This design comes from an exercise in tuning for small area on the open sky130 flow, not from production work.
The RTL was checked by simulation tests, not by an equivalence proof against the original design.
Not every run is shown, and edits may drop behaviour that the tests do not exercise.
With no activity given, the tool overestimates toggling in this design, so its power and IR-drop figures are unreliable.

==> flow/config.mk <==
export PLATFORM = sky130hd
export DESIGN_NAME = top
export DESIGN_NICKNAME = top
export VERILOG_FILES = /design/flow/design.v
export SDC_FILE = /design/flow/constraint.sdc
export NUM_CORES = 4
export LEC_CHECK = 0
export CAP_MARGIN = 20
export CORE_MARGIN = 2
export CORE_UTILIZATION = 40
export SLEW_MARGIN = 20
==> flow/constraint.sdc <==
create_clock -name core_clock -period 7.0 [get_ports {clk}]
set_input_delay 1.4000 -clock core_clock [delete_from_list [all_inputs] [get_ports {clk}]]
set_output_delay 1.4000 -clock core_clock [all_outputs]
set_load 0.01 [all_outputs]
==> flow/design.v <==
module top(input clk,
           input rst_n,
           input weight_select,
           input [7:0] fmaps_in1,
           input [7:0] fmaps_in2,
           input [7:0] fmaps_in3,
           input [7:0] fmaps_in4,
           input [7:0] fmaps_in5,
           input [7:0] fmaps_in6,
           input [7:0] fmaps_in7,
           input [7:0] weight_in1,
           input [7:0] weight_in2,
           input [7:0] weight_in3,
           input [7:0] weight_in4,
           input [7:0] weight_in5,
           output [1:0] cs,
           output [1:0] we,
           output [4:0] fmaps_addr,
           output [5:0] weight_addr,
           output valid,
           output signed [20:0] acc);
    wire worken;
    wire outputen;
    wire [2:0] flag;
    control control(
    .clk(clk),
    .rst_n(rst_n),
    .weight_select(weight_select),
    .fmaps_addr(fmaps_addr),
    .weight_addr(weight_addr),
    .cs(cs),
    .we(we),
    .worken(worken),
    .outputen(outputen),
    .flag(flag),
    .valid(valid)
    );
    wire [20:0] psum_out1;
    wire [20:0] psum_out2;
    wire [20:0] psum_out3;
    pe_array pe_array(
    .clk(clk),
    .rst_n(rst_n),
    .worken(worken),
    .outputen(outputen),
    .fmaps_in1_1(fmaps_in1),
    .fmaps_in2_1(fmaps_in2),
    .fmaps_in3_1(fmaps_in3),
    .fmaps_in4_1(fmaps_in4),
    .fmaps_in5_1(fmaps_in5),
    .fmaps_in5_2(fmaps_in6),
    .fmaps_in5_3(fmaps_in7),
    .weight_in1(weight_in1),
    .weight_in2(weight_in2),
    .weight_in3(weight_in3),
    .weight_in4(weight_in4),
    .weight_in5(weight_in5),
    .psum_out1_1(psum_out1),
    .psum_out1_2(psum_out2),
    .psum_out1_3(psum_out3)
    );
    mux4_1 mux4_1(
    .s(flag),
    .a(psum_out1),
    .b(psum_out2),
    .c(psum_out3),
    .d(acc)
    );
endmodule  
module control(input clk,
               input rst_n,
               input weight_select,
               output reg [4:0] fmaps_addr,
               output [5:0] weight_addr,
               output reg [1:0] cs,
               output reg [1:0] we,
               output reg worken,
               output reg outputen,
               output reg [2:0] flag,
               output reg valid);
    always @(posedge clk or negedge rst_n) begin
        if (!rst_n)
            fmaps_addr <= 0;
        else if (worken) begin
            if (fmaps_addr == 18)
                fmaps_addr <= 0;
            else
                fmaps_addr <= fmaps_addr + 1;
        end
        else
            fmaps_addr <= fmaps_addr;
    end
    reg [5:0] weight_addr_reg0;
    always @(posedge clk or negedge rst_n) begin
        if (!rst_n)
            weight_addr_reg0 <= 0;
        else if (worken) begin
            if (weight_addr_reg0 == 18)
                weight_addr_reg0 <= 0;
            else
                weight_addr_reg0 <= weight_addr_reg0 + 1;
        end
        else
            weight_addr_reg0 <= weight_addr_reg0;
    end
    reg [5:0] weight_addr_reg1;
    always @(posedge clk or negedge rst_n) begin
        if (!rst_n)
            weight_addr_reg1 <= 18;
        else if (worken) begin
            if (weight_addr_reg1 == 37)
                weight_addr_reg1 <= 18;
            else
                weight_addr_reg1 <= weight_addr_reg1 + 1;
        end
        else
            weight_addr_reg1 <= weight_addr_reg1;
    end
    assign weight_addr = weight_select ? weight_addr_reg1 : weight_addr_reg0;
    always @(posedge clk or negedge rst_n) begin
        if (!rst_n) begin
            worken <= 0;
            cs     <= 0;
            we     <= 0;
        end
        else begin
            worken <= 1;
            cs     <= 2'b11;
        end
    end
    always @(posedge clk or negedge rst_n) begin
        if (!rst_n)
            outputen <= 0;
        else if (fmaps_addr == 5)
            outputen <= 1;
        else if (fmaps_addr == 10)
            outputen <= 1;
        else if (fmaps_addr == 15)
            outputen <= 1;
        else
            outputen <= 0;
    end
    reg [4:0] cnt;       
    always @(posedge clk or negedge rst_n) begin
        if (!rst_n)
            cnt <= 0;
        else 
            cnt <= fmaps_addr;
    end
    reg [2:0] flag_reg;
    always @(posedge clk or negedge rst_n) begin
        if (!rst_n)
            flag_reg <= 0;
        else if (cnt == 8)
            flag_reg <= 1;
        else if (cnt == 13)
            flag_reg <= 1;
        else if (cnt == 18)
            flag_reg <= 1;
        else begin
            flag_reg[2] <= flag_reg[1];
            flag_reg[1] <= flag_reg[0];
            flag_reg[0] <= 0;
        end
    end
    always @(posedge clk or negedge rst_n) begin
        if (!rst_n)
            flag <= 0;
        else 
            flag <= flag_reg;
    end
    reg [2:0] valid_reg;
    always @(posedge clk or negedge rst_n) begin
        if (!rst_n)
            valid_reg <= 0;
        else if (cnt == 8)
            valid_reg <= 1;
        else if (cnt == 13)
            valid_reg <= 1;
        else if (cnt == 18)
            valid_reg <= 1;
        else begin
            valid_reg[2] <= valid_reg[1];
            valid_reg[1] <= valid_reg[0];
            valid_reg[0] <= 0;
        end            
    end
    always @(posedge clk or negedge rst_n) begin
        if (!rst_n)
            valid <= 0;
        else 
            valid = valid_reg[0]|valid_reg[1]|valid_reg[2];
    end
endmodule  
module pe_array(input clk,
                input rst_n,
                input worken,
                input outputen,
                input signed [7:0] fmaps_in1_1,     
                input signed [7:0] fmaps_in2_1,
                input signed [7:0] fmaps_in3_1,
                input signed [7:0] fmaps_in4_1,
                input signed [7:0] fmaps_in5_1,
                input signed [7:0] fmaps_in5_2,
                input signed [7:0] fmaps_in5_3,
                input signed [7:0] weight_in1,      
                input signed [7:0] weight_in2,
                input signed [7:0] weight_in3,
                input signed [7:0] weight_in4,
                input signed [7:0] weight_in5,
                output signed [20:0] psum_out1_1,   
                output signed [20:0] psum_out1_2,
                output signed [20:0] psum_out1_3);
    wire [7:0] connect_in[1:8];
    wire [7:0] connect_out[1:8];
    buffer buffer1(
    .clk(clk),
    .rst_n(rst_n),
    .data_in(connect_in[1]),
    .data_out(connect_out[1])
    );
    buffer buffer2(
    .clk(clk),
    .rst_n(rst_n),
    .data_in(connect_in[2]),
    .data_out(connect_out[2])
    );
    buffer buffer3(
    .clk(clk),
    .rst_n(rst_n),
    .data_in(connect_in[3]),
    .data_out(connect_out[3])
    );
    buffer buffer4(
    .clk(clk),
    .rst_n(rst_n),
    .data_in(connect_in[4]),
    .data_out(connect_out[4])
    );
    buffer buffer5(
    .clk(clk),
    .rst_n(rst_n),
    .data_in(connect_in[5]),
    .data_out(connect_out[5])
    );
    buffer buffer6(
    .clk(clk),
    .rst_n(rst_n),
    .data_in(connect_in[6]),
    .data_out(connect_out[6])
    );
    buffer buffer7(
    .clk(clk),
    .rst_n(rst_n),
    .data_in(connect_in[7]),
    .data_out(connect_out[7])
    );
    buffer buffer8(
    .clk(clk),
    .rst_n(rst_n),
    .data_in(connect_in[8]),
    .data_out(connect_out[8])
    );
    wire outputen_connection[0:5];
    wire [20:0] psum_in1_1, psum_in1_2, psum_in1_3;
    wire [20:0] psum_in2_1, psum_in2_2, psum_in2_3;
    wire [20:0] psum_in3_1, psum_in3_2, psum_in3_3;
    wire [20:0] psum_in4_1, psum_in4_2, psum_in4_3;
    wire [20:0] psum_in5_1, psum_in5_2, psum_in5_3;
    assign psum_in5_1 = 0;
    assign psum_in5_2 = 0;
    assign psum_in5_3 = 0;
    wire [7:0] weight_reuse1_1;
    wire [7:0] weight_reuse2_1;
    wire [7:0] weight_reuse3_1;
    wire [7:0] weight_reuse4_1;
    wire [7:0] weight_reuse5_1;
    pe pe1_1(
    .clk(clk),
    .rst_n(rst_n),
    .worken(worken),
    .outputen(outputen_connection[3]),
    .fmaps_in(fmaps_in1_1),
    .weight_in(weight_in1),
    .psum_in(psum_in1_1),
    .outputen_delay(),
    .fmaps_reuse(),
    .weight_reuse(weight_reuse1_1),
    .psum_out(psum_out1_1)
    );
    pe pe2_1(
    .clk(clk),
    .rst_n(rst_n),
    .worken(worken),
    .outputen(outputen_connection[2]),
    .fmaps_in(fmaps_in2_1),
    .weight_in(weight_in2),
    .psum_in(psum_in2_1),
    .outputen_delay(outputen_connection[3]),
    .fmaps_reuse(connect_in[1]),
    .weight_reuse(weight_reuse2_1),
    .psum_out(psum_in1_1)
    );
    pe pe3_1(
    .clk(clk),
    .rst_n(rst_n),
    .worken(worken),
    .outputen(outputen_connection[1]),
    .fmaps_in(fmaps_in3_1),
    .weight_in(weight_in3),
    .psum_in(psum_in3_1),
    .outputen_delay(outputen_connection[2]),
    .fmaps_reuse(connect_in[2]),
    .weight_reuse(weight_reuse3_1),
    .psum_out(psum_in2_1)
    );
    pe pe4_1(
    .clk(clk),
    .rst_n(rst_n),
    .worken(worken),
    .outputen(outputen_connection[0]),
    .fmaps_in(fmaps_in4_1),
    .weight_in(weight_in4),
    .psum_in(psum_in4_1),
    .outputen_delay(outputen_connection[1]),
    .fmaps_reuse(connect_in[3]),
    .weight_reuse(weight_reuse4_1),
    .psum_out(psum_in3_1)
    );
    pe pe5_1(
    .clk(clk),
    .rst_n(rst_n),
    .worken(worken),
    .outputen(outputen),
    .fmaps_in(fmaps_in5_1),
    .weight_in(weight_in5),
    .psum_in(psum_in5_1),
    .outputen_delay(outputen_connection[0]),
    .fmaps_reuse(connect_in[4]),
    .weight_reuse(weight_reuse5_1),
    .psum_out(psum_in4_1)
    );
    wire [7:0] weight_reuse1_2;
    wire [7:0] weight_reuse2_2;
    wire [7:0] weight_reuse3_2;
    wire [7:0] weight_reuse4_2;
    wire [7:0] weight_reuse5_2;
    pe pe1_2(
    .clk(clk),
    .rst_n(rst_n),
    .worken(worken),
    .outputen(outputen_connection[4]),
    .fmaps_in(connect_out[1]),
    .weight_in(weight_reuse1_1),
    .psum_in(psum_in1_2),
    .outputen_delay(outputen_connection[5]),
    .fmaps_reuse(),
    .weight_reuse(weight_reuse1_2),
    .psum_out(psum_out1_2)
    );
    pe pe2_2(
    .clk(clk),
    .rst_n(rst_n),
    .worken(worken),
    .outputen(outputen_connection[3]),
    .fmaps_in(connect_out[2]),
    .weight_in(weight_reuse2_1),
    .psum_in(psum_in2_2),
    .outputen_delay(outputen_connection[4]),
    .fmaps_reuse(connect_in[5]),
    .weight_reuse(weight_reuse2_2),
    .psum_out(psum_in1_2)
    );
    pe pe3_2(
    .clk(clk),
    .rst_n(rst_n),
    .worken(worken),
    .outputen(outputen_connection[2]),
    .fmaps_in(connect_out[3]),
    .weight_in(weight_reuse3_1),
    .psum_in(psum_in3_2),
    .outputen_delay(outputen_connection[3]),
    .fmaps_reuse(connect_in[6]),
    .weight_reuse(weight_reuse3_2),
    .psum_out(psum_in2_2)
    );
    pe pe4_2(
    .clk(clk),
    .rst_n(rst_n),
    .worken(worken),
    .outputen(outputen_connection[1]),
    .fmaps_in(connect_out[4]),
    .weight_in(weight_reuse4_1),
    .psum_in(psum_in4_2),
    .outputen_delay(outputen_connection[2]),
    .fmaps_reuse(connect_in[7]),
    .weight_reuse(weight_reuse4_2),
    .psum_out(psum_in3_2)
    );
    pe pe5_2(
    .clk(clk),
    .rst_n(rst_n),
    .worken(worken),
    .outputen(outputen_connection[0]),
    .fmaps_in(fmaps_in5_2),
    .weight_in(weight_reuse5_1),
    .psum_in(psum_in5_2),
    .outputen_delay(outputen_connection[1]),
    .fmaps_reuse(connect_in[8]),
    .weight_reuse(weight_reuse5_2),
    .psum_out(psum_in4_2)
    );
    pe pe1_3(
    .clk(clk),
    .rst_n(rst_n),
    .worken(worken),
    .outputen(outputen_connection[5]),
    .fmaps_in(connect_out[5]),
    .weight_in(weight_reuse1_2),
    .psum_in(psum_in1_3),
    .outputen_delay(),
    .fmaps_reuse(),
    .weight_reuse(),
    .psum_out(psum_out1_3)
    );
    pe pe2_3(
    .clk(clk),
    .rst_n(rst_n),
    .worken(worken),
    .outputen(outputen_connection[4]),
    .fmaps_in(connect_out[6]),
    .weight_in(weight_reuse2_2),
    .psum_in(psum_in2_3),
    .outputen_delay(outputen_connection[5]),
    .fmaps_reuse(),
    .weight_reuse(),
    .psum_out(psum_in1_3)
    );
    pe pe3_3(
    .clk(clk),
    .rst_n(rst_n),
    .worken(worken),
    .outputen(outputen_connection[3]),
    .fmaps_in(connect_out[7]),
    .weight_in(weight_reuse3_2),
    .psum_in(psum_in3_3),
    .outputen_delay(outputen_connection[4]),
    .fmaps_reuse(),
    .weight_reuse(),
    .psum_out(psum_in2_3)
    );
    pe pe4_3(
    .clk(clk),
    .rst_n(rst_n),
    .worken(worken),
    .outputen(outputen_connection[2]),
    .fmaps_in(connect_out[8]),
    .weight_in(weight_reuse4_2),
    .psum_in(psum_in4_3),
    .outputen_delay(outputen_connection[3]),
    .fmaps_reuse(),
    .weight_reuse(),
    .psum_out(psum_in3_3)
    );
    pe pe5_3(
    .clk(clk),
    .rst_n(rst_n),
    .worken(worken),
    .outputen(outputen_connection[1]),
    .fmaps_in(fmaps_in5_3),
    .weight_in(weight_reuse5_2),
    .psum_in(psum_in5_3),
    .outputen_delay(outputen_connection[2]),
    .fmaps_reuse(),
    .weight_reuse(),
    .psum_out(psum_in4_3)
    );
endmodule  
module pe(input clk,
          input rst_n,
          input worken,
          input outputen,
          input signed [7:0] fmaps_in,
          input signed [7:0] weight_in,
          input signed [20:0] psum_in,          
          output reg outputen_delay,
          output reg signed [7:0] fmaps_reuse,
          output reg signed [7:0] weight_reuse,
          output reg signed [20:0] psum_out);  
    reg signed [20:0] acc_reg;
    always @(posedge clk or negedge rst_n) begin
        if (!rst_n)
            outputen_delay <= 0;
        else
            outputen_delay <= outputen;
    end
    always @(posedge clk or negedge rst_n) begin
        if (!rst_n)
            fmaps_reuse <= 0;
        else if (worken)
            fmaps_reuse <= fmaps_in;
        else
            fmaps_reuse <= fmaps_reuse;
    end
    always @(posedge clk or negedge rst_n) begin
        if (!rst_n)
            weight_reuse <= 0;
        else if (worken)
            weight_reuse <= weight_in;
        else
            weight_reuse <= weight_reuse;
    end
    reg signed [15:0] mult_reg;
    always @(posedge clk or negedge rst_n) begin
        if (!rst_n)
            mult_reg <= 0;
        else if (worken)
            mult_reg <= fmaps_in*weight_in;
        else
            mult_reg <= mult_reg;
    end
    always @(posedge clk or negedge rst_n) begin
        if (!rst_n)
            acc_reg <= 0;
        else
            case ({outputen,worken})
                2'b01: acc_reg   <= acc_reg + mult_reg;
                2'b11: acc_reg   <= mult_reg;
                default: acc_reg <= acc_reg;
            endcase
    end
    always @(posedge clk or negedge rst_n) begin
        if (!rst_n)
            psum_out <= 0;
        else if (outputen)
            psum_out <= acc_reg + psum_in;
        else
            psum_out <= 0;
    end
endmodule  
module buffer(input clk,
              input rst_n,
              input [7:0] data_in,
              output reg [7:0] data_out);
    always @(posedge clk or negedge rst_n) begin
        if (!rst_n)
            data_out <= 0;
        else 
            data_out <= data_in;
    end
endmodule  
module mux4_1(input [2:0] s,         
              input [20:0] a,        
              input [20:0] b,        
              input [20:0] c,
              output reg [20:0] d);
always @(*) begin
    case (s)
        3'b001: d  = a;
        3'b010: d  = b;
        3'b100: d  = c;
        default: d = 0;
    endcase
end
endmodule  
==> flow/run.sh <==
#!/bin/bash
# synth_recipe.tcl (not shown) runs the flow's synth.tcl, then flattens the netlist and writes it again
# the make line also repeats each setting of config.mk as NAME=value (left out here)
make -C /OpenROAD-flow-scripts/flow DESIGN_CONFIG=/design/flow/config.mk WORK_HOME=/design/flow/orfs CLKGATE_MAP_FILE= SYNTH_SCRIPT=/design/flow/synth_recipe.tcl finish
==> summary.txt, run 1 <==
- Run status: complete, no violations
- Final Hold Fails: 0
- Initial Util: 40.19%
- Post-synth EDFFs: 0
- ANT cells: 9
- Total track usage: 20.09%
- Fillers: 23870
- ANT nets after route: 0
- Worst-Skew Late Latency: 0.82 ns
- Share of layout cells above drive strength 1: 6.015%
- Worst-path cell chain: clkdlybuf4s50_1 > and2_1 > fa_1 > inv_1 > fa_1 > inv_1 > fa_1 > inv_1 > fa_1 > inv_1 > ha_1 > o21ai_0 > a21boi_0 > o21ai_0 > a21boi_0 > o21ai_0 > a21boi_0 > o21a_1 > o21a_1 > o31ai_1
- Mapped Avg Cell Area: 9.392 µm²
- Placer congestion estimate: 0.8899
- Worst setup SP type: primary input
- Max frequency: 0.1743 GHz
- Global-route wire length before repair: 418.2 mm
- Clk slew on worst S/H paths: 0.06 ns
- CP endpoint: pe_array.pe5_3.mult_reg[14]
- Most common cell after layout, fill and taps aside: inv_1
- CP delay by family, top: adder cells
- Critical path's largest stage delay: 0.60 ns
- Post-DP HPWL: 199.0 mm
- Cells taking the most area after synthesis: dfrtp_1, fa_1, ha_1
- Hold WC Path Type: reg2reg
- Vias in the first global route: 76760
- HP Start: pe_array.pe4_2.fmaps_reuse[7]
- R2R setup slack: 1.69 ns
- Hold EP: pe_array.buffer7.data_out[7]
- CTS sink cnt: 1115
- RSZ-0062 raised after global routing: no
- Htree depth: 4
- Top_reg_cell synth: dfrtp_1
- Highest-count cells in the layout ignoring fill and taps: inv_1, dfrtp_1, ha_1
- Top cells by count, synth: inv_1, dfrtp_1, ha_1
-- run 1: kinds of logic after synthesis --
| family | after synthesis | share of synthesized area (%) |
|---|---|---|
| AOI/OAI and AO/OA | 2017 | 12.63 |
| xor gates and xnor gates | 590 | 5.119 |
| adders and majority gates | 1835 | 29.08 |
| buffers and inverters | 1724 | 6.426 |
| DFF | 1115 | 27.64 |
| muxes | 362 | 3.960 |
| other | 2 | 0.007440 |
| and+or+nand+nor | 3103 | 15.13 |
-- run 1: per-layer routing --
metal / up-vias / part of all wire, % / wire (µm) / GRT usage, %
met4: 2 / 3.6 / 9296 / 6.675
met2: 1307 / 48 / 121800 / 33.86
li1: 35980 / - / - / -
met1: 36920 / 45 / 115300 / 26.82
met3: 351 / 3.6 / 9082 / 2.317
met5: - / 0.0051 / 13 / 0
**Run 1: static IR drop**

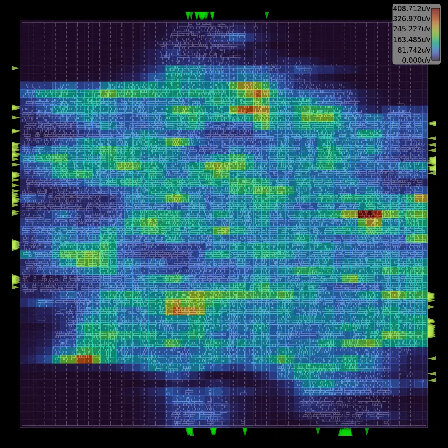

**Run 1: ports around the boundary**

Pins as bars across the die edge, other pins in gray.
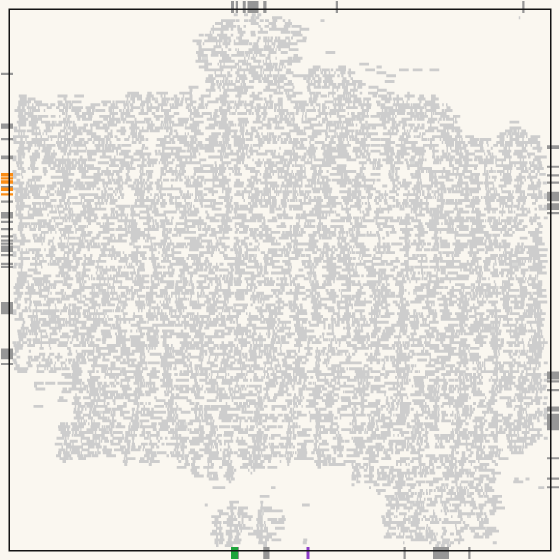
Green stands for weight_addr, pins 6, direction output, edge bottom. Orange stands for weight_in4, pins 8, direction input, edge left. Purple stands for cs, pins 2, direction output, edge bottom.
All pins by edge: 49 left, 40 right, 30 bottom, 17 top.

**Run 1: met1 routing**

Bar = 200 µm. Supply wires on this layer in gray. Cells faint in the background.
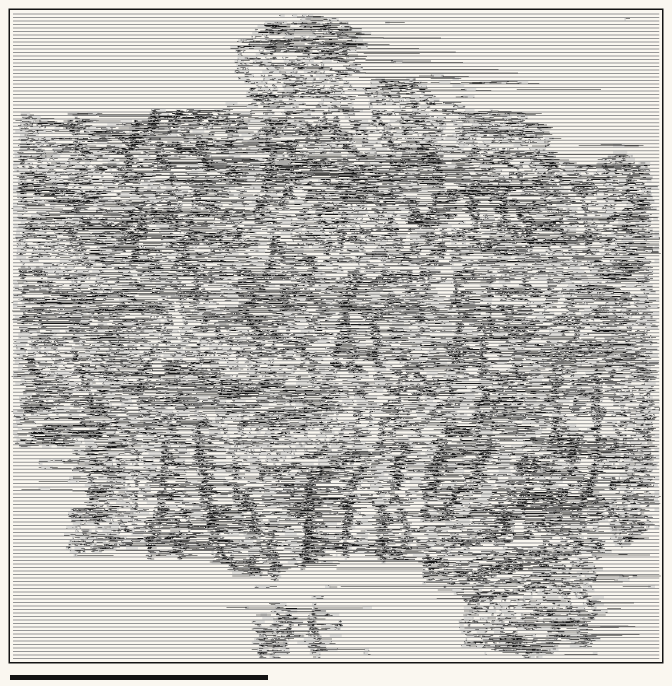
The wires run mostly horizontal. 12052 nets have wire on it.
vias: 74560
routed wire length: 255.6 mm
GR Layer Usage met1: 26.82%

--- run 2 (changed files replaced; the others as in run 1) ---
==> flow/design.v <==
module fa(input a, input b, input c, output s, output co);
    assign s = a ^ b ^ c;
    assign co = (a & b) | (a & c) | (b & c);
endmodule
module ha(input a, input b, output s, output co);
    assign s = a ^ b;
    assign co = a & b;
endmodule
module mac5(input [3:0] one0, input [3:0] two0, input [3:0] neg0, input [7:0] x0,
            input [3:0] one1, input [3:0] two1, input [3:0] neg1, input [7:0] x1,
            input [3:0] one2, input [3:0] two2, input [3:0] neg2, input [7:0] x2,
            input [3:0] one3, input [3:0] two3, input [3:0] neg3, input [7:0] x3,
            input [3:0] one4, input [3:0] two4, input [3:0] neg4, input [7:0] x4,
            input [20:0] base,
            output [20:0] sum);
    wire b1;
    assign b1 = (one0[0] & x0[0]) ^ neg0[0];
    wire b2;
    assign b2 = ((one0[0] & x0[1]) | (two0[0] & x0[0])) ^ neg0[0];
    wire b3;
    assign b3 = ((one0[0] & x0[2]) | (two0[0] & x0[1])) ^ neg0[0];
    wire b4;
    assign b4 = ((one0[0] & x0[3]) | (two0[0] & x0[2])) ^ neg0[0];
    wire b5;
    assign b5 = ((one0[0] & x0[4]) | (two0[0] & x0[3])) ^ neg0[0];
    wire b6;
    assign b6 = ((one0[0] & x0[5]) | (two0[0] & x0[4])) ^ neg0[0];
    wire b7;
    assign b7 = ((one0[0] & x0[6]) | (two0[0] & x0[5])) ^ neg0[0];
    wire b8;
    assign b8 = ((one0[0] & x0[7]) | (two0[0] & x0[6])) ^ neg0[0];
    wire b9;
    assign b9 = ~(((one0[0] | two0[0]) & x0[7]) ^ neg0[0]);
    wire b10;
    assign b10 = (one0[1] & x0[0]) ^ neg0[1];
    wire b11;
    assign b11 = ((one0[1] & x0[1]) | (two0[1] & x0[0])) ^ neg0[1];
    wire b12;
    assign b12 = ((one0[1] & x0[2]) | (two0[1] & x0[1])) ^ neg0[1];
    wire b13;
    assign b13 = ((one0[1] & x0[3]) | (two0[1] & x0[2])) ^ neg0[1];
    wire b14;
    assign b14 = ((one0[1] & x0[4]) | (two0[1] & x0[3])) ^ neg0[1];
    wire b15;
    assign b15 = ((one0[1] & x0[5]) | (two0[1] & x0[4])) ^ neg0[1];
    wire b16;
    assign b16 = ((one0[1] & x0[6]) | (two0[1] & x0[5])) ^ neg0[1];
    wire b17;
    assign b17 = ((one0[1] & x0[7]) | (two0[1] & x0[6])) ^ neg0[1];
    wire b18;
    assign b18 = ~(((one0[1] | two0[1]) & x0[7]) ^ neg0[1]);
    wire b19;
    assign b19 = (one0[2] & x0[0]) ^ neg0[2];
    wire b20;
    assign b20 = ((one0[2] & x0[1]) | (two0[2] & x0[0])) ^ neg0[2];
    wire b21;
    assign b21 = ((one0[2] & x0[2]) | (two0[2] & x0[1])) ^ neg0[2];
    wire b22;
    assign b22 = ((one0[2] & x0[3]) | (two0[2] & x0[2])) ^ neg0[2];
    wire b23;
    assign b23 = ((one0[2] & x0[4]) | (two0[2] & x0[3])) ^ neg0[2];
    wire b24;
    assign b24 = ((one0[2] & x0[5]) | (two0[2] & x0[4])) ^ neg0[2];
    wire b25;
    assign b25 = ((one0[2] & x0[6]) | (two0[2] & x0[5])) ^ neg0[2];
    wire b26;
    assign b26 = ((one0[2] & x0[7]) | (two0[2] & x0[6])) ^ neg0[2];
    wire b27;
    assign b27 = ~(((one0[2] | two0[2]) & x0[7]) ^ neg0[2]);
    wire b28;
    assign b28 = (one0[3] & x0[0]) ^ neg0[3];
    wire b29;
    assign b29 = ((one0[3] & x0[1]) | (two0[3] & x0[0])) ^ neg0[3];
    wire b30;
    assign b30 = ((one0[3] & x0[2]) | (two0[3] & x0[1])) ^ neg0[3];
    wire b31;
    assign b31 = ((one0[3] & x0[3]) | (two0[3] & x0[2])) ^ neg0[3];
    wire b32;
    assign b32 = ((one0[3] & x0[4]) | (two0[3] & x0[3])) ^ neg0[3];
    wire b33;
    assign b33 = ((one0[3] & x0[5]) | (two0[3] & x0[4])) ^ neg0[3];
    wire b34;
    assign b34 = ((one0[3] & x0[6]) | (two0[3] & x0[5])) ^ neg0[3];
    wire b35;
    assign b35 = ((one0[3] & x0[7]) | (two0[3] & x0[6])) ^ neg0[3];
    wire b36;
    assign b36 = ~(((one0[3] | two0[3]) & x0[7]) ^ neg0[3]);
    wire b37;
    assign b37 = (one1[0] & x1[0]) ^ neg1[0];
    wire b38;
    assign b38 = ((one1[0] & x1[1]) | (two1[0] & x1[0])) ^ neg1[0];
    wire b39;
    assign b39 = ((one1[0] & x1[2]) | (two1[0] & x1[1])) ^ neg1[0];
    wire b40;
    assign b40 = ((one1[0] & x1[3]) | (two1[0] & x1[2])) ^ neg1[0];
    wire b41;
    assign b41 = ((one1[0] & x1[4]) | (two1[0] & x1[3])) ^ neg1[0];
    wire b42;
    assign b42 = ((one1[0] & x1[5]) | (two1[0] & x1[4])) ^ neg1[0];
    wire b43;
    assign b43 = ((one1[0] & x1[6]) | (two1[0] & x1[5])) ^ neg1[0];
    wire b44;
    assign b44 = ((one1[0] & x1[7]) | (two1[0] & x1[6])) ^ neg1[0];
    wire b45;
    assign b45 = ~(((one1[0] | two1[0]) & x1[7]) ^ neg1[0]);
    wire b46;
    assign b46 = (one1[1] & x1[0]) ^ neg1[1];
    wire b47;
    assign b47 = ((one1[1] & x1[1]) | (two1[1] & x1[0])) ^ neg1[1];
    wire b48;
    assign b48 = ((one1[1] & x1[2]) | (two1[1] & x1[1])) ^ neg1[1];
    wire b49;
    assign b49 = ((one1[1] & x1[3]) | (two1[1] & x1[2])) ^ neg1[1];
    wire b50;
    assign b50 = ((one1[1] & x1[4]) | (two1[1] & x1[3])) ^ neg1[1];
    wire b51;
    assign b51 = ((one1[1] & x1[5]) | (two1[1] & x1[4])) ^ neg1[1];
    wire b52;
    assign b52 = ((one1[1] & x1[6]) | (two1[1] & x1[5])) ^ neg1[1];
    wire b53;
    assign b53 = ((one1[1] & x1[7]) | (two1[1] & x1[6])) ^ neg1[1];
    wire b54;
    assign b54 = ~(((one1[1] | two1[1]) & x1[7]) ^ neg1[1]);
    wire b55;
    assign b55 = (one1[2] & x1[0]) ^ neg1[2];
    wire b56;
    assign b56 = ((one1[2] & x1[1]) | (two1[2] & x1[0])) ^ neg1[2];
    wire b57;
    assign b57 = ((one1[2] & x1[2]) | (two1[2] & x1[1])) ^ neg1[2];
    wire b58;
    assign b58 = ((one1[2] & x1[3]) | (two1[2] & x1[2])) ^ neg1[2];
    wire b59;
    assign b59 = ((one1[2] & x1[4]) | (two1[2] & x1[3])) ^ neg1[2];
    wire b60;
    assign b60 = ((one1[2] & x1[5]) | (two1[2] & x1[4])) ^ neg1[2];
    wire b61;
    assign b61 = ((one1[2] & x1[6]) | (two1[2] & x1[5])) ^ neg1[2];
    wire b62;
    assign b62 = ((one1[2] & x1[7]) | (two1[2] & x1[6])) ^ neg1[2];
    wire b63;
    assign b63 = ~(((one1[2] | two1[2]) & x1[7]) ^ neg1[2]);
    wire b64;
    assign b64 = (one1[3] & x1[0]) ^ neg1[3];
    wire b65;
    assign b65 = ((one1[3] & x1[1]) | (two1[3] & x1[0])) ^ neg1[3];
    wire b66;
    assign b66 = ((one1[3] & x1[2]) | (two1[3] & x1[1])) ^ neg1[3];
    wire b67;
    assign b67 = ((one1[3] & x1[3]) | (two1[3] & x1[2])) ^ neg1[3];
    wire b68;
    assign b68 = ((one1[3] & x1[4]) | (two1[3] & x1[3])) ^ neg1[3];
    wire b69;
    assign b69 = ((one1[3] & x1[5]) | (two1[3] & x1[4])) ^ neg1[3];
    wire b70;
    assign b70 = ((one1[3] & x1[6]) | (two1[3] & x1[5])) ^ neg1[3];
    wire b71;
    assign b71 = ((one1[3] & x1[7]) | (two1[3] & x1[6])) ^ neg1[3];
    wire b72;
    assign b72 = ~(((one1[3] | two1[3]) & x1[7]) ^ neg1[3]);
    wire b73;
    assign b73 = (one2[0] & x2[0]) ^ neg2[0];
    wire b74;
    assign b74 = ((one2[0] & x2[1]) | (two2[0] & x2[0])) ^ neg2[0];
    wire b75;
    assign b75 = ((one2[0] & x2[2]) | (two2[0] & x2[1])) ^ neg2[0];
    wire b76;
    assign b76 = ((one2[0] & x2[3]) | (two2[0] & x2[2])) ^ neg2[0];
    wire b77;
    assign b77 = ((one2[0] & x2[4]) | (two2[0] & x2[3])) ^ neg2[0];
    wire b78;
    assign b78 = ((one2[0] & x2[5]) | (two2[0] & x2[4])) ^ neg2[0];
    wire b79;
    assign b79 = ((one2[0] & x2[6]) | (two2[0] & x2[5])) ^ neg2[0];
    wire b80;
    assign b80 = ((one2[0] & x2[7]) | (two2[0] & x2[6])) ^ neg2[0];
    wire b81;
    assign b81 = ~(((one2[0] | two2[0]) & x2[7]) ^ neg2[0]);
    wire b82;
    assign b82 = (one2[1] & x2[0]) ^ neg2[1];
    wire b83;
    assign b83 = ((one2[1] & x2[1]) | (two2[1] & x2[0])) ^ neg2[1];
    wire b84;
    assign b84 = ((one2[1] & x2[2]) | (two2[1] & x2[1])) ^ neg2[1];
    wire b85;
    assign b85 = ((one2[1] & x2[3]) | (two2[1] & x2[2])) ^ neg2[1];
    wire b86;
    assign b86 = ((one2[1] & x2[4]) | (two2[1] & x2[3])) ^ neg2[1];
    wire b87;
    assign b87 = ((one2[1] & x2[5]) | (two2[1] & x2[4])) ^ neg2[1];
    wire b88;
    assign b88 = ((one2[1] & x2[6]) | (two2[1] & x2[5])) ^ neg2[1];
    wire b89;
    assign b89 = ((one2[1] & x2[7]) | (two2[1] & x2[6])) ^ neg2[1];
    wire b90;
    assign b90 = ~(((one2[1] | two2[1]) & x2[7]) ^ neg2[1]);
    wire b91;
    assign b91 = (one2[2] & x2[0]) ^ neg2[2];
    wire b92;
    assign b92 = ((one2[2] & x2[1]) | (two2[2] & x2[0])) ^ neg2[2];
    wire b93;
    assign b93 = ((one2[2] & x2[2]) | (two2[2] & x2[1])) ^ neg2[2];
    wire b94;
    assign b94 = ((one2[2] & x2[3]) | (two2[2] & x2[2])) ^ neg2[2];
    wire b95;
    assign b95 = ((one2[2] & x2[4]) | (two2[2] & x2[3])) ^ neg2[2];
    wire b96;
    assign b96 = ((one2[2] & x2[5]) | (two2[2] & x2[4])) ^ neg2[2];
    wire b97;
    assign b97 = ((one2[2] & x2[6]) | (two2[2] & x2[5])) ^ neg2[2];
    wire b98;
    assign b98 = ((one2[2] & x2[7]) | (two2[2] & x2[6])) ^ neg2[2];
    wire b99;
    assign b99 = ~(((one2[2] | two2[2]) & x2[7]) ^ neg2[2]);
    wire b100;
    assign b100 = (one2[3] & x2[0]) ^ neg2[3];
    wire b101;
    assign b101 = ((one2[3] & x2[1]) | (two2[3] & x2[0])) ^ neg2[3];
    wire b102;
    assign b102 = ((one2[3] & x2[2]) | (two2[3] & x2[1])) ^ neg2[3];
    wire b103;
    assign b103 = ((one2[3] & x2[3]) | (two2[3] & x2[2])) ^ neg2[3];
    wire b104;
    assign b104 = ((one2[3] & x2[4]) | (two2[3] & x2[3])) ^ neg2[3];
    wire b105;
    assign b105 = ((one2[3] & x2[5]) | (two2[3] & x2[4])) ^ neg2[3];
    wire b106;
    assign b106 = ((one2[3] & x2[6]) | (two2[3] & x2[5])) ^ neg2[3];
    wire b107;
    assign b107 = ((one2[3] & x2[7]) | (two2[3] & x2[6])) ^ neg2[3];
    wire b108;
    assign b108 = ~(((one2[3] | two2[3]) & x2[7]) ^ neg2[3]);
    wire b109;
    assign b109 = (one3[0] & x3[0]) ^ neg3[0];
    wire b110;
    assign b110 = ((one3[0] & x3[1]) | (two3[0] & x3[0])) ^ neg3[0];
    wire b111;
    assign b111 = ((one3[0] & x3[2]) | (two3[0] & x3[1])) ^ neg3[0];
    wire b112;
    assign b112 = ((one3[0] & x3[3]) | (two3[0] & x3[2])) ^ neg3[0];
    wire b113;
    assign b113 = ((one3[0] & x3[4]) | (two3[0] & x3[3])) ^ neg3[0];
    wire b114;
    assign b114 = ((one3[0] & x3[5]) | (two3[0] & x3[4])) ^ neg3[0];
    wire b115;
    assign b115 = ((one3[0] & x3[6]) | (two3[0] & x3[5])) ^ neg3[0];
    wire b116;
    assign b116 = ((one3[0] & x3[7]) | (two3[0] & x3[6])) ^ neg3[0];
    wire b117;
    assign b117 = ~(((one3[0] | two3[0]) & x3[7]) ^ neg3[0]);
    wire b118;
    assign b118 = (one3[1] & x3[0]) ^ neg3[1];
    wire b119;
    assign b119 = ((one3[1] & x3[1]) | (two3[1] & x3[0])) ^ neg3[1];
    wire b120;
    assign b120 = ((one3[1] & x3[2]) | (two3[1] & x3[1])) ^ neg3[1];
    wire b121;
    assign b121 = ((one3[1] & x3[3]) | (two3[1] & x3[2])) ^ neg3[1];
    wire b122;
    assign b122 = ((one3[1] & x3[4]) | (two3[1] & x3[3])) ^ neg3[1];
    wire b123;
    assign b123 = ((one3[1] & x3[5]) | (two3[1] & x3[4])) ^ neg3[1];
    wire b124;
    assign b124 = ((one3[1] & x3[6]) | (two3[1] & x3[5])) ^ neg3[1];
    wire b125;
    assign b125 = ((one3[1] & x3[7]) | (two3[1] & x3[6])) ^ neg3[1];
    wire b126;
    assign b126 = ~(((one3[1] | two3[1]) & x3[7]) ^ neg3[1]);
    wire b127;
    assign b127 = (one3[2] & x3[0]) ^ neg3[2];
    wire b128;
    assign b128 = ((one3[2] & x3[1]) | (two3[2] & x3[0])) ^ neg3[2];
    wire b129;
    assign b129 = ((one3[2] & x3[2]) | (two3[2] & x3[1])) ^ neg3[2];
    wire b130;
    assign b130 = ((one3[2] & x3[3]) | (two3[2] & x3[2])) ^ neg3[2];
    wire b131;
    assign b131 = ((one3[2] & x3[4]) | (two3[2] & x3[3])) ^ neg3[2];
    wire b132;
    assign b132 = ((one3[2] & x3[5]) | (two3[2] & x3[4])) ^ neg3[2];
    wire b133;
    assign b133 = ((one3[2] & x3[6]) | (two3[2] & x3[5])) ^ neg3[2];
    wire b134;
    assign b134 = ((one3[2] & x3[7]) | (two3[2] & x3[6])) ^ neg3[2];
    wire b135;
    assign b135 = ~(((one3[2] | two3[2]) & x3[7]) ^ neg3[2]);
    wire b136;
    assign b136 = (one3[3] & x3[0]) ^ neg3[3];
    wire b137;
    assign b137 = ((one3[3] & x3[1]) | (two3[3] & x3[0])) ^ neg3[3];
    wire b138;
    assign b138 = ((one3[3] & x3[2]) | (two3[3] & x3[1])) ^ neg3[3];
    wire b139;
    assign b139 = ((one3[3] & x3[3]) | (two3[3] & x3[2])) ^ neg3[3];
    wire b140;
    assign b140 = ((one3[3] & x3[4]) | (two3[3] & x3[3])) ^ neg3[3];
    wire b141;
    assign b141 = ((one3[3] & x3[5]) | (two3[3] & x3[4])) ^ neg3[3];
    wire b142;
    assign b142 = ((one3[3] & x3[6]) | (two3[3] & x3[5])) ^ neg3[3];
    wire b143;
    assign b143 = ((one3[3] & x3[7]) | (two3[3] & x3[6])) ^ neg3[3];
    wire b144;
    assign b144 = ~(((one3[3] | two3[3]) & x3[7]) ^ neg3[3]);
    wire b145;
    assign b145 = (one4[0] & x4[0]) ^ neg4[0];
    wire b146;
    assign b146 = ((one4[0] & x4[1]) | (two4[0] & x4[0])) ^ neg4[0];
    wire b147;
    assign b147 = ((one4[0] & x4[2]) | (two4[0] & x4[1])) ^ neg4[0];
    wire b148;
    assign b148 = ((one4[0] & x4[3]) | (two4[0] & x4[2])) ^ neg4[0];
    wire b149;
    assign b149 = ((one4[0] & x4[4]) | (two4[0] & x4[3])) ^ neg4[0];
    wire b150;
    assign b150 = ((one4[0] & x4[5]) | (two4[0] & x4[4])) ^ neg4[0];
    wire b151;
    assign b151 = ((one4[0] & x4[6]) | (two4[0] & x4[5])) ^ neg4[0];
    wire b152;
    assign b152 = ((one4[0] & x4[7]) | (two4[0] & x4[6])) ^ neg4[0];
    wire b153;
    assign b153 = ~(((one4[0] | two4[0]) & x4[7]) ^ neg4[0]);
    wire b154;
    assign b154 = (one4[1] & x4[0]) ^ neg4[1];
    wire b155;
    assign b155 = ((one4[1] & x4[1]) | (two4[1] & x4[0])) ^ neg4[1];
    wire b156;
    assign b156 = ((one4[1] & x4[2]) | (two4[1] & x4[1])) ^ neg4[1];
    wire b157;
    assign b157 = ((one4[1] & x4[3]) | (two4[1] & x4[2])) ^ neg4[1];
    wire b158;
    assign b158 = ((one4[1] & x4[4]) | (two4[1] & x4[3])) ^ neg4[1];
    wire b159;
    assign b159 = ((one4[1] & x4[5]) | (two4[1] & x4[4])) ^ neg4[1];
    wire b160;
    assign b160 = ((one4[1] & x4[6]) | (two4[1] & x4[5])) ^ neg4[1];
    wire b161;
    assign b161 = ((one4[1] & x4[7]) | (two4[1] & x4[6])) ^ neg4[1];
    wire b162;
    assign b162 = ~(((one4[1] | two4[1]) & x4[7]) ^ neg4[1]);
    wire b163;
    assign b163 = (one4[2] & x4[0]) ^ neg4[2];
    wire b164;
    assign b164 = ((one4[2] & x4[1]) | (two4[2] & x4[0])) ^ neg4[2];
    wire b165;
    assign b165 = ((one4[2] & x4[2]) | (two4[2] & x4[1])) ^ neg4[2];
    wire b166;
    assign b166 = ((one4[2] & x4[3]) | (two4[2] & x4[2])) ^ neg4[2];
    wire b167;
    assign b167 = ((one4[2] & x4[4]) | (two4[2] & x4[3])) ^ neg4[2];
    wire b168;
    assign b168 = ((one4[2] & x4[5]) | (two4[2] & x4[4])) ^ neg4[2];
    wire b169;
    assign b169 = ((one4[2] & x4[6]) | (two4[2] & x4[5])) ^ neg4[2];
    wire b170;
    assign b170 = ((one4[2] & x4[7]) | (two4[2] & x4[6])) ^ neg4[2];
    wire b171;
    assign b171 = ~(((one4[2] | two4[2]) & x4[7]) ^ neg4[2]);
    wire b172;
    assign b172 = (one4[3] & x4[0]) ^ neg4[3];
    wire b173;
    assign b173 = ((one4[3] & x4[1]) | (two4[3] & x4[0])) ^ neg4[3];
    wire b174;
    assign b174 = ((one4[3] & x4[2]) | (two4[3] & x4[1])) ^ neg4[3];
    wire b175;
    assign b175 = ((one4[3] & x4[3]) | (two4[3] & x4[2])) ^ neg4[3];
    wire b176;
    assign b176 = ((one4[3] & x4[4]) | (two4[3] & x4[3])) ^ neg4[3];
    wire b177;
    assign b177 = ((one4[3] & x4[5]) | (two4[3] & x4[4])) ^ neg4[3];
    wire b178;
    assign b178 = ((one4[3] & x4[6]) | (two4[3] & x4[5])) ^ neg4[3];
    wire b179;
    assign b179 = ((one4[3] & x4[7]) | (two4[3] & x4[6])) ^ neg4[3];
    wire b180;
    assign b180 = ~(((one4[3] | two4[3]) & x4[7]) ^ neg4[3]);
    wire s181;
    wire c182;
    fa us181 (.a(b5), .b(b12), .c(b19), .s(s181), .co(c182));
    wire s183;
    wire c184;
    fa us183 (.a(b7), .b(b14), .c(b21), .s(s183), .co(c184));
    wire s185;
    wire c186;
    fa us185 (.a(b28), .b(neg0[3]), .c(b43), .s(s185), .co(c186));
    wire s187;
    wire c188;
    fa us187 (.a(b50), .b(b57), .c(b64), .s(s187), .co(c188));
    wire s189;
    wire c190;
    ha us189 (.a(neg1[3]), .b(b79), .s(s189), .co(c190));
    wire s191;
    wire c192;
    fa us191 (.a(b8), .b(b15), .c(b22), .s(s191), .co(c192));
    wire s193;
    wire c194;
    fa us193 (.a(b29), .b(b44), .c(b51), .s(s193), .co(c194));
    wire s195;
    wire c196;
    fa us195 (.a(b58), .b(b65), .c(b80), .s(s195), .co(c196));
    wire s197;
    wire c198;
    fa us197 (.a(b9), .b(b16), .c(b23), .s(s197), .co(c198));
    wire s199;
    wire c200;
    fa us199 (.a(b30), .b(b45), .c(b52), .s(s199), .co(c200));
    wire s201;
    wire c202;
    fa us201 (.a(b59), .b(b66), .c(b81), .s(s201), .co(c202));
    wire s203;
    wire c204;
    ha us203 (.a(b17), .b(b24), .s(s203), .co(c204));
    wire s205;
    wire c206;
    fa us205 (.a(b3), .b(b10), .c(neg0[1]), .s(s205), .co(c206));
    wire s207;
    wire c208;
    ha us207 (.a(b39), .b(b46), .s(s207), .co(c208));
    wire s209;
    wire c210;
    fa us209 (.a(s181), .b(neg0[2]), .c(b41), .s(s209), .co(c210));
    wire s211;
    wire c212;
    fa us211 (.a(b48), .b(b55), .c(neg1[2]), .s(s211), .co(c212));
    wire s213;
    wire c214;
    fa us213 (.a(b77), .b(b84), .c(b91), .s(s213), .co(c214));
    wire s215;
    wire c216;
    fa us215 (.a(c182), .b(b6), .c(b13), .s(s215), .co(c216));
    wire s217;
    wire c218;
    fa us217 (.a(b20), .b(b42), .c(b49), .s(s217), .co(c218));
    wire s219;
    wire c220;
    fa us219 (.a(b56), .b(b78), .c(b85), .s(s219), .co(c220));
    wire s221;
    wire c222;
    ha us221 (.a(b92), .b(b114), .s(s221), .co(c222));
    wire s223;
    wire c224;
    fa us223 (.a(s183), .b(s185), .c(s187), .s(s223), .co(c224));
    wire s225;
    wire c226;
    fa us225 (.a(s189), .b(b86), .c(b93), .s(s225), .co(c226));
    wire s227;
    wire c228;
    fa us227 (.a(b100), .b(neg2[3]), .c(b115), .s(s227), .co(c228));
    wire s229;
    wire c230;
    fa us229 (.a(b122), .b(b129), .c(b136), .s(s229), .co(c230));
    wire s231;
    wire c232;
    fa us231 (.a(neg3[3]), .b(b151), .c(b158), .s(s231), .co(c232));
    wire s233;
    wire c234;
    fa us233 (.a(c184), .b(c186), .c(c188), .s(s233), .co(c234));
    wire s235;
    wire c236;
    fa us235 (.a(c190), .b(s191), .c(s193), .s(s235), .co(c236));
    wire s237;
    wire c238;
    fa us237 (.a(s195), .b(b87), .c(b94), .s(s237), .co(c238));
    wire s239;
    wire c240;
    fa us239 (.a(b101), .b(b116), .c(b123), .s(s239), .co(c240));
    wire s241;
    wire c242;
    fa us241 (.a(b130), .b(b137), .c(b152), .s(s241), .co(c242));
    wire s243;
    wire c244;
    ha us243 (.a(b159), .b(b166), .s(s243), .co(c244));
    wire s245;
    wire c246;
    fa us245 (.a(c192), .b(c194), .c(c196), .s(s245), .co(c246));
    wire s247;
    wire c248;
    fa us247 (.a(s197), .b(s199), .c(s201), .s(s247), .co(c248));
    wire s249;
    wire c250;
    fa us249 (.a(b88), .b(b95), .c(b102), .s(s249), .co(c250));
    wire s251;
    wire c252;
    fa us251 (.a(b117), .b(b124), .c(b131), .s(s251), .co(c252));
    wire s253;
    wire c254;
    fa us253 (.a(b138), .b(b153), .c(b160), .s(s253), .co(c254));
    wire s255;
    wire c256;
    fa us255 (.a(b167), .b(b174), .c(1'b1), .s(s255), .co(c256));
    wire s257;
    wire c258;
    fa us257 (.a(c198), .b(c200), .c(c202), .s(s257), .co(c258));
    wire s259;
    wire c260;
    fa us259 (.a(s203), .b(b31), .c(b53), .s(s259), .co(c260));
    wire s261;
    wire c262;
    fa us261 (.a(b60), .b(b67), .c(b89), .s(s261), .co(c262));
    wire s263;
    wire c264;
    fa us263 (.a(b96), .b(b103), .c(b125), .s(s263), .co(c264));
    wire s265;
    wire c266;
    fa us265 (.a(b132), .b(b139), .c(b161), .s(s265), .co(c266));
    wire s267;
    wire c268;
    fa us267 (.a(b168), .b(b175), .c(1'b1), .s(s267), .co(c268));
    wire s269;
    wire c270;
    fa us269 (.a(c204), .b(b18), .c(b25), .s(s269), .co(c270));
    wire s271;
    wire c272;
    fa us271 (.a(b32), .b(b54), .c(b61), .s(s271), .co(c272));
    wire s273;
    wire c274;
    fa us273 (.a(b68), .b(b90), .c(b97), .s(s273), .co(c274));
    wire s275;
    wire c276;
    fa us275 (.a(b104), .b(b126), .c(b133), .s(s275), .co(c276));
    wire s277;
    wire c278;
    fa us277 (.a(b140), .b(b162), .c(b169), .s(s277), .co(c278));
    wire s279;
    wire c280;
    ha us279 (.a(b176), .b(1'b1), .s(s279), .co(c280));
    wire s281;
    wire c282;
    fa us281 (.a(b26), .b(b33), .c(b62), .s(s281), .co(c282));
    wire s283;
    wire c284;
    fa us283 (.a(b69), .b(b98), .c(b105), .s(s283), .co(c284));
    wire s285;
    wire c286;
    ha us285 (.a(b27), .b(b34), .s(s285), .co(c286));
    wire s287;
    wire c288;
    fa us287 (.a(b1), .b(neg0[0]), .c(b37), .s(s287), .co(c288));
    wire s289;
    wire c290;
    fa us289 (.a(s205), .b(s207), .c(neg1[1]), .s(s289), .co(c290));
    wire s291;
    wire c292;
    fa us291 (.a(b75), .b(b82), .c(neg2[1]), .s(s291), .co(c292));
    wire s293;
    wire c294;
    fa us293 (.a(c206), .b(c208), .c(b4), .s(s293), .co(c294));
    wire s295;
    wire c296;
    fa us295 (.a(b11), .b(b40), .c(b47), .s(s295), .co(c296));
    wire s297;
    wire c298;
    fa us297 (.a(b76), .b(b83), .c(b112), .s(s297), .co(c298));
    wire s299;
    wire c300;
    fa us299 (.a(s209), .b(s211), .c(s213), .s(s299), .co(c300));
    wire s301;
    wire c302;
    fa us301 (.a(neg2[2]), .b(b113), .c(b120), .s(s301), .co(c302));
    wire s303;
    wire c304;
    fa us303 (.a(b127), .b(neg3[2]), .c(b149), .s(s303), .co(c304));
    wire s305;
    wire c306;
    ha us305 (.a(b156), .b(b163), .s(s305), .co(c306));
    wire s307;
    wire c308;
    fa us307 (.a(c210), .b(c212), .c(c214), .s(s307), .co(c308));
    wire s309;
    wire c310;
    fa us309 (.a(s215), .b(s217), .c(s219), .s(s309), .co(c310));
    wire s311;
    wire c312;
    fa us311 (.a(s221), .b(b121), .c(b128), .s(s311), .co(c312));
    wire s313;
    wire c314;
    fa us313 (.a(b150), .b(b157), .c(b164), .s(s313), .co(c314));
    wire s315;
    wire c316;
    fa us315 (.a(c216), .b(c218), .c(c220), .s(s315), .co(c316));
    wire s317;
    wire c318;
    fa us317 (.a(c222), .b(s223), .c(s225), .s(s317), .co(c318));
    wire s319;
    wire c320;
    fa us319 (.a(s227), .b(s229), .c(s231), .s(s319), .co(c320));
    wire s321;
    wire c322;
    fa us321 (.a(b165), .b(b172), .c(neg4[3]), .s(s321), .co(c322));
    wire s323;
    wire c324;
    fa us323 (.a(c224), .b(c226), .c(c228), .s(s323), .co(c324));
    wire s325;
    wire c326;
    fa us325 (.a(c230), .b(c232), .c(s233), .s(s325), .co(c326));
    wire s327;
    wire c328;
    fa us327 (.a(s235), .b(s237), .c(s239), .s(s327), .co(c328));
    wire s329;
    wire c330;
    fa us329 (.a(s241), .b(s243), .c(b173), .s(s329), .co(c330));
    wire s331;
    wire c332;
    fa us331 (.a(c234), .b(c236), .c(c238), .s(s331), .co(c332));
    wire s333;
    wire c334;
    fa us333 (.a(c240), .b(c242), .c(c244), .s(s333), .co(c334));
    wire s335;
    wire c336;
    fa us335 (.a(s245), .b(s247), .c(s249), .s(s335), .co(c336));
    wire s337;
    wire c338;
    fa us337 (.a(s251), .b(s253), .c(s255), .s(s337), .co(c338));
    wire s339;
    wire c340;
    fa us339 (.a(c246), .b(c248), .c(c250), .s(s339), .co(c340));
    wire s341;
    wire c342;
    fa us341 (.a(c252), .b(c254), .c(c256), .s(s341), .co(c342));
    wire s343;
    wire c344;
    fa us343 (.a(s257), .b(s259), .c(s261), .s(s343), .co(c344));
    wire s345;
    wire c346;
    fa us345 (.a(s263), .b(s265), .c(s267), .s(s345), .co(c346));
    wire s347;
    wire c348;
    fa us347 (.a(c258), .b(c260), .c(c262), .s(s347), .co(c348));
    wire s349;
    wire c350;
    fa us349 (.a(c264), .b(c266), .c(c268), .s(s349), .co(c350));
    wire s351;
    wire c352;
    fa us351 (.a(s269), .b(s271), .c(s273), .s(s351), .co(c352));
    wire s353;
    wire c354;
    fa us353 (.a(s275), .b(s277), .c(s279), .s(s353), .co(c354));
    wire s355;
    wire c356;
    fa us355 (.a(c270), .b(c272), .c(c274), .s(s355), .co(c356));
    wire s357;
    wire c358;
    fa us357 (.a(c276), .b(c278), .c(c280), .s(s357), .co(c358));
    wire s359;
    wire c360;
    fa us359 (.a(s281), .b(s283), .c(b134), .s(s359), .co(c360));
    wire s361;
    wire c362;
    fa us361 (.a(b141), .b(b170), .c(b177), .s(s361), .co(c362));
    wire s363;
    wire c364;
    fa us363 (.a(c282), .b(c284), .c(s285), .s(s363), .co(c364));
    wire s365;
    wire c366;
    fa us365 (.a(b63), .b(b70), .c(b99), .s(s365), .co(c366));
    wire s367;
    wire c368;
    fa us367 (.a(b106), .b(b135), .c(b142), .s(s367), .co(c368));
    wire s369;
    wire c370;
    fa us369 (.a(b171), .b(b178), .c(1'b1), .s(s369), .co(c370));
    wire s371;
    wire c372;
    fa us371 (.a(c286), .b(b35), .c(b71), .s(s371), .co(c372));
    wire s373;
    wire c374;
    fa us373 (.a(s287), .b(neg1[0]), .c(b73), .s(s373), .co(c374));
    wire s375;
    wire c376;
    ha us375 (.a(neg2[0]), .b(b109), .s(s375), .co(c376));
    wire s377;
    wire c378;
    fa us377 (.a(c288), .b(b2), .c(b38), .s(s377), .co(c378));
    wire s379;
    wire c380;
    ha us379 (.a(b74), .b(b110), .s(s379), .co(c380));
    wire s381;
    wire c382;
    fa us381 (.a(s289), .b(s291), .c(b111), .s(s381), .co(c382));
    wire s383;
    wire c384;
    fa us383 (.a(b118), .b(neg3[1]), .c(b147), .s(s383), .co(c384));
    wire s385;
    wire c386;
    ha us385 (.a(b154), .b(neg4[1]), .s(s385), .co(c386));
    wire s387;
    wire c388;
    fa us387 (.a(c290), .b(c292), .c(s293), .s(s387), .co(c388));
    wire s389;
    wire c390;
    fa us389 (.a(s295), .b(s297), .c(b119), .s(s389), .co(c390));
    wire s391;
    wire c392;
    fa us391 (.a(b148), .b(b155), .c(base[3]), .s(s391), .co(c392));
    wire s393;
    wire c394;
    fa us393 (.a(c294), .b(c296), .c(c298), .s(s393), .co(c394));
    wire s395;
    wire c396;
    fa us395 (.a(s299), .b(s301), .c(s303), .s(s395), .co(c396));
    wire s397;
    wire c398;
    fa us397 (.a(s305), .b(neg4[2]), .c(base[4]), .s(s397), .co(c398));
    wire s399;
    wire c400;
    fa us399 (.a(c300), .b(c302), .c(c304), .s(s399), .co(c400));
    wire s401;
    wire c402;
    fa us401 (.a(c306), .b(s307), .c(s309), .s(s401), .co(c402));
    wire s403;
    wire c404;
    fa us403 (.a(s311), .b(s313), .c(base[5]), .s(s403), .co(c404));
    wire s405;
    wire c406;
    fa us405 (.a(c308), .b(c310), .c(c312), .s(s405), .co(c406));
    wire s407;
    wire c408;
    fa us407 (.a(c314), .b(s315), .c(s317), .s(s407), .co(c408));
    wire s409;
    wire c410;
    fa us409 (.a(s319), .b(s321), .c(base[6]), .s(s409), .co(c410));
    wire s411;
    wire c412;
    fa us411 (.a(c316), .b(c318), .c(c320), .s(s411), .co(c412));
    wire s413;
    wire c414;
    fa us413 (.a(c322), .b(s323), .c(s325), .s(s413), .co(c414));
    wire s415;
    wire c416;
    fa us415 (.a(s327), .b(s329), .c(base[7]), .s(s415), .co(c416));
    wire s417;
    wire c418;
    fa us417 (.a(c324), .b(c326), .c(c328), .s(s417), .co(c418));
    wire s419;
    wire c420;
    fa us419 (.a(c330), .b(s331), .c(s333), .s(s419), .co(c420));
    wire s421;
    wire c422;
    fa us421 (.a(s335), .b(s337), .c(base[8]), .s(s421), .co(c422));
    wire s423;
    wire c424;
    fa us423 (.a(c332), .b(c334), .c(c336), .s(s423), .co(c424));
    wire s425;
    wire c426;
    fa us425 (.a(c338), .b(s339), .c(s341), .s(s425), .co(c426));
    wire s427;
    wire c428;
    fa us427 (.a(s343), .b(s345), .c(base[9]), .s(s427), .co(c428));
    wire s429;
    wire c430;
    fa us429 (.a(c340), .b(c342), .c(c344), .s(s429), .co(c430));
    wire s431;
    wire c432;
    fa us431 (.a(c346), .b(s347), .c(s349), .s(s431), .co(c432));
    wire s433;
    wire c434;
    fa us433 (.a(s351), .b(s353), .c(base[10]), .s(s433), .co(c434));
    wire s435;
    wire c436;
    fa us435 (.a(c348), .b(c350), .c(c352), .s(s435), .co(c436));
    wire s437;
    wire c438;
    fa us437 (.a(c354), .b(s355), .c(s357), .s(s437), .co(c438));
    wire s439;
    wire c440;
    fa us439 (.a(s359), .b(s361), .c(base[11]), .s(s439), .co(c440));
    wire s441;
    wire c442;
    fa us441 (.a(c356), .b(c358), .c(c360), .s(s441), .co(c442));
    wire s443;
    wire c444;
    fa us443 (.a(c362), .b(s363), .c(s365), .s(s443), .co(c444));
    wire s445;
    wire c446;
    fa us445 (.a(s367), .b(s369), .c(base[12]), .s(s445), .co(c446));
    wire s447;
    wire c448;
    fa us447 (.a(c364), .b(c366), .c(c368), .s(s447), .co(c448));
    wire s449;
    wire c450;
    fa us449 (.a(c370), .b(s371), .c(b107), .s(s449), .co(c450));
    wire s451;
    wire c452;
    fa us451 (.a(b143), .b(b179), .c(base[13]), .s(s451), .co(c452));
    wire s453;
    wire c454;
    fa us453 (.a(c372), .b(b36), .c(b72), .s(s453), .co(c454));
    wire s455;
    wire c456;
    fa us455 (.a(b108), .b(b144), .c(b180), .s(s455), .co(c456));
    wire s457;
    wire c458;
    ha us457 (.a(1'b1), .b(base[14]), .s(s457), .co(c458));
    wire s459;
    wire c460;
    fa us459 (.a(s373), .b(s375), .c(neg3[0]), .s(s459), .co(c460));
    wire s461;
    wire c462;
    fa us461 (.a(c374), .b(c376), .c(s377), .s(s461), .co(c462));
    wire s463;
    wire c464;
    ha us463 (.a(s379), .b(b146), .s(s463), .co(c464));
    wire s465;
    wire c466;
    fa us465 (.a(c378), .b(c380), .c(s381), .s(s465), .co(c466));
    wire s467;
    wire c468;
    fa us467 (.a(s383), .b(s385), .c(base[2]), .s(s467), .co(c468));
    wire s469;
    wire c470;
    fa us469 (.a(c382), .b(c384), .c(c386), .s(s469), .co(c470));
    wire s471;
    wire c472;
    fa us471 (.a(s387), .b(s389), .c(s391), .s(s471), .co(c472));
    wire s473;
    wire c474;
    fa us473 (.a(c388), .b(c390), .c(c392), .s(s473), .co(c474));
    wire s475;
    wire c476;
    fa us475 (.a(s393), .b(s395), .c(s397), .s(s475), .co(c476));
    wire s477;
    wire c478;
    fa us477 (.a(c394), .b(c396), .c(c398), .s(s477), .co(c478));
    wire s479;
    wire c480;
    fa us479 (.a(s399), .b(s401), .c(s403), .s(s479), .co(c480));
    wire s481;
    wire c482;
    fa us481 (.a(c400), .b(c402), .c(c404), .s(s481), .co(c482));
    wire s483;
    wire c484;
    fa us483 (.a(s405), .b(s407), .c(s409), .s(s483), .co(c484));
    wire s485;
    wire c486;
    fa us485 (.a(c406), .b(c408), .c(c410), .s(s485), .co(c486));
    wire s487;
    wire c488;
    fa us487 (.a(s411), .b(s413), .c(s415), .s(s487), .co(c488));
    wire s489;
    wire c490;
    fa us489 (.a(c412), .b(c414), .c(c416), .s(s489), .co(c490));
    wire s491;
    wire c492;
    fa us491 (.a(s417), .b(s419), .c(s421), .s(s491), .co(c492));
    wire s493;
    wire c494;
    fa us493 (.a(c418), .b(c420), .c(c422), .s(s493), .co(c494));
    wire s495;
    wire c496;
    fa us495 (.a(s423), .b(s425), .c(s427), .s(s495), .co(c496));
    wire s497;
    wire c498;
    fa us497 (.a(c424), .b(c426), .c(c428), .s(s497), .co(c498));
    wire s499;
    wire c500;
    fa us499 (.a(s429), .b(s431), .c(s433), .s(s499), .co(c500));
    wire s501;
    wire c502;
    fa us501 (.a(c430), .b(c432), .c(c434), .s(s501), .co(c502));
    wire s503;
    wire c504;
    fa us503 (.a(s435), .b(s437), .c(s439), .s(s503), .co(c504));
    wire s505;
    wire c506;
    fa us505 (.a(c436), .b(c438), .c(c440), .s(s505), .co(c506));
    wire s507;
    wire c508;
    fa us507 (.a(s441), .b(s443), .c(s445), .s(s507), .co(c508));
    wire s509;
    wire c510;
    fa us509 (.a(c442), .b(c444), .c(c446), .s(s509), .co(c510));
    wire s511;
    wire c512;
    fa us511 (.a(s447), .b(s449), .c(s451), .s(s511), .co(c512));
    wire s513;
    wire c514;
    fa us513 (.a(c448), .b(c450), .c(c452), .s(s513), .co(c514));
    wire s515;
    wire c516;
    fa us515 (.a(s453), .b(s455), .c(s457), .s(s515), .co(c516));
    wire s517;
    wire c518;
    fa us517 (.a(c454), .b(c456), .c(c458), .s(s517), .co(c518));
    wire s519;
    wire c520;
    ha us519 (.a(s459), .b(b145), .s(s519), .co(c520));
    wire s521;
    wire c522;
    fa us521 (.a(c460), .b(s461), .c(s463), .s(s521), .co(c522));
    wire s523;
    wire c524;
    fa us523 (.a(c462), .b(c464), .c(s465), .s(s523), .co(c524));
    wire s525;
    wire c526;
    fa us525 (.a(c466), .b(c468), .c(s469), .s(s525), .co(c526));
    wire s527;
    wire c528;
    fa us527 (.a(c470), .b(c472), .c(s473), .s(s527), .co(c528));
    wire s529;
    wire c530;
    fa us529 (.a(c474), .b(c476), .c(s477), .s(s529), .co(c530));
    wire s531;
    wire c532;
    fa us531 (.a(c478), .b(c480), .c(s481), .s(s531), .co(c532));
    wire s533;
    wire c534;
    fa us533 (.a(c482), .b(c484), .c(s485), .s(s533), .co(c534));
    wire s535;
    wire c536;
    fa us535 (.a(c486), .b(c488), .c(s489), .s(s535), .co(c536));
    wire s537;
    wire c538;
    fa us537 (.a(c490), .b(c492), .c(s493), .s(s537), .co(c538));
    wire s539;
    wire c540;
    fa us539 (.a(c494), .b(c496), .c(s497), .s(s539), .co(c540));
    wire s541;
    wire c542;
    fa us541 (.a(c498), .b(c500), .c(s501), .s(s541), .co(c542));
    wire s543;
    wire c544;
    fa us543 (.a(c502), .b(c504), .c(s505), .s(s543), .co(c544));
    wire s545;
    wire c546;
    fa us545 (.a(c506), .b(c508), .c(s509), .s(s545), .co(c546));
    wire s547;
    wire c548;
    fa us547 (.a(c510), .b(c512), .c(s513), .s(s547), .co(c548));
    wire s549;
    wire c550;
    fa us549 (.a(c514), .b(c516), .c(s517), .s(s549), .co(c550));
    wire s551;
    wire c552;
    ha us551 (.a(s519), .b(neg4[0]), .s(s551), .co(c552));
    wire s553;
    wire c554;
    fa us553 (.a(c520), .b(s521), .c(base[1]), .s(s553), .co(c554));
    wire s555;
    wire c556;
    fa us555 (.a(c522), .b(s523), .c(s467), .s(s555), .co(c556));
    wire s557;
    wire c558;
    fa us557 (.a(c524), .b(s525), .c(s471), .s(s557), .co(c558));
    wire s559;
    wire c560;
    fa us559 (.a(c526), .b(s527), .c(s475), .s(s559), .co(c560));
    wire s561;
    wire c562;
    fa us561 (.a(c528), .b(s529), .c(s479), .s(s561), .co(c562));
    wire s563;
    wire c564;
    fa us563 (.a(c530), .b(s531), .c(s483), .s(s563), .co(c564));
    wire s565;
    wire c566;
    fa us565 (.a(c532), .b(s533), .c(s487), .s(s565), .co(c566));
    wire s567;
    wire c568;
    fa us567 (.a(c534), .b(s535), .c(s491), .s(s567), .co(c568));
    wire s569;
    wire c570;
    fa us569 (.a(c536), .b(s537), .c(s495), .s(s569), .co(c570));
    wire s571;
    wire c572;
    fa us571 (.a(c538), .b(s539), .c(s499), .s(s571), .co(c572));
    wire s573;
    wire c574;
    fa us573 (.a(c540), .b(s541), .c(s503), .s(s573), .co(c574));
    wire s575;
    wire c576;
    fa us575 (.a(c542), .b(s543), .c(s507), .s(s575), .co(c576));
    wire s577;
    wire c578;
    fa us577 (.a(c544), .b(s545), .c(s511), .s(s577), .co(c578));
    wire s579;
    wire c580;
    fa us579 (.a(c546), .b(s547), .c(s515), .s(s579), .co(c580));
    wire s581;
    wire c582;
    fa us581 (.a(c548), .b(s549), .c(base[15]), .s(s581), .co(c582));
    wire s583;
    wire c584;
    fa us583 (.a(c550), .b(c518), .c(base[16]), .s(s583), .co(c584));
    wire s585;
    wire c586;
    ha us585 (.a(1'b1), .b(base[17]), .s(s585), .co(c586));
    wire s587;
    wire c588;
    ha us587 (.a(1'b1), .b(base[18]), .s(s587), .co(c588));
    wire s589;
    wire c590;
    ha us589 (.a(1'b1), .b(base[19]), .s(s589), .co(c590));
    wire s591;
    wire c592;
    ha us591 (.a(1'b1), .b(base[20]), .s(s591), .co(c592));
    wire [20:0] ra = {c590, c588, c586, c584, c582, c580, c578, c576, c574, c572, c570, c568, c566, c564, c562, c560, c558, c556, c554, c552, s551};
    wire [20:0] rb = {s591, s589, s587, s585, s583, s581, s579, s577, s575, s573, s571, s569, s567, s565, s563, s561, s559, s557, s555, s553, base[0]};
    assign sum = ra + rb;
endmodule
module booth_enc(input [7:0] w, output [3:0] one, output [3:0] two, output [3:0] neg);
    wire [8:0] we = {w, 1'b0};
    genvar k;
    generate for (k = 0; k < 4; k = k + 1) begin : dig
        assign one[k] = we[2*k+1] ^ we[2*k];
        assign two[k] = (we[2*k+2] & ~we[2*k+1] & ~we[2*k]) | (~we[2*k+2] & we[2*k+1] & we[2*k]);
        assign neg[k] = we[2*k+2];
    end endgenerate
endmodule
module top(input clk,
           input rst_n,
           input weight_select,
           input [7:0] fmaps_in1,
           input [7:0] fmaps_in2,
           input [7:0] fmaps_in3,
           input [7:0] fmaps_in4,
           input [7:0] fmaps_in5,
           input [7:0] fmaps_in6,
           input [7:0] fmaps_in7,
           input [7:0] weight_in1,
           input [7:0] weight_in2,
           input [7:0] weight_in3,
           input [7:0] weight_in4,
           input [7:0] weight_in5,
           output [1:0] cs,
           output [1:0] we,
           output [4:0] fmaps_addr,
           output [5:0] weight_addr,
           output valid,
           output signed [20:0] acc);
    reg        worken;
    reg [4:0]  faddr;
    reg [5:0]  waddr1;
    reg        started;
    always @(posedge clk or negedge rst_n) begin
        if (!rst_n) begin
            worken  <= 1'b0;
            faddr   <= 5'd0;
            waddr1  <= 6'd18;
            started <= 1'b0;
        end else begin
            worken <= 1'b1;
            if (worken) begin
                faddr  <= (faddr == 5'd18) ? 5'd0 : faddr + 5'd1;
                waddr1 <= (waddr1 == 6'd37) ? 6'd18 : waddr1 + 6'd1;
            end
            if (faddr == 5'd10)
                started <= 1'b1;
        end
    end
    assign cs          = {worken, worken};
    assign we          = 2'b00;
    assign fmaps_addr  = faddr;
    assign weight_addr = weight_select ? waddr1 : {1'b0, faddr};
    assign valid = started & ((faddr == 5'd2)  | (faddr == 5'd3)  | (faddr == 5'd4)  |
                              (faddr == 5'd11) | (faddr == 5'd12) | (faddr == 5'd13) |
                              (faddr == 5'd16) | (faddr == 5'd17) | (faddr == 5'd18));
    wire newwin = (faddr == 5'd1) | (faddr == 5'd10) | (faddr == 5'd15);
    wire [7:0] wk = {8{worken}};
    reg [7:0] x1_0;
    reg [7:0] x2_0, x2_1;
    reg [7:0] x3_0, x3_1, x3_2;
    reg [7:0] x4_0, x4_1, x4_2, x4_3;
    reg [7:0] x5_0, x5_1, x5_2, x5_3, x5_4;
    reg [7:0] x6_0, x6_1, x6_2, x6_3;
    reg [7:0] x7_0, x7_1, x7_2;
    reg [7:0] w5_0;
    always @(posedge clk or negedge rst_n) begin
        if (!rst_n) begin
            x1_0 <= 0;
            x2_0 <= 0; x2_1 <= 0;
            x3_0 <= 0; x3_1 <= 0; x3_2 <= 0;
            x4_0 <= 0; x4_1 <= 0; x4_2 <= 0; x4_3 <= 0;
            x5_0 <= 0; x5_1 <= 0; x5_2 <= 0; x5_3 <= 0; x5_4 <= 0;
            x6_0 <= 0; x6_1 <= 0; x6_2 <= 0; x6_3 <= 0;
            x7_0 <= 0; x7_1 <= 0; x7_2 <= 0;
            w5_0 <= 0;
        end else begin
            x1_0 <= fmaps_in1 & wk; x2_0 <= fmaps_in2 & wk; x3_0 <= fmaps_in3 & wk;
            x4_0 <= fmaps_in4 & wk; x5_0 <= fmaps_in5 & wk; x6_0 <= fmaps_in6 & wk;
            x7_0 <= fmaps_in7 & wk;
            w5_0 <= weight_in5 & wk;
            x2_1 <= x2_0;
            x3_1 <= x3_0; x3_2 <= x3_1;
            x4_1 <= x4_0; x4_2 <= x4_1; x4_3 <= x4_2;
            x5_1 <= x5_0; x5_2 <= x5_1; x5_3 <= x5_2; x5_4 <= x5_3;
            x6_1 <= x6_0; x6_2 <= x6_1; x6_3 <= x6_2;
            x7_1 <= x7_0; x7_2 <= x7_1;
        end
    end
    reg [7:0] w1_0;
    reg [7:0] w2_0, w2_1;
    reg [7:0] w3_0, w3_1, w3_2;
    reg [7:0] w4_0, w4_1, w4_2, w4_3;
    reg [7:0] w5_1, w5_2, w5_3, w5_4;
    always @(posedge clk) begin
        w1_0 <= weight_in1; w2_0 <= weight_in2; w3_0 <= weight_in3;
        w4_0 <= weight_in4;
        w2_1 <= w2_0;
        w3_1 <= w3_0; w3_2 <= w3_1;
        w4_1 <= w4_0; w4_2 <= w4_1; w4_3 <= w4_2;
        w5_1 <= w5_0; w5_2 <= w5_1; w5_3 <= w5_2; w5_4 <= w5_3;
    end
    wire [7:0] X1 = x1_0, X2 = x2_1, X3 = x3_2, X4 = x4_3, X5 = x5_4,
               X6 = x6_3, X7 = x7_2;
    wire [7:0] W1 = w1_0, W2 = w2_1, W3 = w3_2, W4 = w4_3, W5 = w5_4;
    reg [20:0] s1, s2, s3;
    reg [20:0] h2, h3, o;
    wire [20:0] base1 = s1 & {21{~newwin}};
    wire [20:0] base2 = s2 & {21{~newwin}};
    wire [20:0] base3 = s3 & {21{~newwin}};
    wire [3:0] one1, two1, neg1;
    booth_enc enc1(.w(W1), .one(one1), .two(two1), .neg(neg1));
    wire [3:0] one2, two2, neg2;
    booth_enc enc2(.w(W2), .one(one2), .two(two2), .neg(neg2));
    wire [3:0] one3, two3, neg3;
    booth_enc enc3(.w(W3), .one(one3), .two(two3), .neg(neg3));
    wire [3:0] one4, two4, neg4;
    booth_enc enc4(.w(W4), .one(one4), .two(two4), .neg(neg4));
    wire [3:0] one5, two5, neg5;
    booth_enc enc5(.w(W5), .one(one5), .two(two5), .neg(neg5));
    wire [20:0] sum1, sum2, sum3;
    mac5 mac_c1(.one0(one1), .two0(two1), .neg0(neg1), .x0(X1), .one1(one2), .two1(two2), .neg1(neg2), .x1(X2), .one2(one3), .two2(two3), .neg2(neg3), .x2(X3), .one3(one4), .two3(two4), .neg3(neg4), .x3(X4), .one4(one5), .two4(two5), .neg4(neg5), .x4(X5),
                .base(base1), .sum(sum1));
    mac5 mac_c2(.one0(one1), .two0(two1), .neg0(neg1), .x0(X2), .one1(one2), .two1(two2), .neg1(neg2), .x1(X3), .one2(one3), .two2(two3), .neg2(neg3), .x2(X4), .one3(one4), .two3(two4), .neg3(neg4), .x3(X5), .one4(one5), .two4(two5), .neg4(neg5), .x4(X6),
                .base(base2), .sum(sum2));
    mac5 mac_c3(.one0(one1), .two0(two1), .neg0(neg1), .x0(X3), .one1(one2), .two1(two2), .neg1(neg2), .x1(X4), .one2(one3), .two2(two3), .neg2(neg3), .x2(X5), .one3(one4), .two3(two4), .neg3(neg4), .x3(X6), .one4(one5), .two4(two5), .neg4(neg5), .x4(X7),
                .base(base3), .sum(sum3));
    always @(posedge clk) begin
        s1 <= sum1;
        s2 <= sum2;
        s3 <= sum3;
        o  <= newwin ? s1 : h2;
        h2 <= newwin ? s2 : h3;
        h3 <= s3;
    end
    assign acc = o;
endmodule
==> flow/config.mk <==
export PLATFORM = sky130hd
export DESIGN_NAME = top
export DESIGN_NICKNAME = top
export VERILOG_FILES = /design/flow/design.v
export SDC_FILE = /design/flow/constraint.sdc
export NUM_CORES = 4
export LEC_CHECK = 0
export CAP_MARGIN = 20
export CORE_MARGIN = 2
export CORE_UTILIZATION = 40
export SLEW_MARGIN = 20
export SYNTH_HIERARCHICAL = 1
export SYNTH_MINIMUM_KEEP_SIZE = 0
**Run 2: static IR drop**

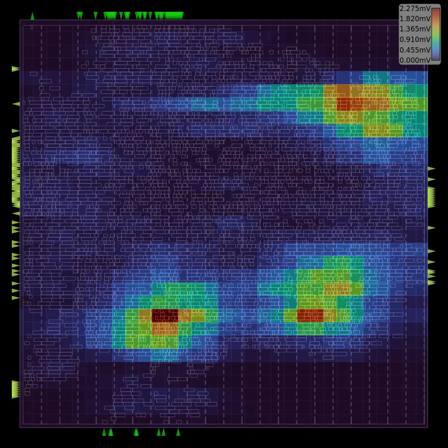

**Run 2: gate families picked out**

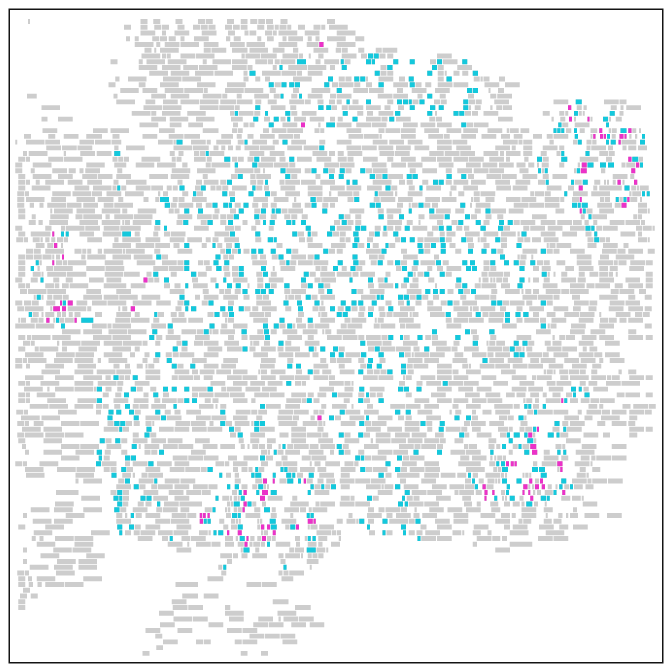
Magenta stands for nor cells, cells 84. Cyan stands for aoi and oai cells, cells 650, most used a22oi_1.
fraction of area in multi-input gates: 62.35%
final cell count without fillers: 4572

==> run 2 against run 1 <==
Die area down 63%; hold slack worse by 0.043 ns; cell area down 62%; worst setup slack worse by 0.95 ns; critical path depth down 1; via count down 65%; first-iteration DRC count down 39%; sequential cell count down 680.
==> summary.txt, run 2 <==
- Most common cell after layout, fill and taps aside: fa_1
- Grt met3 use: 6.659%
- Placement Setup Slack: 0.3436 ns
- Cells taking the most area after synthesis: fa_1, dfrtp_1, dfxtp_1
- Layout area overhead: 12.94%
- DRT met1 WL: 48.27 mm
- Global-route wire length before repair: 177.2 mm
- CP delay by family, top: adder cells
- Top_reg_cell synth: dfxtp_1
- Core Rows: 111
- Xor and xnor area share after synthesis: 14.27%
- Highest-count cells in the layout ignoring fill and taps: fa_1, xnor2_1, a22oi_1
- M2 GR Usage: 38.41%
- Simple-gate share of the synthesized area: 6.162%
- Nets@finish: 4071
- Worst setup SP type: flip-flop
- Worst-path cell chain: nand2b_1 > o21ai_2 > buf_4 > a22oi_1 > xnor2_1 > fa_1 > fa_1 > fa_1 > fa_1 > fa_1 > fa_1 > fa_1 > ha_1 > and4_2 > o2111ai_1 > a2111oi_0 > buf_4 > or3b_1 > nand3_1
- Share of layout cells above drive strength 1: 10.89%
- Post-DP HPWL: 87.26 mm
- Routed wire length: 118.6 mm
- Vias in the first global route: 27520
- RSZ-0062 raised after global routing: no
- Top cells by count, synth: fa_1, xnor2_1, a22oi_1
- Post-synth EDFFs: 0
- CTS tree: done
- Total track usage: 25.26%
- Mapped Avg Cell Area: 11.38 µm²
- Grt peak-use layer: met2
- Highest Signal Layer: met5
- Synth Area in Compound Gates: 13.14%
- Area share of the largest cell type after synthesis: 30.40%
- Vias: 26210
- Synthesized-area fraction occupied by adder cells: 34.58%
- Hold WC Path Type: reg2reg
- ANT nets after route: 0
- Detail Route met3 WL: 12.95 mm
- Post-CTS setup buffers: 0
- Min Tclk post-route: 6.685 ns
- Placer congestion estimate: 0.9584
- Clk slew on worst S/H paths: 0.06 ns
- Post-synthesis mux area share: 1.482%
- Worst-Skew Late Latency: 0.66 ns
- Met2 WL: 52.22 mm
- Max frequency: 0.1496 GHz
- CP max-delay cell: fa_1
- Run status: complete, no violations
- Critical path's largest stage delay: 0.57 ns
- Htree depth: 2
- Drt wl/cell: 25.94 µm
- Worst Path Buf+Inv: 2
- Fillers: 8523
- Initial Util: 40.46%
- Largest family of logic cells by synthesized area: adder cells
- Final Hold Fails: 0
- Placed Cells: 4476
**Run 2: ports around the boundary**

Pins as bars across the die edge, other pins in gray.
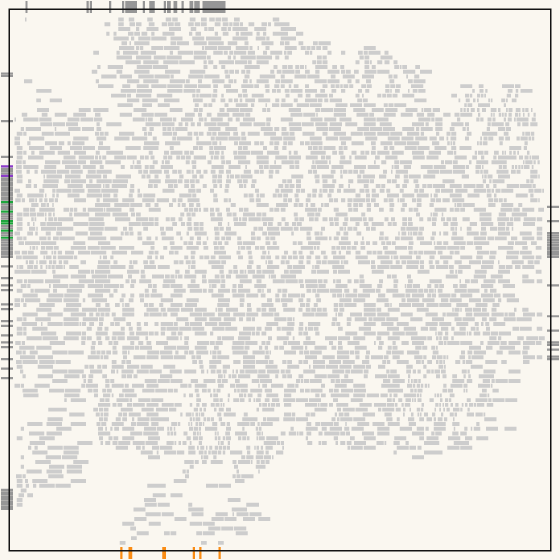
Orange stands for weight_in4, pins 8, direction input, edge bottom. Purple stands for cs, pins 2, direction output, edge left. Green stands for weight_addr, pins 6, direction output, edge left.
All pins by edge: 66 left, 41 top, 21 right, 8 bottom.

## run 2: final timing paths
kind,endpoint,slack (ns),cells past startpoint,from
min in group asynchronous,w5_0[7],0.74,1,rst_n
worst max-delay path,s1[20],0.31,19,w2_1[6]
worst max register to register,s1[20],0.31,19,w2_1[6]
max in group asynchronous,worken,4.88,2,rst_n
worst min-delay path,w3_1[1],0.32,0,w3_0[1]
worst min register to register,w3_1[1],0.32,0,w3_0[1]
## run 2: logic make-up after synthesis
| kind of cell | count (synthesis) |
|---|---|
| compound gates | 692 |
| fa+ha+maj | 688 |
| xor+xnor | 605 |
| flops | 435 |
| simple gates | 422 |
| buf+inv | 367 |
| mux | 49 |
| other cells | 5 |
## run 2: cell type report
type	instances	share of cell area (%)
Multi-Input combinational cell	2486	62.35
Sequential cell	435	23.18
Timing Repair Buffer	293	6.434
Tap cell	1243	3.708
Clock buffer	67	3.251
Clock inverter	24	0.8770
Inverter	19	0.1700
Antenna cell	5	0.02983
**Run 2: met1 routing**

Bar = 100 µm. Supply wires on this layer in gray. Cells faint in the background.
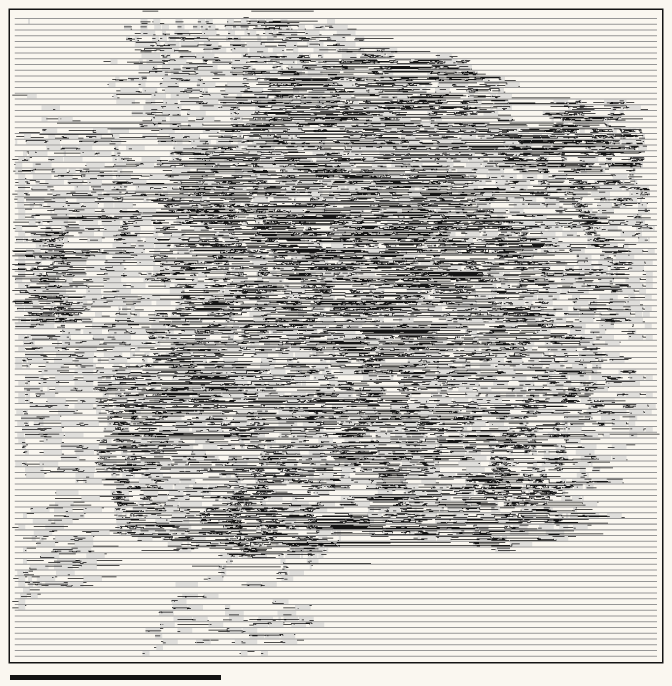

--- run 3: outline of the changes from run 2 ---
flow/design.v: 1135 -> 1103 lines; modules unchanged: 3
  mac5: edited, 989 -> 956 lines
  top: edited, 129 -> 130 lines
==> module top as of run 3 <==
module top(input clk,
           input rst_n,
           input weight_select,
           input [7:0] fmaps_in1,
           input [7:0] fmaps_in2,
           input [7:0] fmaps_in3,
           input [7:0] fmaps_in4,
           input [7:0] fmaps_in5,
           input [7:0] fmaps_in6,
           input [7:0] fmaps_in7,
           input [7:0] weight_in1,
           input [7:0] weight_in2,
           input [7:0] weight_in3,
           input [7:0] weight_in4,
           input [7:0] weight_in5,
           output [1:0] cs,
           output [1:0] we,
           output [4:0] fmaps_addr,
           output [5:0] weight_addr,
           output valid,
           output signed [20:0] acc);
    reg        worken;
    reg [4:0]  faddr;
    reg [5:0]  waddr1;
    reg        started;
    always @(posedge clk or negedge rst_n) begin
        if (!rst_n) begin
            worken  <= 1'b0;
            faddr   <= 5'd0;
            waddr1  <= 6'd18;
            started <= 1'b0;
        end else begin
            worken <= 1'b1;
            if (worken) begin
                faddr  <= (faddr == 5'd18) ? 5'd0 : faddr + 5'd1;
                waddr1 <= (waddr1 == 6'd37) ? 6'd18 : waddr1 + 6'd1;
            end
            if (faddr == 5'd10)
                started <= 1'b1;
        end
    end
    assign cs          = {worken, worken};
    assign we          = 2'b00;
    assign fmaps_addr  = faddr;
    assign weight_addr = weight_select ? waddr1 : {1'b0, faddr};
    assign valid = started & ((faddr == 5'd2)  | (faddr == 5'd3)  | (faddr == 5'd4)  |
                              (faddr == 5'd11) | (faddr == 5'd12) | (faddr == 5'd13) |
                              (faddr == 5'd16) | (faddr == 5'd17) | (faddr == 5'd18));
    wire newwin = (faddr == 5'd1) | (faddr == 5'd10) | (faddr == 5'd15);
    wire [7:0] wk = {8{worken}};
    reg [7:0] x1_0;
    reg [7:0] x2_0, x2_1;
    reg [7:0] x3_0, x3_1, x3_2;
    reg [7:0] x4_0, x4_1, x4_2, x4_3;
    reg [7:0] x5_0, x5_1, x5_2, x5_3, x5_4;
    reg [7:0] x6_0, x6_1, x6_2, x6_3;
    reg [7:0] x7_0, x7_1, x7_2;
    reg [7:0] w5_0;
    always @(posedge clk or negedge rst_n) begin
        if (!rst_n) begin
            x1_0 <= 0;
            x2_0 <= 0; x2_1 <= 0;
            x3_0 <= 0; x3_1 <= 0; x3_2 <= 0;
            x4_0 <= 0; x4_1 <= 0; x4_2 <= 0; x4_3 <= 0;
            x5_0 <= 0; x5_1 <= 0; x5_2 <= 0; x5_3 <= 0; x5_4 <= 0;
            x6_0 <= 0; x6_1 <= 0; x6_2 <= 0; x6_3 <= 0;
            x7_0 <= 0; x7_1 <= 0; x7_2 <= 0;
            w5_0 <= 0;
        end else begin
            x1_0 <= fmaps_in1 & wk; x2_0 <= fmaps_in2 & wk; x3_0 <= fmaps_in3 & wk;
            x4_0 <= fmaps_in4 & wk; x5_0 <= fmaps_in5 & wk; x6_0 <= fmaps_in6 & wk;
            x7_0 <= fmaps_in7 & wk;
            w5_0 <= weight_in5 & wk;
            x2_1 <= x2_0;
            x3_1 <= x3_0; x3_2 <= x3_1;
            x4_1 <= x4_0; x4_2 <= x4_1; x4_3 <= x4_2;
            x5_1 <= x5_0; x5_2 <= x5_1; x5_3 <= x5_2; x5_4 <= x5_3;
            x6_1 <= x6_0; x6_2 <= x6_1; x6_3 <= x6_2;
            x7_1 <= x7_0; x7_2 <= x7_1;
        end
    end
    reg [7:0] w1_0;
    reg [7:0] w2_0, w2_1;
    reg [7:0] w3_0, w3_1, w3_2;
    reg [7:0] w4_0, w4_1, w4_2, w4_3;
    reg [7:0] w5_1, w5_2, w5_3, w5_4;
    always @(posedge clk) begin
        w1_0 <= weight_in1; w2_0 <= weight_in2; w3_0 <= weight_in3;
        w4_0 <= weight_in4;
        w2_1 <= w2_0;
        w3_1 <= w3_0; w3_2 <= w3_1;
        w4_1 <= w4_0; w4_2 <= w4_1; w4_3 <= w4_2;
        w5_1 <= w5_0; w5_2 <= w5_1; w5_3 <= w5_2; w5_4 <= w5_3;
    end
    wire [7:0] X1 = x1_0, X2 = x2_1, X3 = x3_2, X4 = x4_3, X5 = x5_4,
               X6 = x6_3, X7 = x7_2;
    wire [7:0] W1 = w1_0, W2 = w2_1, W3 = w3_2, W4 = w4_3, W5 = w5_4;
    reg [20:0] s1, s2, s3;
    reg [20:0] h2, h3, o;
    wire [20:0] kwin = (faddr == 5'd1) ? 21'd1117952 : 21'd1553152;
    wire [20:0] base1 = newwin ? kwin : s1;
    wire [20:0] base2 = newwin ? kwin : s2;
    wire [20:0] base3 = newwin ? kwin : s3;
    wire [3:0] one1, two1, neg1;
    booth_enc enc1(.w(W1), .one(one1), .two(two1), .neg(neg1));
    wire [3:0] one2, two2, neg2;
    booth_enc enc2(.w(W2), .one(one2), .two(two2), .neg(neg2));
    wire [3:0] one3, two3, neg3;
    booth_enc enc3(.w(W3), .one(one3), .two(two3), .neg(neg3));
    wire [3:0] one4, two4, neg4;
    booth_enc enc4(.w(W4), .one(one4), .two(two4), .neg(neg4));
    wire [3:0] one5, two5, neg5;
    booth_enc enc5(.w(W5), .one(one5), .two(two5), .neg(neg5));
    wire [20:0] sum1, sum2, sum3;
    mac5 mac_c1(.one0(one1), .two0(two1), .neg0(neg1), .x0(X1), .one1(one2), .two1(two2), .neg1(neg2), .x1(X2), .one2(one3), .two2(two3), .neg2(neg3), .x2(X3), .one3(one4), .two3(two4), .neg3(neg4), .x3(X4), .one4(one5), .two4(two5), .neg4(neg5), .x4(X5),
                .base(base1), .sum(sum1));
    mac5 mac_c2(.one0(one1), .two0(two1), .neg0(neg1), .x0(X2), .one1(one2), .two1(two2), .neg1(neg2), .x1(X3), .one2(one3), .two2(two3), .neg2(neg3), .x2(X4), .one3(one4), .two3(two4), .neg3(neg4), .x3(X5), .one4(one5), .two4(two5), .neg4(neg5), .x4(X6),
                .base(base2), .sum(sum2));
    mac5 mac_c3(.one0(one1), .two0(two1), .neg0(neg1), .x0(X3), .one1(one2), .two1(two2), .neg1(neg2), .x1(X4), .one2(one3), .two2(two3), .neg2(neg3), .x2(X5), .one3(one4), .two3(two4), .neg3(neg4), .x3(X6), .one4(one5), .two4(two5), .neg4(neg5), .x4(X7),
                .base(base3), .sum(sum3));
    always @(posedge clk) begin
        s1 <= sum1;
        s2 <= sum2;
        s3 <= sum3;
        o  <= newwin ? s1 : h2;
        h2 <= newwin ? s2 : h3;
        h3 <= s3;
    end
    assign acc = o;
endmodule
--- a/flow/config.mk
+++ b/flow/config.mk
@@ -8,5 +8,5 @@
 export CAP_MARGIN = 20
 export CORE_MARGIN = 2
-export CORE_UTILIZATION = 40
+export CORE_UTILIZATION = 60
 export SLEW_MARGIN = 20
 export SYNTH_HIERARCHICAL = 1
**Run 3: met1 routing**

Bar = 50 µm. Supply wires on this layer in gray. Cells faint in the background.
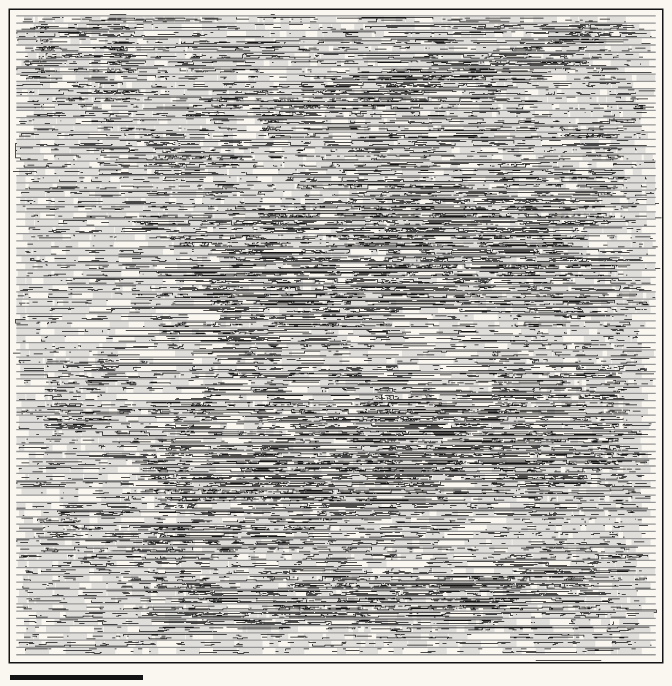
vias: 24250
GR Layer Usage met1: 51.03%
routed wire length: 118.5 mm

**Run 3: static IR drop**

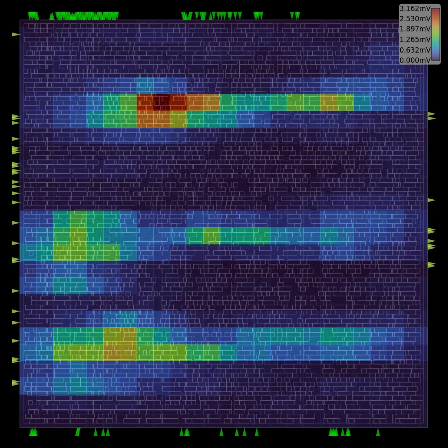

**Run 3: ports around the boundary**

Pins as bars across the die edge, other pins in gray.
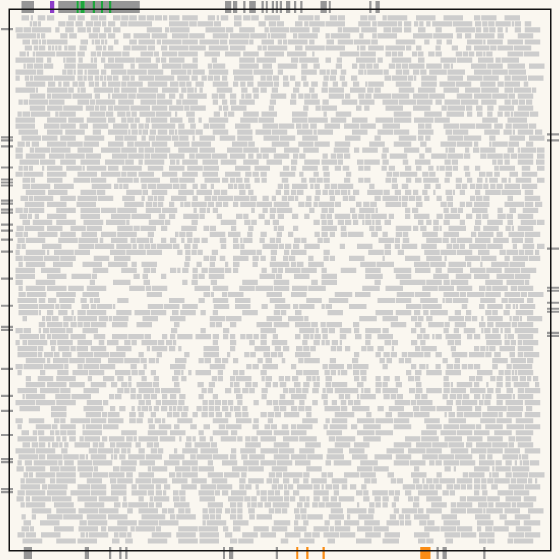
Purple stands for cs, pins 2, direction output, edge top. Green stands for weight_addr, pins 6, direction output, edge top. Orange stands for weight_in4, pins 8, direction input, edge bottom.
All pins by edge: 73 top, 28 left, 25 bottom, 10 right.
die width: 244.3 µm
count of buffers from port buffering: 133
Chip Height: 244.3 µm

==> run 3 against run 2 <==
Now fails the layout checks on setup timing; die area down 37%; clock skew down 0.030 ns; via count down 7.5%; wire length down 0.13%; final cell count down 19%; register-to-register slack worse by 0.38 ns; sequential cell count unchanged; synthesized cell count down 12%.
==> summary.txt, run 3 <==
- Post-CTS setup buffers: 9
- Met2 WL: 52.68 mm
- Total track usage: 41.03%
- Hold WC Path Type: reg2reg
- Violated Checks: setup timing
- WP depth: 24
- Final worst slack: -0.06452 ns
- Worst-path cell chain: ha_4 > and3_4 > ha_4 > a21oi_4 > buf_12 > buf_12 > and2_4 > fa_1 > fa_1 > fa_1 > fa_2 > fa_2 > fa_2 > fa_2 > fa_2 > fa_2 > fa_2 > fa_2 > ha_4 > ha_4 > a31oi_4 > o21bai_4 > a31oi_4 > xnor2_1
- Run status: finished with violations
- CP delay by family, top: adder cells
- Cells taking the most area after synthesis: fa_1, dfrtp_1, dfxtp_1
- CP max-delay cell: fa_1
- Setup Viol. Count Final: 8
- Grt met3 use: 15.27%
- Min Tclk post-route: 7.065 ns
- Max frequency: 0.1416 GHz
- Grt peak-use layer: met2
- Placer congestion estimate: 0.9732
- Worst r2r dst: s1[19]
- Highest-count cells in the layout ignoring fill and taps: xnor2_1, fa_1, a22oi_1
- Hold Path Depth: 0
- RSZ-0062 raised after global routing: yes
## run 3: Yosys stat by module (local to each module, per instance)
module     area (µm²)  copies in the design  flip-flops and latches  cells
booth_enc       123.9                     5                       0     18
fa              20.02                   585                       0      1
mac5             3540                     3                       0    498
top             11700                     1                     435    706
## run 3: area by class of cell
class	count	share of cell area [%]
multi-input combinational	2066	60.11
inverter	10	0.09406
clock buffer	60	3.167
sequential	435	24.37
timing repair buffer	351	9.052
clock inverter	23	0.8121
tap	765	2.399
## run 3: cell families (layout without fill, tap and decap cells)
| family | Yosys count | count (layout) | synth area share (%) |
|---|---|---|---|
| buffers and inverters | 375 | 444 | 5.008 |
| XOR/XNOR | 590 | 590 | 14.91 |
| multiplexers | 46 | 46 | 1.697 |
| adder cells (fa/ha/maj) | 610 | 610 | 34.70 |
| AO/OA/AOI/OAI | 567 | 567 | 11.74 |
| other | 2 | 3 | 0.02167 |
| AND/OR/NAND/NOR | 250 | 250 | 3.929 |
| flip-flops | 435 | 435 | 27.99 |
## run 3: through the flow
step,utilization (%),std cells
2_1_floorplan,-,2876
3_3_place_gp,65.67,3614
3_5_place_dp,65.67,3614
4_1_cts,69.22,3708
5_1_grt,69.56,3710
6_report,69.56,3710
--- run 4: outline of the changes from run 3 ---
flow/design.v: 1103 -> 3240 lines; modules unchanged: 3
  mac_col1: new, 1113 lines
  mac_col2: new, 987 lines
  mac_col3: new, 987 lines
  top: edited, 130 -> 136 lines
  removed: mac5
==> module top as of run 4 <==
module top(input clk,
           input rst_n,
           input weight_select,
           input [7:0] fmaps_in1,
           input [7:0] fmaps_in2,
           input [7:0] fmaps_in3,
           input [7:0] fmaps_in4,
           input [7:0] fmaps_in5,
           input [7:0] fmaps_in6,
           input [7:0] fmaps_in7,
           input [7:0] weight_in1,
           input [7:0] weight_in2,
           input [7:0] weight_in3,
           input [7:0] weight_in4,
           input [7:0] weight_in5,
           output [1:0] cs,
           output [1:0] we,
           output [4:0] fmaps_addr,
           output [5:0] weight_addr,
           output valid,
           output signed [20:0] acc);
    reg        worken;
    reg [4:0]  faddr;
    reg [5:0]  waddr1;
    reg        started;
    always @(posedge clk or negedge rst_n) begin
        if (!rst_n) begin
            worken  <= 1'b0;
            faddr   <= 5'd0;
            waddr1  <= 6'd18;
            started <= 1'b0;
        end else begin
            worken <= 1'b1;
            if (worken) begin
                faddr  <= (faddr == 5'd18) ? 5'd0 : faddr + 5'd1;
                waddr1 <= (waddr1 == 6'd37) ? 6'd18 : waddr1 + 6'd1;
            end
            if (faddr == 5'd10)
                started <= 1'b1;
        end
    end
    assign cs          = {worken, worken};
    assign we          = 2'b00;
    assign fmaps_addr  = faddr;
    assign weight_addr = weight_select ? waddr1 : {1'b0, faddr};
    assign valid = started & ((faddr == 5'd2)  | (faddr == 5'd3)  | (faddr == 5'd4)  |
                              (faddr == 5'd11) | (faddr == 5'd12) | (faddr == 5'd13) |
                              (faddr == 5'd16) | (faddr == 5'd17) | (faddr == 5'd18));
    reg newwin, shift, k9;
    always @(posedge clk or negedge rst_n) begin
        if (!rst_n) begin
            newwin <= 1'b1;
            shift  <= 1'b0;
            k9     <= 1'b1;
        end else begin
            newwin <= ~worken | (faddr == 5'd18) | (faddr == 5'd8) | (faddr == 5'd13);
            shift  <= worken & ((faddr == 5'd1) | (faddr == 5'd2) | (faddr == 5'd10) |
                                (faddr == 5'd11) | (faddr == 5'd15) | (faddr == 5'd16));
            k9     <= ~worken | (faddr == 5'd18);
        end
    end
    wire [7:0] wk = {8{worken}};
    reg [7:0] x2_1;
    reg [7:0] x3_1, x3_2;
    reg [7:0] x4_1, x4_2, x4_3;
    reg [7:0] x5_1, x5_2, x5_3, x5_4;
    reg [7:0] x6_1, x6_2, x6_3;
    reg [7:0] x7_1, x7_2;
    reg [7:0] w5_1;
    always @(posedge clk or negedge rst_n) begin
        if (!rst_n) begin
            x2_1 <= 0;
            x3_1 <= 0; x3_2 <= 0;
            x4_1 <= 0; x4_2 <= 0; x4_3 <= 0;
            x5_1 <= 0; x5_2 <= 0; x5_3 <= 0; x5_4 <= 0;
            x6_1 <= 0; x6_2 <= 0; x6_3 <= 0;
            x7_1 <= 0; x7_2 <= 0;
            w5_1 <= 0;
        end else begin
            x2_1 <= fmaps_in2 & wk; x3_1 <= fmaps_in3 & wk; x4_1 <= fmaps_in4 & wk;
            x5_1 <= fmaps_in5 & wk; x6_1 <= fmaps_in6 & wk; x7_1 <= fmaps_in7 & wk;
            w5_1 <= weight_in5 & wk;
            x3_2 <= x3_1;
            x4_2 <= x4_1; x4_3 <= x4_2;
            x5_2 <= x5_1; x5_3 <= x5_2; x5_4 <= x5_3;
            x6_2 <= x6_1; x6_3 <= x6_2;
            x7_2 <= x7_1;
        end
    end
    reg [7:0] w2_1;
    reg [7:0] w3_1, w3_2;
    reg [7:0] w4_1, w4_2, w4_3;
    reg [7:0] w5_2, w5_3, w5_4;
    always @(posedge clk) begin
        w2_1 <= weight_in2; w3_1 <= weight_in3; w4_1 <= weight_in4;
        w3_2 <= w3_1;
        w4_2 <= w4_1; w4_3 <= w4_2;
        w5_2 <= w5_1; w5_3 <= w5_2; w5_4 <= w5_3;
    end
    wire [7:0] X1 = fmaps_in1, X2 = x2_1, X3 = x3_2, X4 = x4_3, X5 = x5_4,
               X6 = x6_3, X7 = x7_2;
    wire [7:0] W1 = weight_in1, W2 = w2_1, W3 = w3_2, W4 = w4_3, W5 = w5_4;
    reg [20:0] s1, s2, s3;
    reg [20:0] o, h2, h3;
    wire [20:0] base1 = newwin ? (k9 ? 21'd1021184 : 21'd1499392) : s1;
    wire [20:0] base2 = newwin ? (k9 ? 21'd1117952 : 21'd1553152) : s2;
    wire [20:0] base3 = newwin ? (k9 ? 21'd1117952 : 21'd1553152) : s3;
    wire [3:0] ew2_one, ew2_two, ew2_neg;
    booth_enc enc_w2(.w(W2), .one(ew2_one), .two(ew2_two), .neg(ew2_neg));
    wire [3:0] ew3_one, ew3_two, ew3_neg;
    booth_enc enc_w3(.w(W3), .one(ew3_one), .two(ew3_two), .neg(ew3_neg));
    wire [3:0] ew4_one, ew4_two, ew4_neg;
    booth_enc enc_w4(.w(W4), .one(ew4_one), .two(ew4_two), .neg(ew4_neg));
    wire [3:0] ew5_one, ew5_two, ew5_neg;
    booth_enc enc_w5(.w(W5), .one(ew5_one), .two(ew5_two), .neg(ew5_neg));
    wire [3:0] ex2_one, ex2_two, ex2_neg;
    booth_enc enc_x2(.w(X2), .one(ex2_one), .two(ex2_two), .neg(ex2_neg));
    wire [3:0] ex3_one, ex3_two, ex3_neg;
    booth_enc enc_x3(.w(X3), .one(ex3_one), .two(ex3_two), .neg(ex3_neg));
    wire [20:0] sum1, sum2, sum3;
    mac_col1 mac1(.W1(W1), .X1(X1), .ew2_one(ew2_one), .ew2_two(ew2_two), .ew2_neg(ew2_neg), .X2(X2), .ew3_one(ew3_one), .ew3_two(ew3_two), .ew3_neg(ew3_neg), .X3(X3), .ew4_one(ew4_one), .ew4_two(ew4_two), .ew4_neg(ew4_neg), .X4(X4), .ew5_one(ew5_one), .ew5_two(ew5_two), .ew5_neg(ew5_neg), .X5(X5),
        .base(base1), .sum(sum1));
    mac_col2 mac2(.ex2_one(ex2_one), .ex2_two(ex2_two), .ex2_neg(ex2_neg), .W1(W1), .ew2_one(ew2_one), .ew2_two(ew2_two), .ew2_neg(ew2_neg), .X3(X3), .ew3_one(ew3_one), .ew3_two(ew3_two), .ew3_neg(ew3_neg), .X4(X4), .ew4_one(ew4_one), .ew4_two(ew4_two), .ew4_neg(ew4_neg), .X5(X5), .ew5_one(ew5_one), .ew5_two(ew5_two), .ew5_neg(ew5_neg), .X6(X6),
        .base(base2), .sum(sum2));
    mac_col3 mac3(.ex3_one(ex3_one), .ex3_two(ex3_two), .ex3_neg(ex3_neg), .W1(W1), .ew2_one(ew2_one), .ew2_two(ew2_two), .ew2_neg(ew2_neg), .X4(X4), .ew3_one(ew3_one), .ew3_two(ew3_two), .ew3_neg(ew3_neg), .X5(X5), .ew4_one(ew4_one), .ew4_two(ew4_two), .ew4_neg(ew4_neg), .X6(X6), .ew5_one(ew5_one), .ew5_two(ew5_two), .ew5_neg(ew5_neg), .X7(X7),
        .base(base3), .sum(sum3));
    always @(posedge clk) begin
        s1 <= sum1;
        s2 <= sum2;
        s3 <= sum3;
        o  <= newwin ? s1 : (shift ? h2 : o);
        h2 <= newwin ? s2 : (shift ? h3 : h2);
        h3 <= newwin ? s3 : h3;
    end
    assign acc = o;
endmodule
--- a/flow/config.mk
+++ b/flow/config.mk
@@ -8,5 +8,5 @@
 export CAP_MARGIN = 20
 export CORE_MARGIN = 2
-export CORE_UTILIZATION = 60
+export CORE_UTILIZATION = 55
 export SLEW_MARGIN = 20
 export SYNTH_HIERARCHICAL = 1
**Run 4: drive-strength map**

Bar = 100 µm.
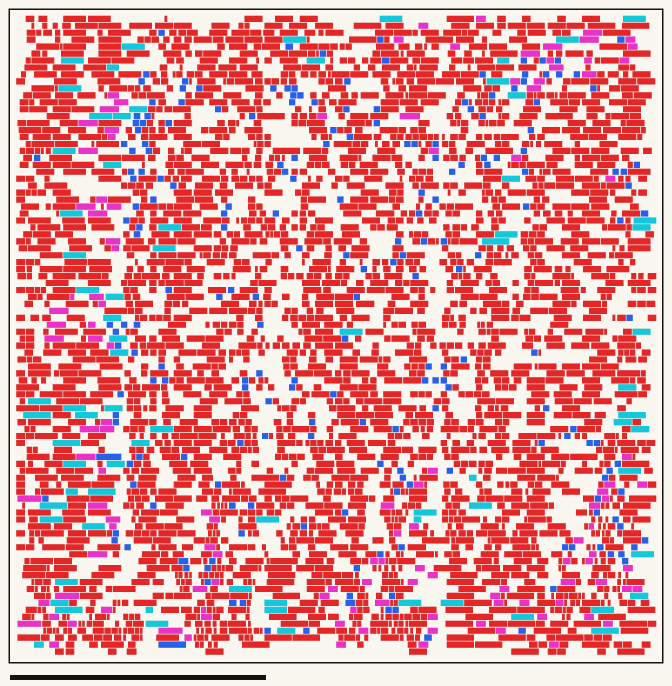
Magenta stands for x2, cells 120, share 3.9%. Blue stands for x3 and x4, cells 216, share 7.0%. Red stands for x1 and smaller, cells 2678, share 87%. Cyan stands for x6 and larger, cells 75, share 2.4%.
Final Cell Area: 39110 µm²
Layout area overhead: 12.83%
final worst slack: 0.1951 ns

**Run 4: met1 routing**

Bar = 100 µm. Supply wires on this layer in gray. Cells faint in the background.
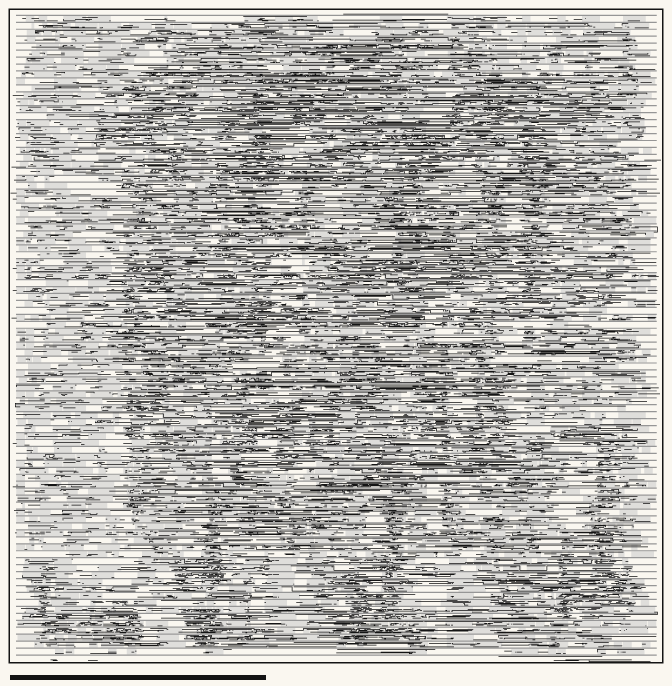
3471 nets have wire on it. The wires run mostly horizontal.

==> run 4 against run 3 <==
The run now finishes clean; cell area shrank 2.0%; via count grew 3.4%.
==> summary.txt, run 4 <==
- Initial Util: 55.26%
- Highest-count cells in the layout ignoring fill and taps: fa_1, xnor2_1, a22oi_1
- Die width: 255.1 µm
- Min Tclk post-route: 6.805 ns
- Drt wl/cell: 30.52 µm
- DRT met1 WL: 44.37 mm
- ANT nets after route: 0
- Fillers: 4989
- Area share of the largest cell type after synthesis: 34.13%
- Vias: 25080
- Placed Cells: 3867
- Htree depth: 2
- Post-layout util: 62.35%
- Max frequency: 0.1470 GHz
- Final cell count without fillers: 3936
- Most common cell after layout, fill and taps aside: fa_1
- Hold Path Depth: 0
- Largest family of logic cells by synthesized area: adder cells
- Mapped Avg Cell Area: 11.57 µm²
- Simple-gate share of the synthesized area: 5.840%
- Worst R2R Path Depth: 19
- Clk slew on worst S/H paths: 0.06 ns
- Global-route wire length before repair: 175.2 mm
- Final Hold Fails: 0
- Routed wire length: 120.1 mm
- Run status: complete, no violations
- Total track usage: 37.91%
- HP Start: w5_2[7]
- Hold EP: w5_3[7]
- Highest Signal Layer: met5
- Worst setup SP type: primary input
- Hold WC Path Type: reg2reg
- CTS tree: done
- Placer congestion estimate: 1.023
- Post-CTS setup buffers: 0
- Setup Viol. Count Final: 0
- Count of buffers from port buffering: 133
- Chip Height: 255.1 µm
- Worst-path cell chain: clkdlybuf4s50_1 > and2_1 > fa_1 > fa_1 > fa_1 > fa_1 > fa_1 > fa_1 > fa_1 > fa_1 > inv_1 > fa_1 > and2b_1 > o211ai_2 > a21oi_1 > a221oi_1 > o311ai_1
- CTS sink cnt: 342
- R2R setup slack: 0.33 ns
- Top cells by count, synth: fa_1, xnor2_1, a22oi_1
- Top_reg_cell synth: dfrtp_1
- Synthesized-area fraction occupied by adder cells: 37.42%
**Run 4: static IR drop**

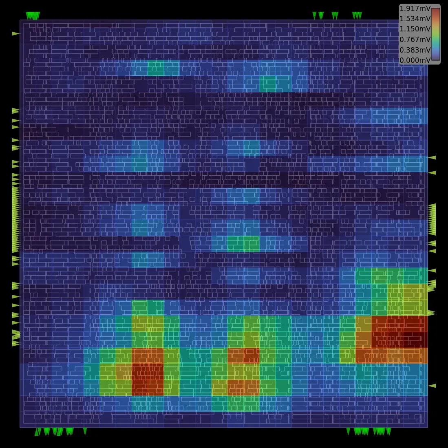

run 4: changes by cell type after synthesis, sizes merged, moves of 30 or more:
cell / previous run / this run
dfxtp: 238 / 135
dfrtp: 195 / 140
nor2b: 8 / 39
ha: 25 / 91
xnor2: 500 / 470
edfxtp: 0 / 63
buf: 134 / 73
run 4: how the worst max path moves through the flow:
stage / from / end / cells after the start / slack [ns]
2_1_floorplan: newwin / s1[19] / 19 / 0.59
3_3_place_gp: weight_in1[0] / s2[15] / 19 / -0.38
3_5_place_dp: weight_in1[0] / s1[19] / 18 / -0.41
4_1_cts: weight_in1[0] / s2[15] / 19 / 0.17
5_1_grt: fmaps_in1[0] / s1[19] / 17 / 0.008
6_report: fmaps_in1[0] / s1[19] / 17 / 0.20
run 4: area by class of cell:
cell class,instances,share of cell area [%]
antenna,1,0.006398
clock buffer,47,2.649
clock inverter,21,0.8861
inverter,35,0.3359
multi-input combinational,2289,64.07
sequential,342,21.04
tap,846,2.706
timing repair buffer,355,8.308
run 4: metal layers:
layer / vias up / GRT usage, %
li1: 10150 / -
met1: 12890 / 47.83
met2: 1640 / 59.43
met3: 401 / 10.20
met4: 2 / 21.32
met5: - / 0
**Run 4: ports around the boundary**

Pins as bars across the die edge, other pins in gray.
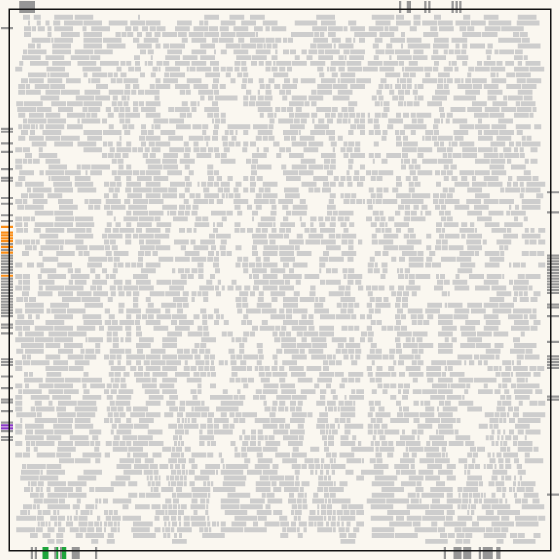

## Run 5: what changed since run 4
==> flow/config.mk (replaced) <==
export PLATFORM = sky130hd
export DESIGN_NAME = top
export DESIGN_NICKNAME = top
export VERILOG_FILES = /design/flow/design.v
export SDC_FILE = /design/flow/constraint.sdc
export NUM_CORES = 4
export LEC_CHECK = 0
export CAP_MARGIN = 0
export CORE_MARGIN = 2
export CORE_UTILIZATION = 70
export SLEW_MARGIN = 0
export SYNTH_HIERARCHICAL = 1
export SYNTH_MINIMUM_KEEP_SIZE = 0
**Run 5: ports around the boundary**

Pins as bars across the die edge, other pins in gray.
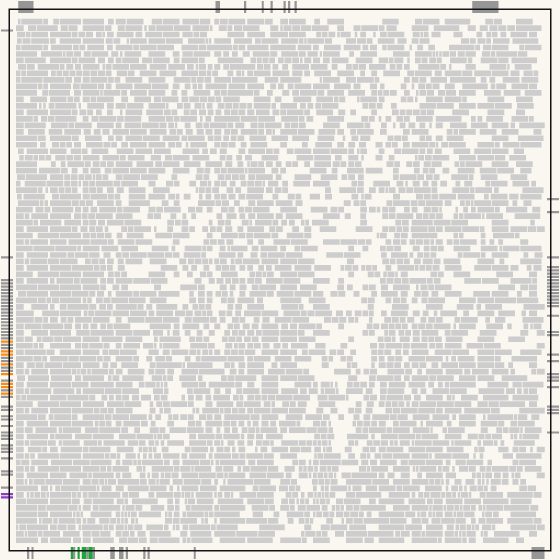
Purple stands for cs, pins 2, direction output, edge left. Orange stands for weight_in4, pins 8, direction input, edge left. Green stands for weight_addr, pins 6, direction output, edge bottom.
All pins by edge: 55 left, 29 right, 27 top, 25 bottom.
die width: 226.5 µm
Chip Height: 226.5 µm

**Run 5: met1 routing**

Bar = 50 µm. Supply wires on this layer in gray. Cells faint in the background.
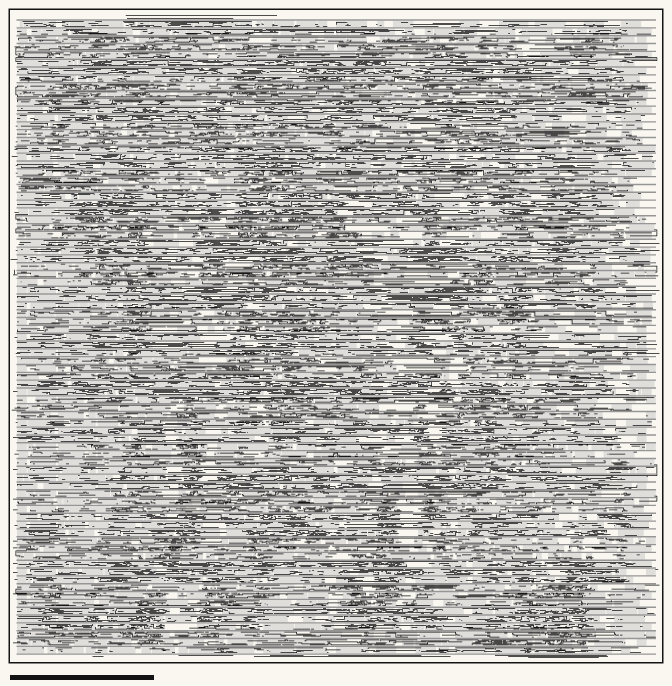
3521 nets have wire on it. The layer holds 32% of the routed length. The wires run mostly horizontal. The layer carries 39.3 mm of wire. The longest straight run is 81.9 µm.
GR Layer Usage met1: 57.65%
routed wire length: 122.6 mm
vias: 26560

**Run 5: gate families picked out**

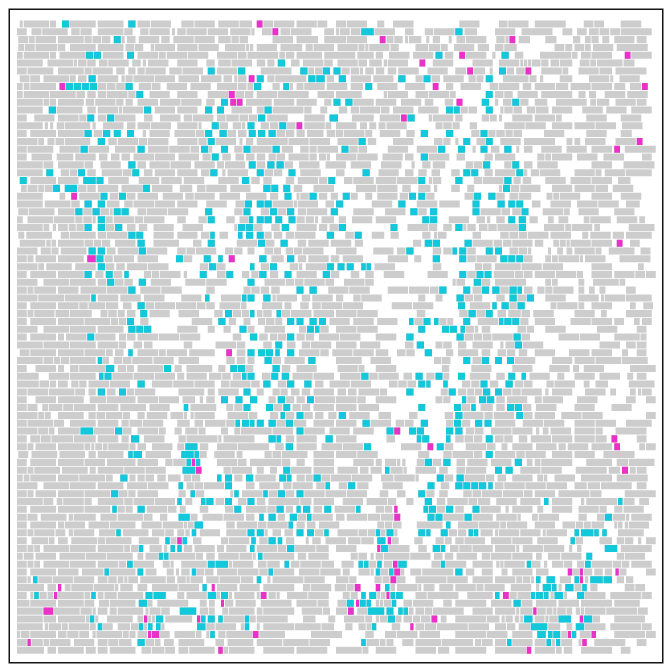
Magenta stands for nor cells, cells 72, most used nor2b_1, where all over the die. Cyan stands for aoi and oai cells, cells 587, most used a22oi_1.

==> run 5 against run 4 <==
Still clean on timing, DRC and antenna; maximum frequency is 0.25% lower; critical path type unchanged; largest cell class unchanged; highest routed layer unchanged.
==> summary.txt, run 5 <==
- Placer congestion estimate: 1.082
- Synthesized-area fraction occupied by adder cells: 37.42%
- Hold WC Path Type: reg2reg
- Layout area overhead: 11.97%
- DRT met1 WL: 39.34 mm
- HP Start: w5_3[4]
- Final cell count without fillers: 3764
- Final Cell Area: 38810 µm²
- Core Rows: 81
- Hold Path Depth: 0
- Final worst slack: 0.1780 ns
- Count of buffers from port buffering: 133
- Share of layout cells above drive strength 1: 13.34%
- Min Tclk post-route: 6.822 ns
- CP Launch Point: weight_in1[1]
- Critical path's largest stage delay: 0.65 ns
- Post-layout util: 79.29%
- Grt peak-use layer: met2
- Met2 WL: 54.64 mm
- Total track usage: 49.28%
- Grt met3 use: 18.19%
- Worst r2r dst: s1[15]
- Clk slew on worst S/H paths: 0.06 ns
- Fillers: 2874
- Worst setup SP type: primary input
- Run status: complete, no violations
- Global-route wire length before repair: 179.7 mm
- CTS tree: done
- Cells taking the most area after synthesis: fa_1, xnor2_1, dfrtp_1
- CTS sink cnt: 342
- M2 GR Usage: 74.46%
- Initial Util: 70.82%
- Nets@finish: 3847
- Drt wl/cell: 32.58 µm
- Max frequency: 0.1466 GHz
- Mapped Avg Cell Area: 11.57 µm²
- Detail Route met3 WL: 17.33 mm
- Largest family of logic cells by synthesized area: adder cells
- RSZ-0062 raised after global routing: no
- Post-synth EDFFs: 63
- R2R setup slack: 0.30 ns
- Synth Area in Compound Gates: 12.67%
==> run 5: cell counts after synthesis <==
Identical to the previous run, type by type.
==> run 5: cell type report <==
cell class | count | area, µm² | area share [%]
multi-input cells | 2289 | 25050 | 64.54
clock buffers | 47 | 1056 | 2.721
well taps | 664 | 830.8 | 2.141
repair buffers | 360 | 3249 | 8.372
flip-flops and latches | 342 | 8228 | 21.20
diodes | 4 | 10.01 | 0.02579
clock inverters | 23 | 257.7 | 0.6641
inverters | 35 | 131.4 | 0.3385
==> run 5: worst max-delay path, delay by kind of cell <==
family,cells,cell delay (ns)
adders and majority gates,8,3.50
buffers and inverters,3,1.02
AOI/OAI and AO/OA,4,0.81
and+or+nand+nor,2,0.30
xor gates and xnor gates,1,0.24
==> run 5: repair_timing <==
action,4_1_cts,5_1_grt
resized for setup,0,1
setup buffers,0,0
endpoints found under the setup margin,0,1
## Run 6: what changed since run 5
--- a/flow/design.v
+++ b/flow/design.v
@@ -3150,47 +3150,49 @@
     assign valid = started & ((faddr == 5'd2)  | (faddr == 5'd3)  | (faddr == 5'd4)  |
                               (faddr == 5'd11) | (faddr == 5'd12) | (faddr == 5'd13) |
                               (faddr == 5'd16) | (faddr == 5'd17) | (faddr == 5'd18));
-    reg newwin, shift, k9;
+    reg newwin, k9;
     always @(posedge clk or negedge rst_n) begin
         if (!rst_n) begin
             newwin <= 1'b1;
-            shift  <= 1'b0;
             k9     <= 1'b1;
         end else begin
             newwin <= ~worken | (faddr == 5'd18) | (faddr == 5'd8) | (faddr == 5'd13);
-            shift  <= worken & ((faddr == 5'd1) | (faddr == 5'd2) | (faddr == 5'd10) |
-                                (faddr == 5'd11) | (faddr == 5'd15) | (faddr == 5'd16));
             k9     <= ~worken | (faddr == 5'd18);
         end
     end
     wire [7:0] wk = {8{worken}};
-    reg [7:0] x2_1;
-    reg [7:0] x3_1, x3_2;
-    reg [7:0] x4_1, x4_2, x4_3;
-    reg [7:0] x5_1, x5_2, x5_3, x5_4;
-    reg [7:0] x6_1, x6_2, x6_3;
-    reg [7:0] x7_1, x7_2;
+    reg [7:0] x3_1;
+    reg [7:0] x4_1, x4_2;
+    reg [7:0] x5_1, x5_2, x5_3;
+    reg [7:0] x6_1, x6_2;
+    reg [7:0] x7_1;
     reg [7:0] w5_1;
     always @(posedge clk or negedge rst_n) begin
         if (!rst_n) begin
-            x2_1 <= 0;
-            x3_1 <= 0; x3_2 <= 0;
-            x4_1 <= 0; x4_2 <= 0; x4_3 <= 0;
-            x5_1 <= 0; x5_2 <= 0; x5_3 <= 0; x5_4 <= 0;
-            x6_1 <= 0; x6_2 <= 0; x6_3 <= 0;
-            x7_1 <= 0; x7_2 <= 0;
+            x3_1 <= 0;
+            x4_1 <= 0; x4_2 <= 0;
+            x5_1 <= 0; x5_2 <= 0; x5_3 <= 0;
+            x6_1 <= 0; x6_2 <= 0;
+            x7_1 <= 0;
             w5_1 <= 0;
         end else begin
-            x2_1 <= fmaps_in2 & wk; x3_1 <= fmaps_in3 & wk; x4_1 <= fmaps_in4 & wk;
+            x3_1 <= fmaps_in3 & wk; x4_1 <= fmaps_in4 & wk;
             x5_1 <= fmaps_in5 & wk; x6_1 <= fmaps_in6 & wk; x7_1 <= fmaps_in7 & wk;
             w5_1 <= weight_in5 & wk;
-            x3_2 <= x3_1;
-            x4_2 <= x4_1; x4_3 <= x4_2;
-            x5_2 <= x5_1; x5_3 <= x5_2; x5_4 <= x5_3;
-            x6_2 <= x6_1; x6_3 <= x6_2;
-            x7_2 <= x7_1;
+            x4_2 <= x4_1;
+            x5_2 <= x5_1; x5_3 <= x5_2;
+            x6_2 <= x6_1;
         end
     end
+    reg [7:0] x2_1, x3_2, x4_3, x5_4, x6_3, x7_2;
+    always @(posedge clk) begin
+        x2_1 <= fmaps_in2 & wk;
+        x3_2 <= x3_1;
+        x4_3 <= x4_2;
+        x5_4 <= x5_3;
+        x6_3 <= x6_2;
+        x7_2 <= x7_1;
+    end
     reg [7:0] w2_1;
     reg [7:0] w3_1, w3_2;
     reg [7:0] w4_1, w4_2, w4_3;
@@ -3205,7 +3207,7 @@
                X6 = x6_3, X7 = x7_2;
     wire [7:0] W1 = weight_in1, W2 = w2_1, W3 = w3_2, W4 = w4_3, W5 = w5_4;
     reg [20:0] s1, s2, s3;
-    reg [20:0] o, h2, h3;
+    reg [20:0] o, h2, h3, h4;
     wire [20:0] base1 = newwin ? (k9 ? 21'd1021184 : 21'd1499392) : s1;
     wire [20:0] base2 = newwin ? (k9 ? 21'd1117952 : 21'd1553152) : s2;
     wire [20:0] base3 = newwin ? (k9 ? 21'd1117952 : 21'd1553152) : s3;
@@ -3232,9 +3234,10 @@
         s1 <= sum1;
         s2 <= sum2;
         s3 <= sum3;
-        o  <= newwin ? s1 : (shift ? h2 : o);
-        h2 <= newwin ? s2 : (shift ? h3 : h2);
-        h3 <= newwin ? s3 : h3;
+        h2 <= newwin ? s1 : h3;
+        h3 <= newwin ? s2 : h4;
+        h4 <= s3;
+        o  <= h2;
     end
     assign acc = o;
 endmodule
==> flow/config.mk (replaced) <==
export PLATFORM = sky130hd
export DESIGN_NAME = top
export DESIGN_NICKNAME = top
export VERILOG_FILES = /design/flow/design.v
export SDC_FILE = /design/flow/constraint.sdc
export NUM_CORES = 4
export LEC_CHECK = 0
export CAP_MARGIN = 20
export CORE_MARGIN = 2
export CORE_UTILIZATION = 65
export SLEW_MARGIN = 20
export SYNTH_HIERARCHICAL = 1
export SYNTH_MINIMUM_KEEP_SIZE = 0
**Run 6: ports around the boundary**

Pins as bars across the die edge, other pins in gray.
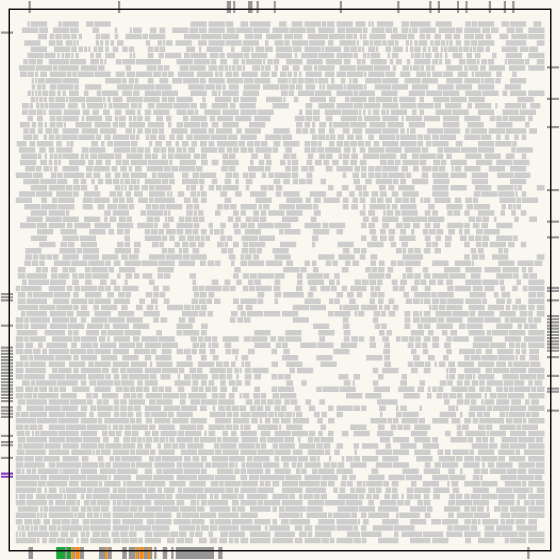
Green stands for weight_addr, pins 6, direction output, edge bottom. Purple stands for cs, pins 2, direction output, edge left. Orange stands for weight_in4, pins 8, direction input, edge bottom.
All pins by edge: 59 bottom, 33 left, 26 right, 18 top.

**Run 6: gate families picked out**

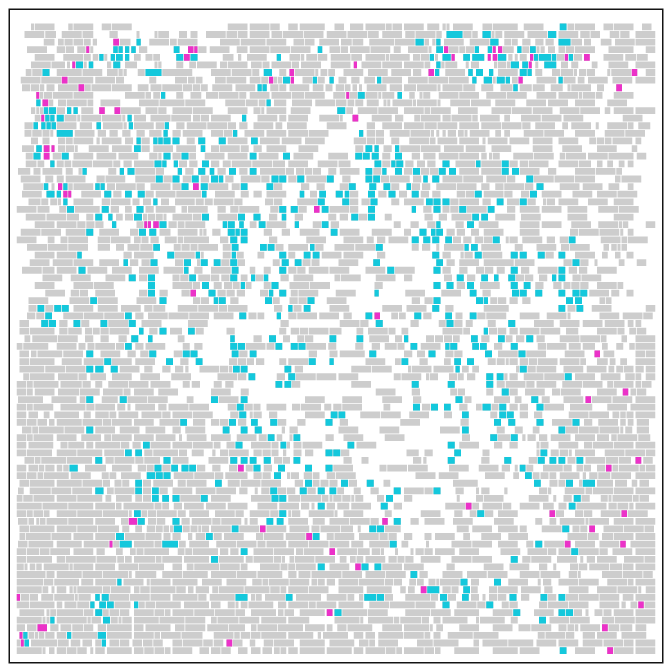
Cyan stands for aoi and oai cells, cells 583, most used a22oi_1, where all over the die. Magenta stands for nor cells, cells 75, most used nor2b_1, where all over the die.

**Run 6: static IR drop**

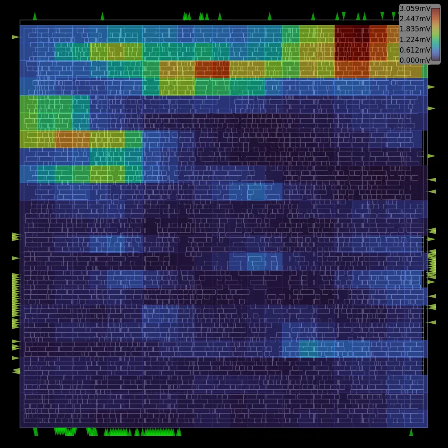

==> run 6 against run 5 <==
Maximum frequency about the same; synthesized cell count up 0.70%; global-route usage down 2.7 points; register-to-register slack worse by 0.13 ns; critical endpoint is now s3[19].
==> summary.txt, run 6 <==
- Run status: complete, no violations
- Worst setup SP type: flip-flop
- Worst-path cell chain: buf_4 > xor2_2 > buf_4 > a22oi_1 > xnor2_1 > fa_1 > fa_1 > fa_1 > fa_1 > fa_1 > fa_1 > fa_1 > ha_1 > o2111ai_1 > buf_4 > buf_4 > a211oi_1 > o21ai_1 > xnor2_1
- HP Start: h2[17]
- Worst Path Buf+Inv: 4
- CP Launch Point: w4_3[5]
- Post-cts resize count: 0
- Routed wire length: 121.6 mm
- Layout area overhead: 12.67%
- Area of the multi-input gates: 25000 µm²
- Synthesized-area fraction occupied by adder cells: 37.96%
- Drt wl/cell: 31.85 µm
- Post-synth EDFFs: 0
- Worst-Skew Late Latency: 0.59 ns
- Xor and xnor area share after synthesis: 14.42%
- Die width: 233.2 µm
- Final Cell Area: 38460 µm²
- Critical path's largest stage delay: 0.69 ns
- Final cell count without fillers: 3819
- Vias: 26020
- Placed Cells: 3744
- CP delay by family, top: adder cells
-- run 6: changes by cell type in the layout (fill, tap and decap cells not counted), moves of 3 or more --
cell	previous run	this run
dfxtp_1	119	251
dfrtp_1	139	90
o21ai_0	67	64
a211oi_1	6	11
edfxtp_1	63	0
buf_12	17	13
buf_4	210	233
inv_1	35	38
bufinv_16	2	5
-- run 6: layout make-up --
class                           count  area share, %
Inverter                           39         0.3806
Timing Repair Buffer              378          8.674
Tap cell                          680          2.212
Antenna cell                        5        0.03253
Clock inverter                     22         0.8296
Sequential cell                   362          20.16
Clock buffer                       48          2.700
Multi-Input combinational cell   2285          65.01
-- run 6: per-layer routing --
layer	vias to the layer above	track usage, %	share of wire, %	wire length, µm
li1	10200	-	-	-
met1	12990	57.48	34	41790
met2	2110	71.21	44	54010
met3	710	13.71	13	15590
met4	6	31.35	8.3	10160
met5	-	0	0.067	81
-- run 6: final timing paths --
check,endpoint,slack (ns),cells past startpoint
hold reg to reg,o[17],0.32,0
max in group asynchronous,x5_1[2],5.11,2
hold / removal,o[17],0.32,0
setup reg to reg,s3[19],0.17,19
min in group asynchronous,w5_1[2],0.78,1
setup / recovery,s3[19],0.17,19

==> separate check: timing with driven ports <==
No port has a modelled driver above. Below, the same layouts with a new extraction and two added sets of constraints.
Step 1 (the two cells are an assumption about what drives the block):
set clk [get_ports {clk}]
set_driving_cell -lib_cell sky130_fd_sc_hd__clkbuf_16 $clk
set_driving_cell -lib_cell sky130_fd_sc_hd__buf_2 [delete_from_list [all_inputs] $clk]
Step 2 times the ports against the registers' clock, not the clock port: input delays grow and output delays shrink by t, the midpoint of the rising clock arrivals with the driver on.
Slacks: ideal ports / drivers / drivers and shift; pairs: ideal ports / drivers.
run | t (ns) | slack for setup (ns) | slew at the worst register clock pin (ns) | worst data-port slew with drivers (ns)
run 1 | 0.887 | 1.262 / 1.320 / 0.433 | 0.07 / 0.07 | 0.09
run 2 | 0.703 | 0.315 / 0.315 / 0.315 | 0.07 / 0.07 | 0.09
run 3 | 0.678 | -0.065 / -0.065 / -0.065 | 0.07 / 0.07 | 0.06
run 4 | 0.645 | 0.195 / 0.178 / -0.467 | 0.07 / 0.07 | 0.13
run 5 | 0.656 | 0.178 / 0.217 / -0.439 | 0.07 / 0.07 | 0.11
run 6 | 0.652 | 0.172 / 0.172 / -0.256 | 0.07 / 0.07 | 0.09
Met with ideal ports but missed after step 2: setup timing in run 4, run 5 and run 6. The setup slack of run 1, which loses most, moves by +0.058 ns with the drivers and by -0.829 ns with both steps.
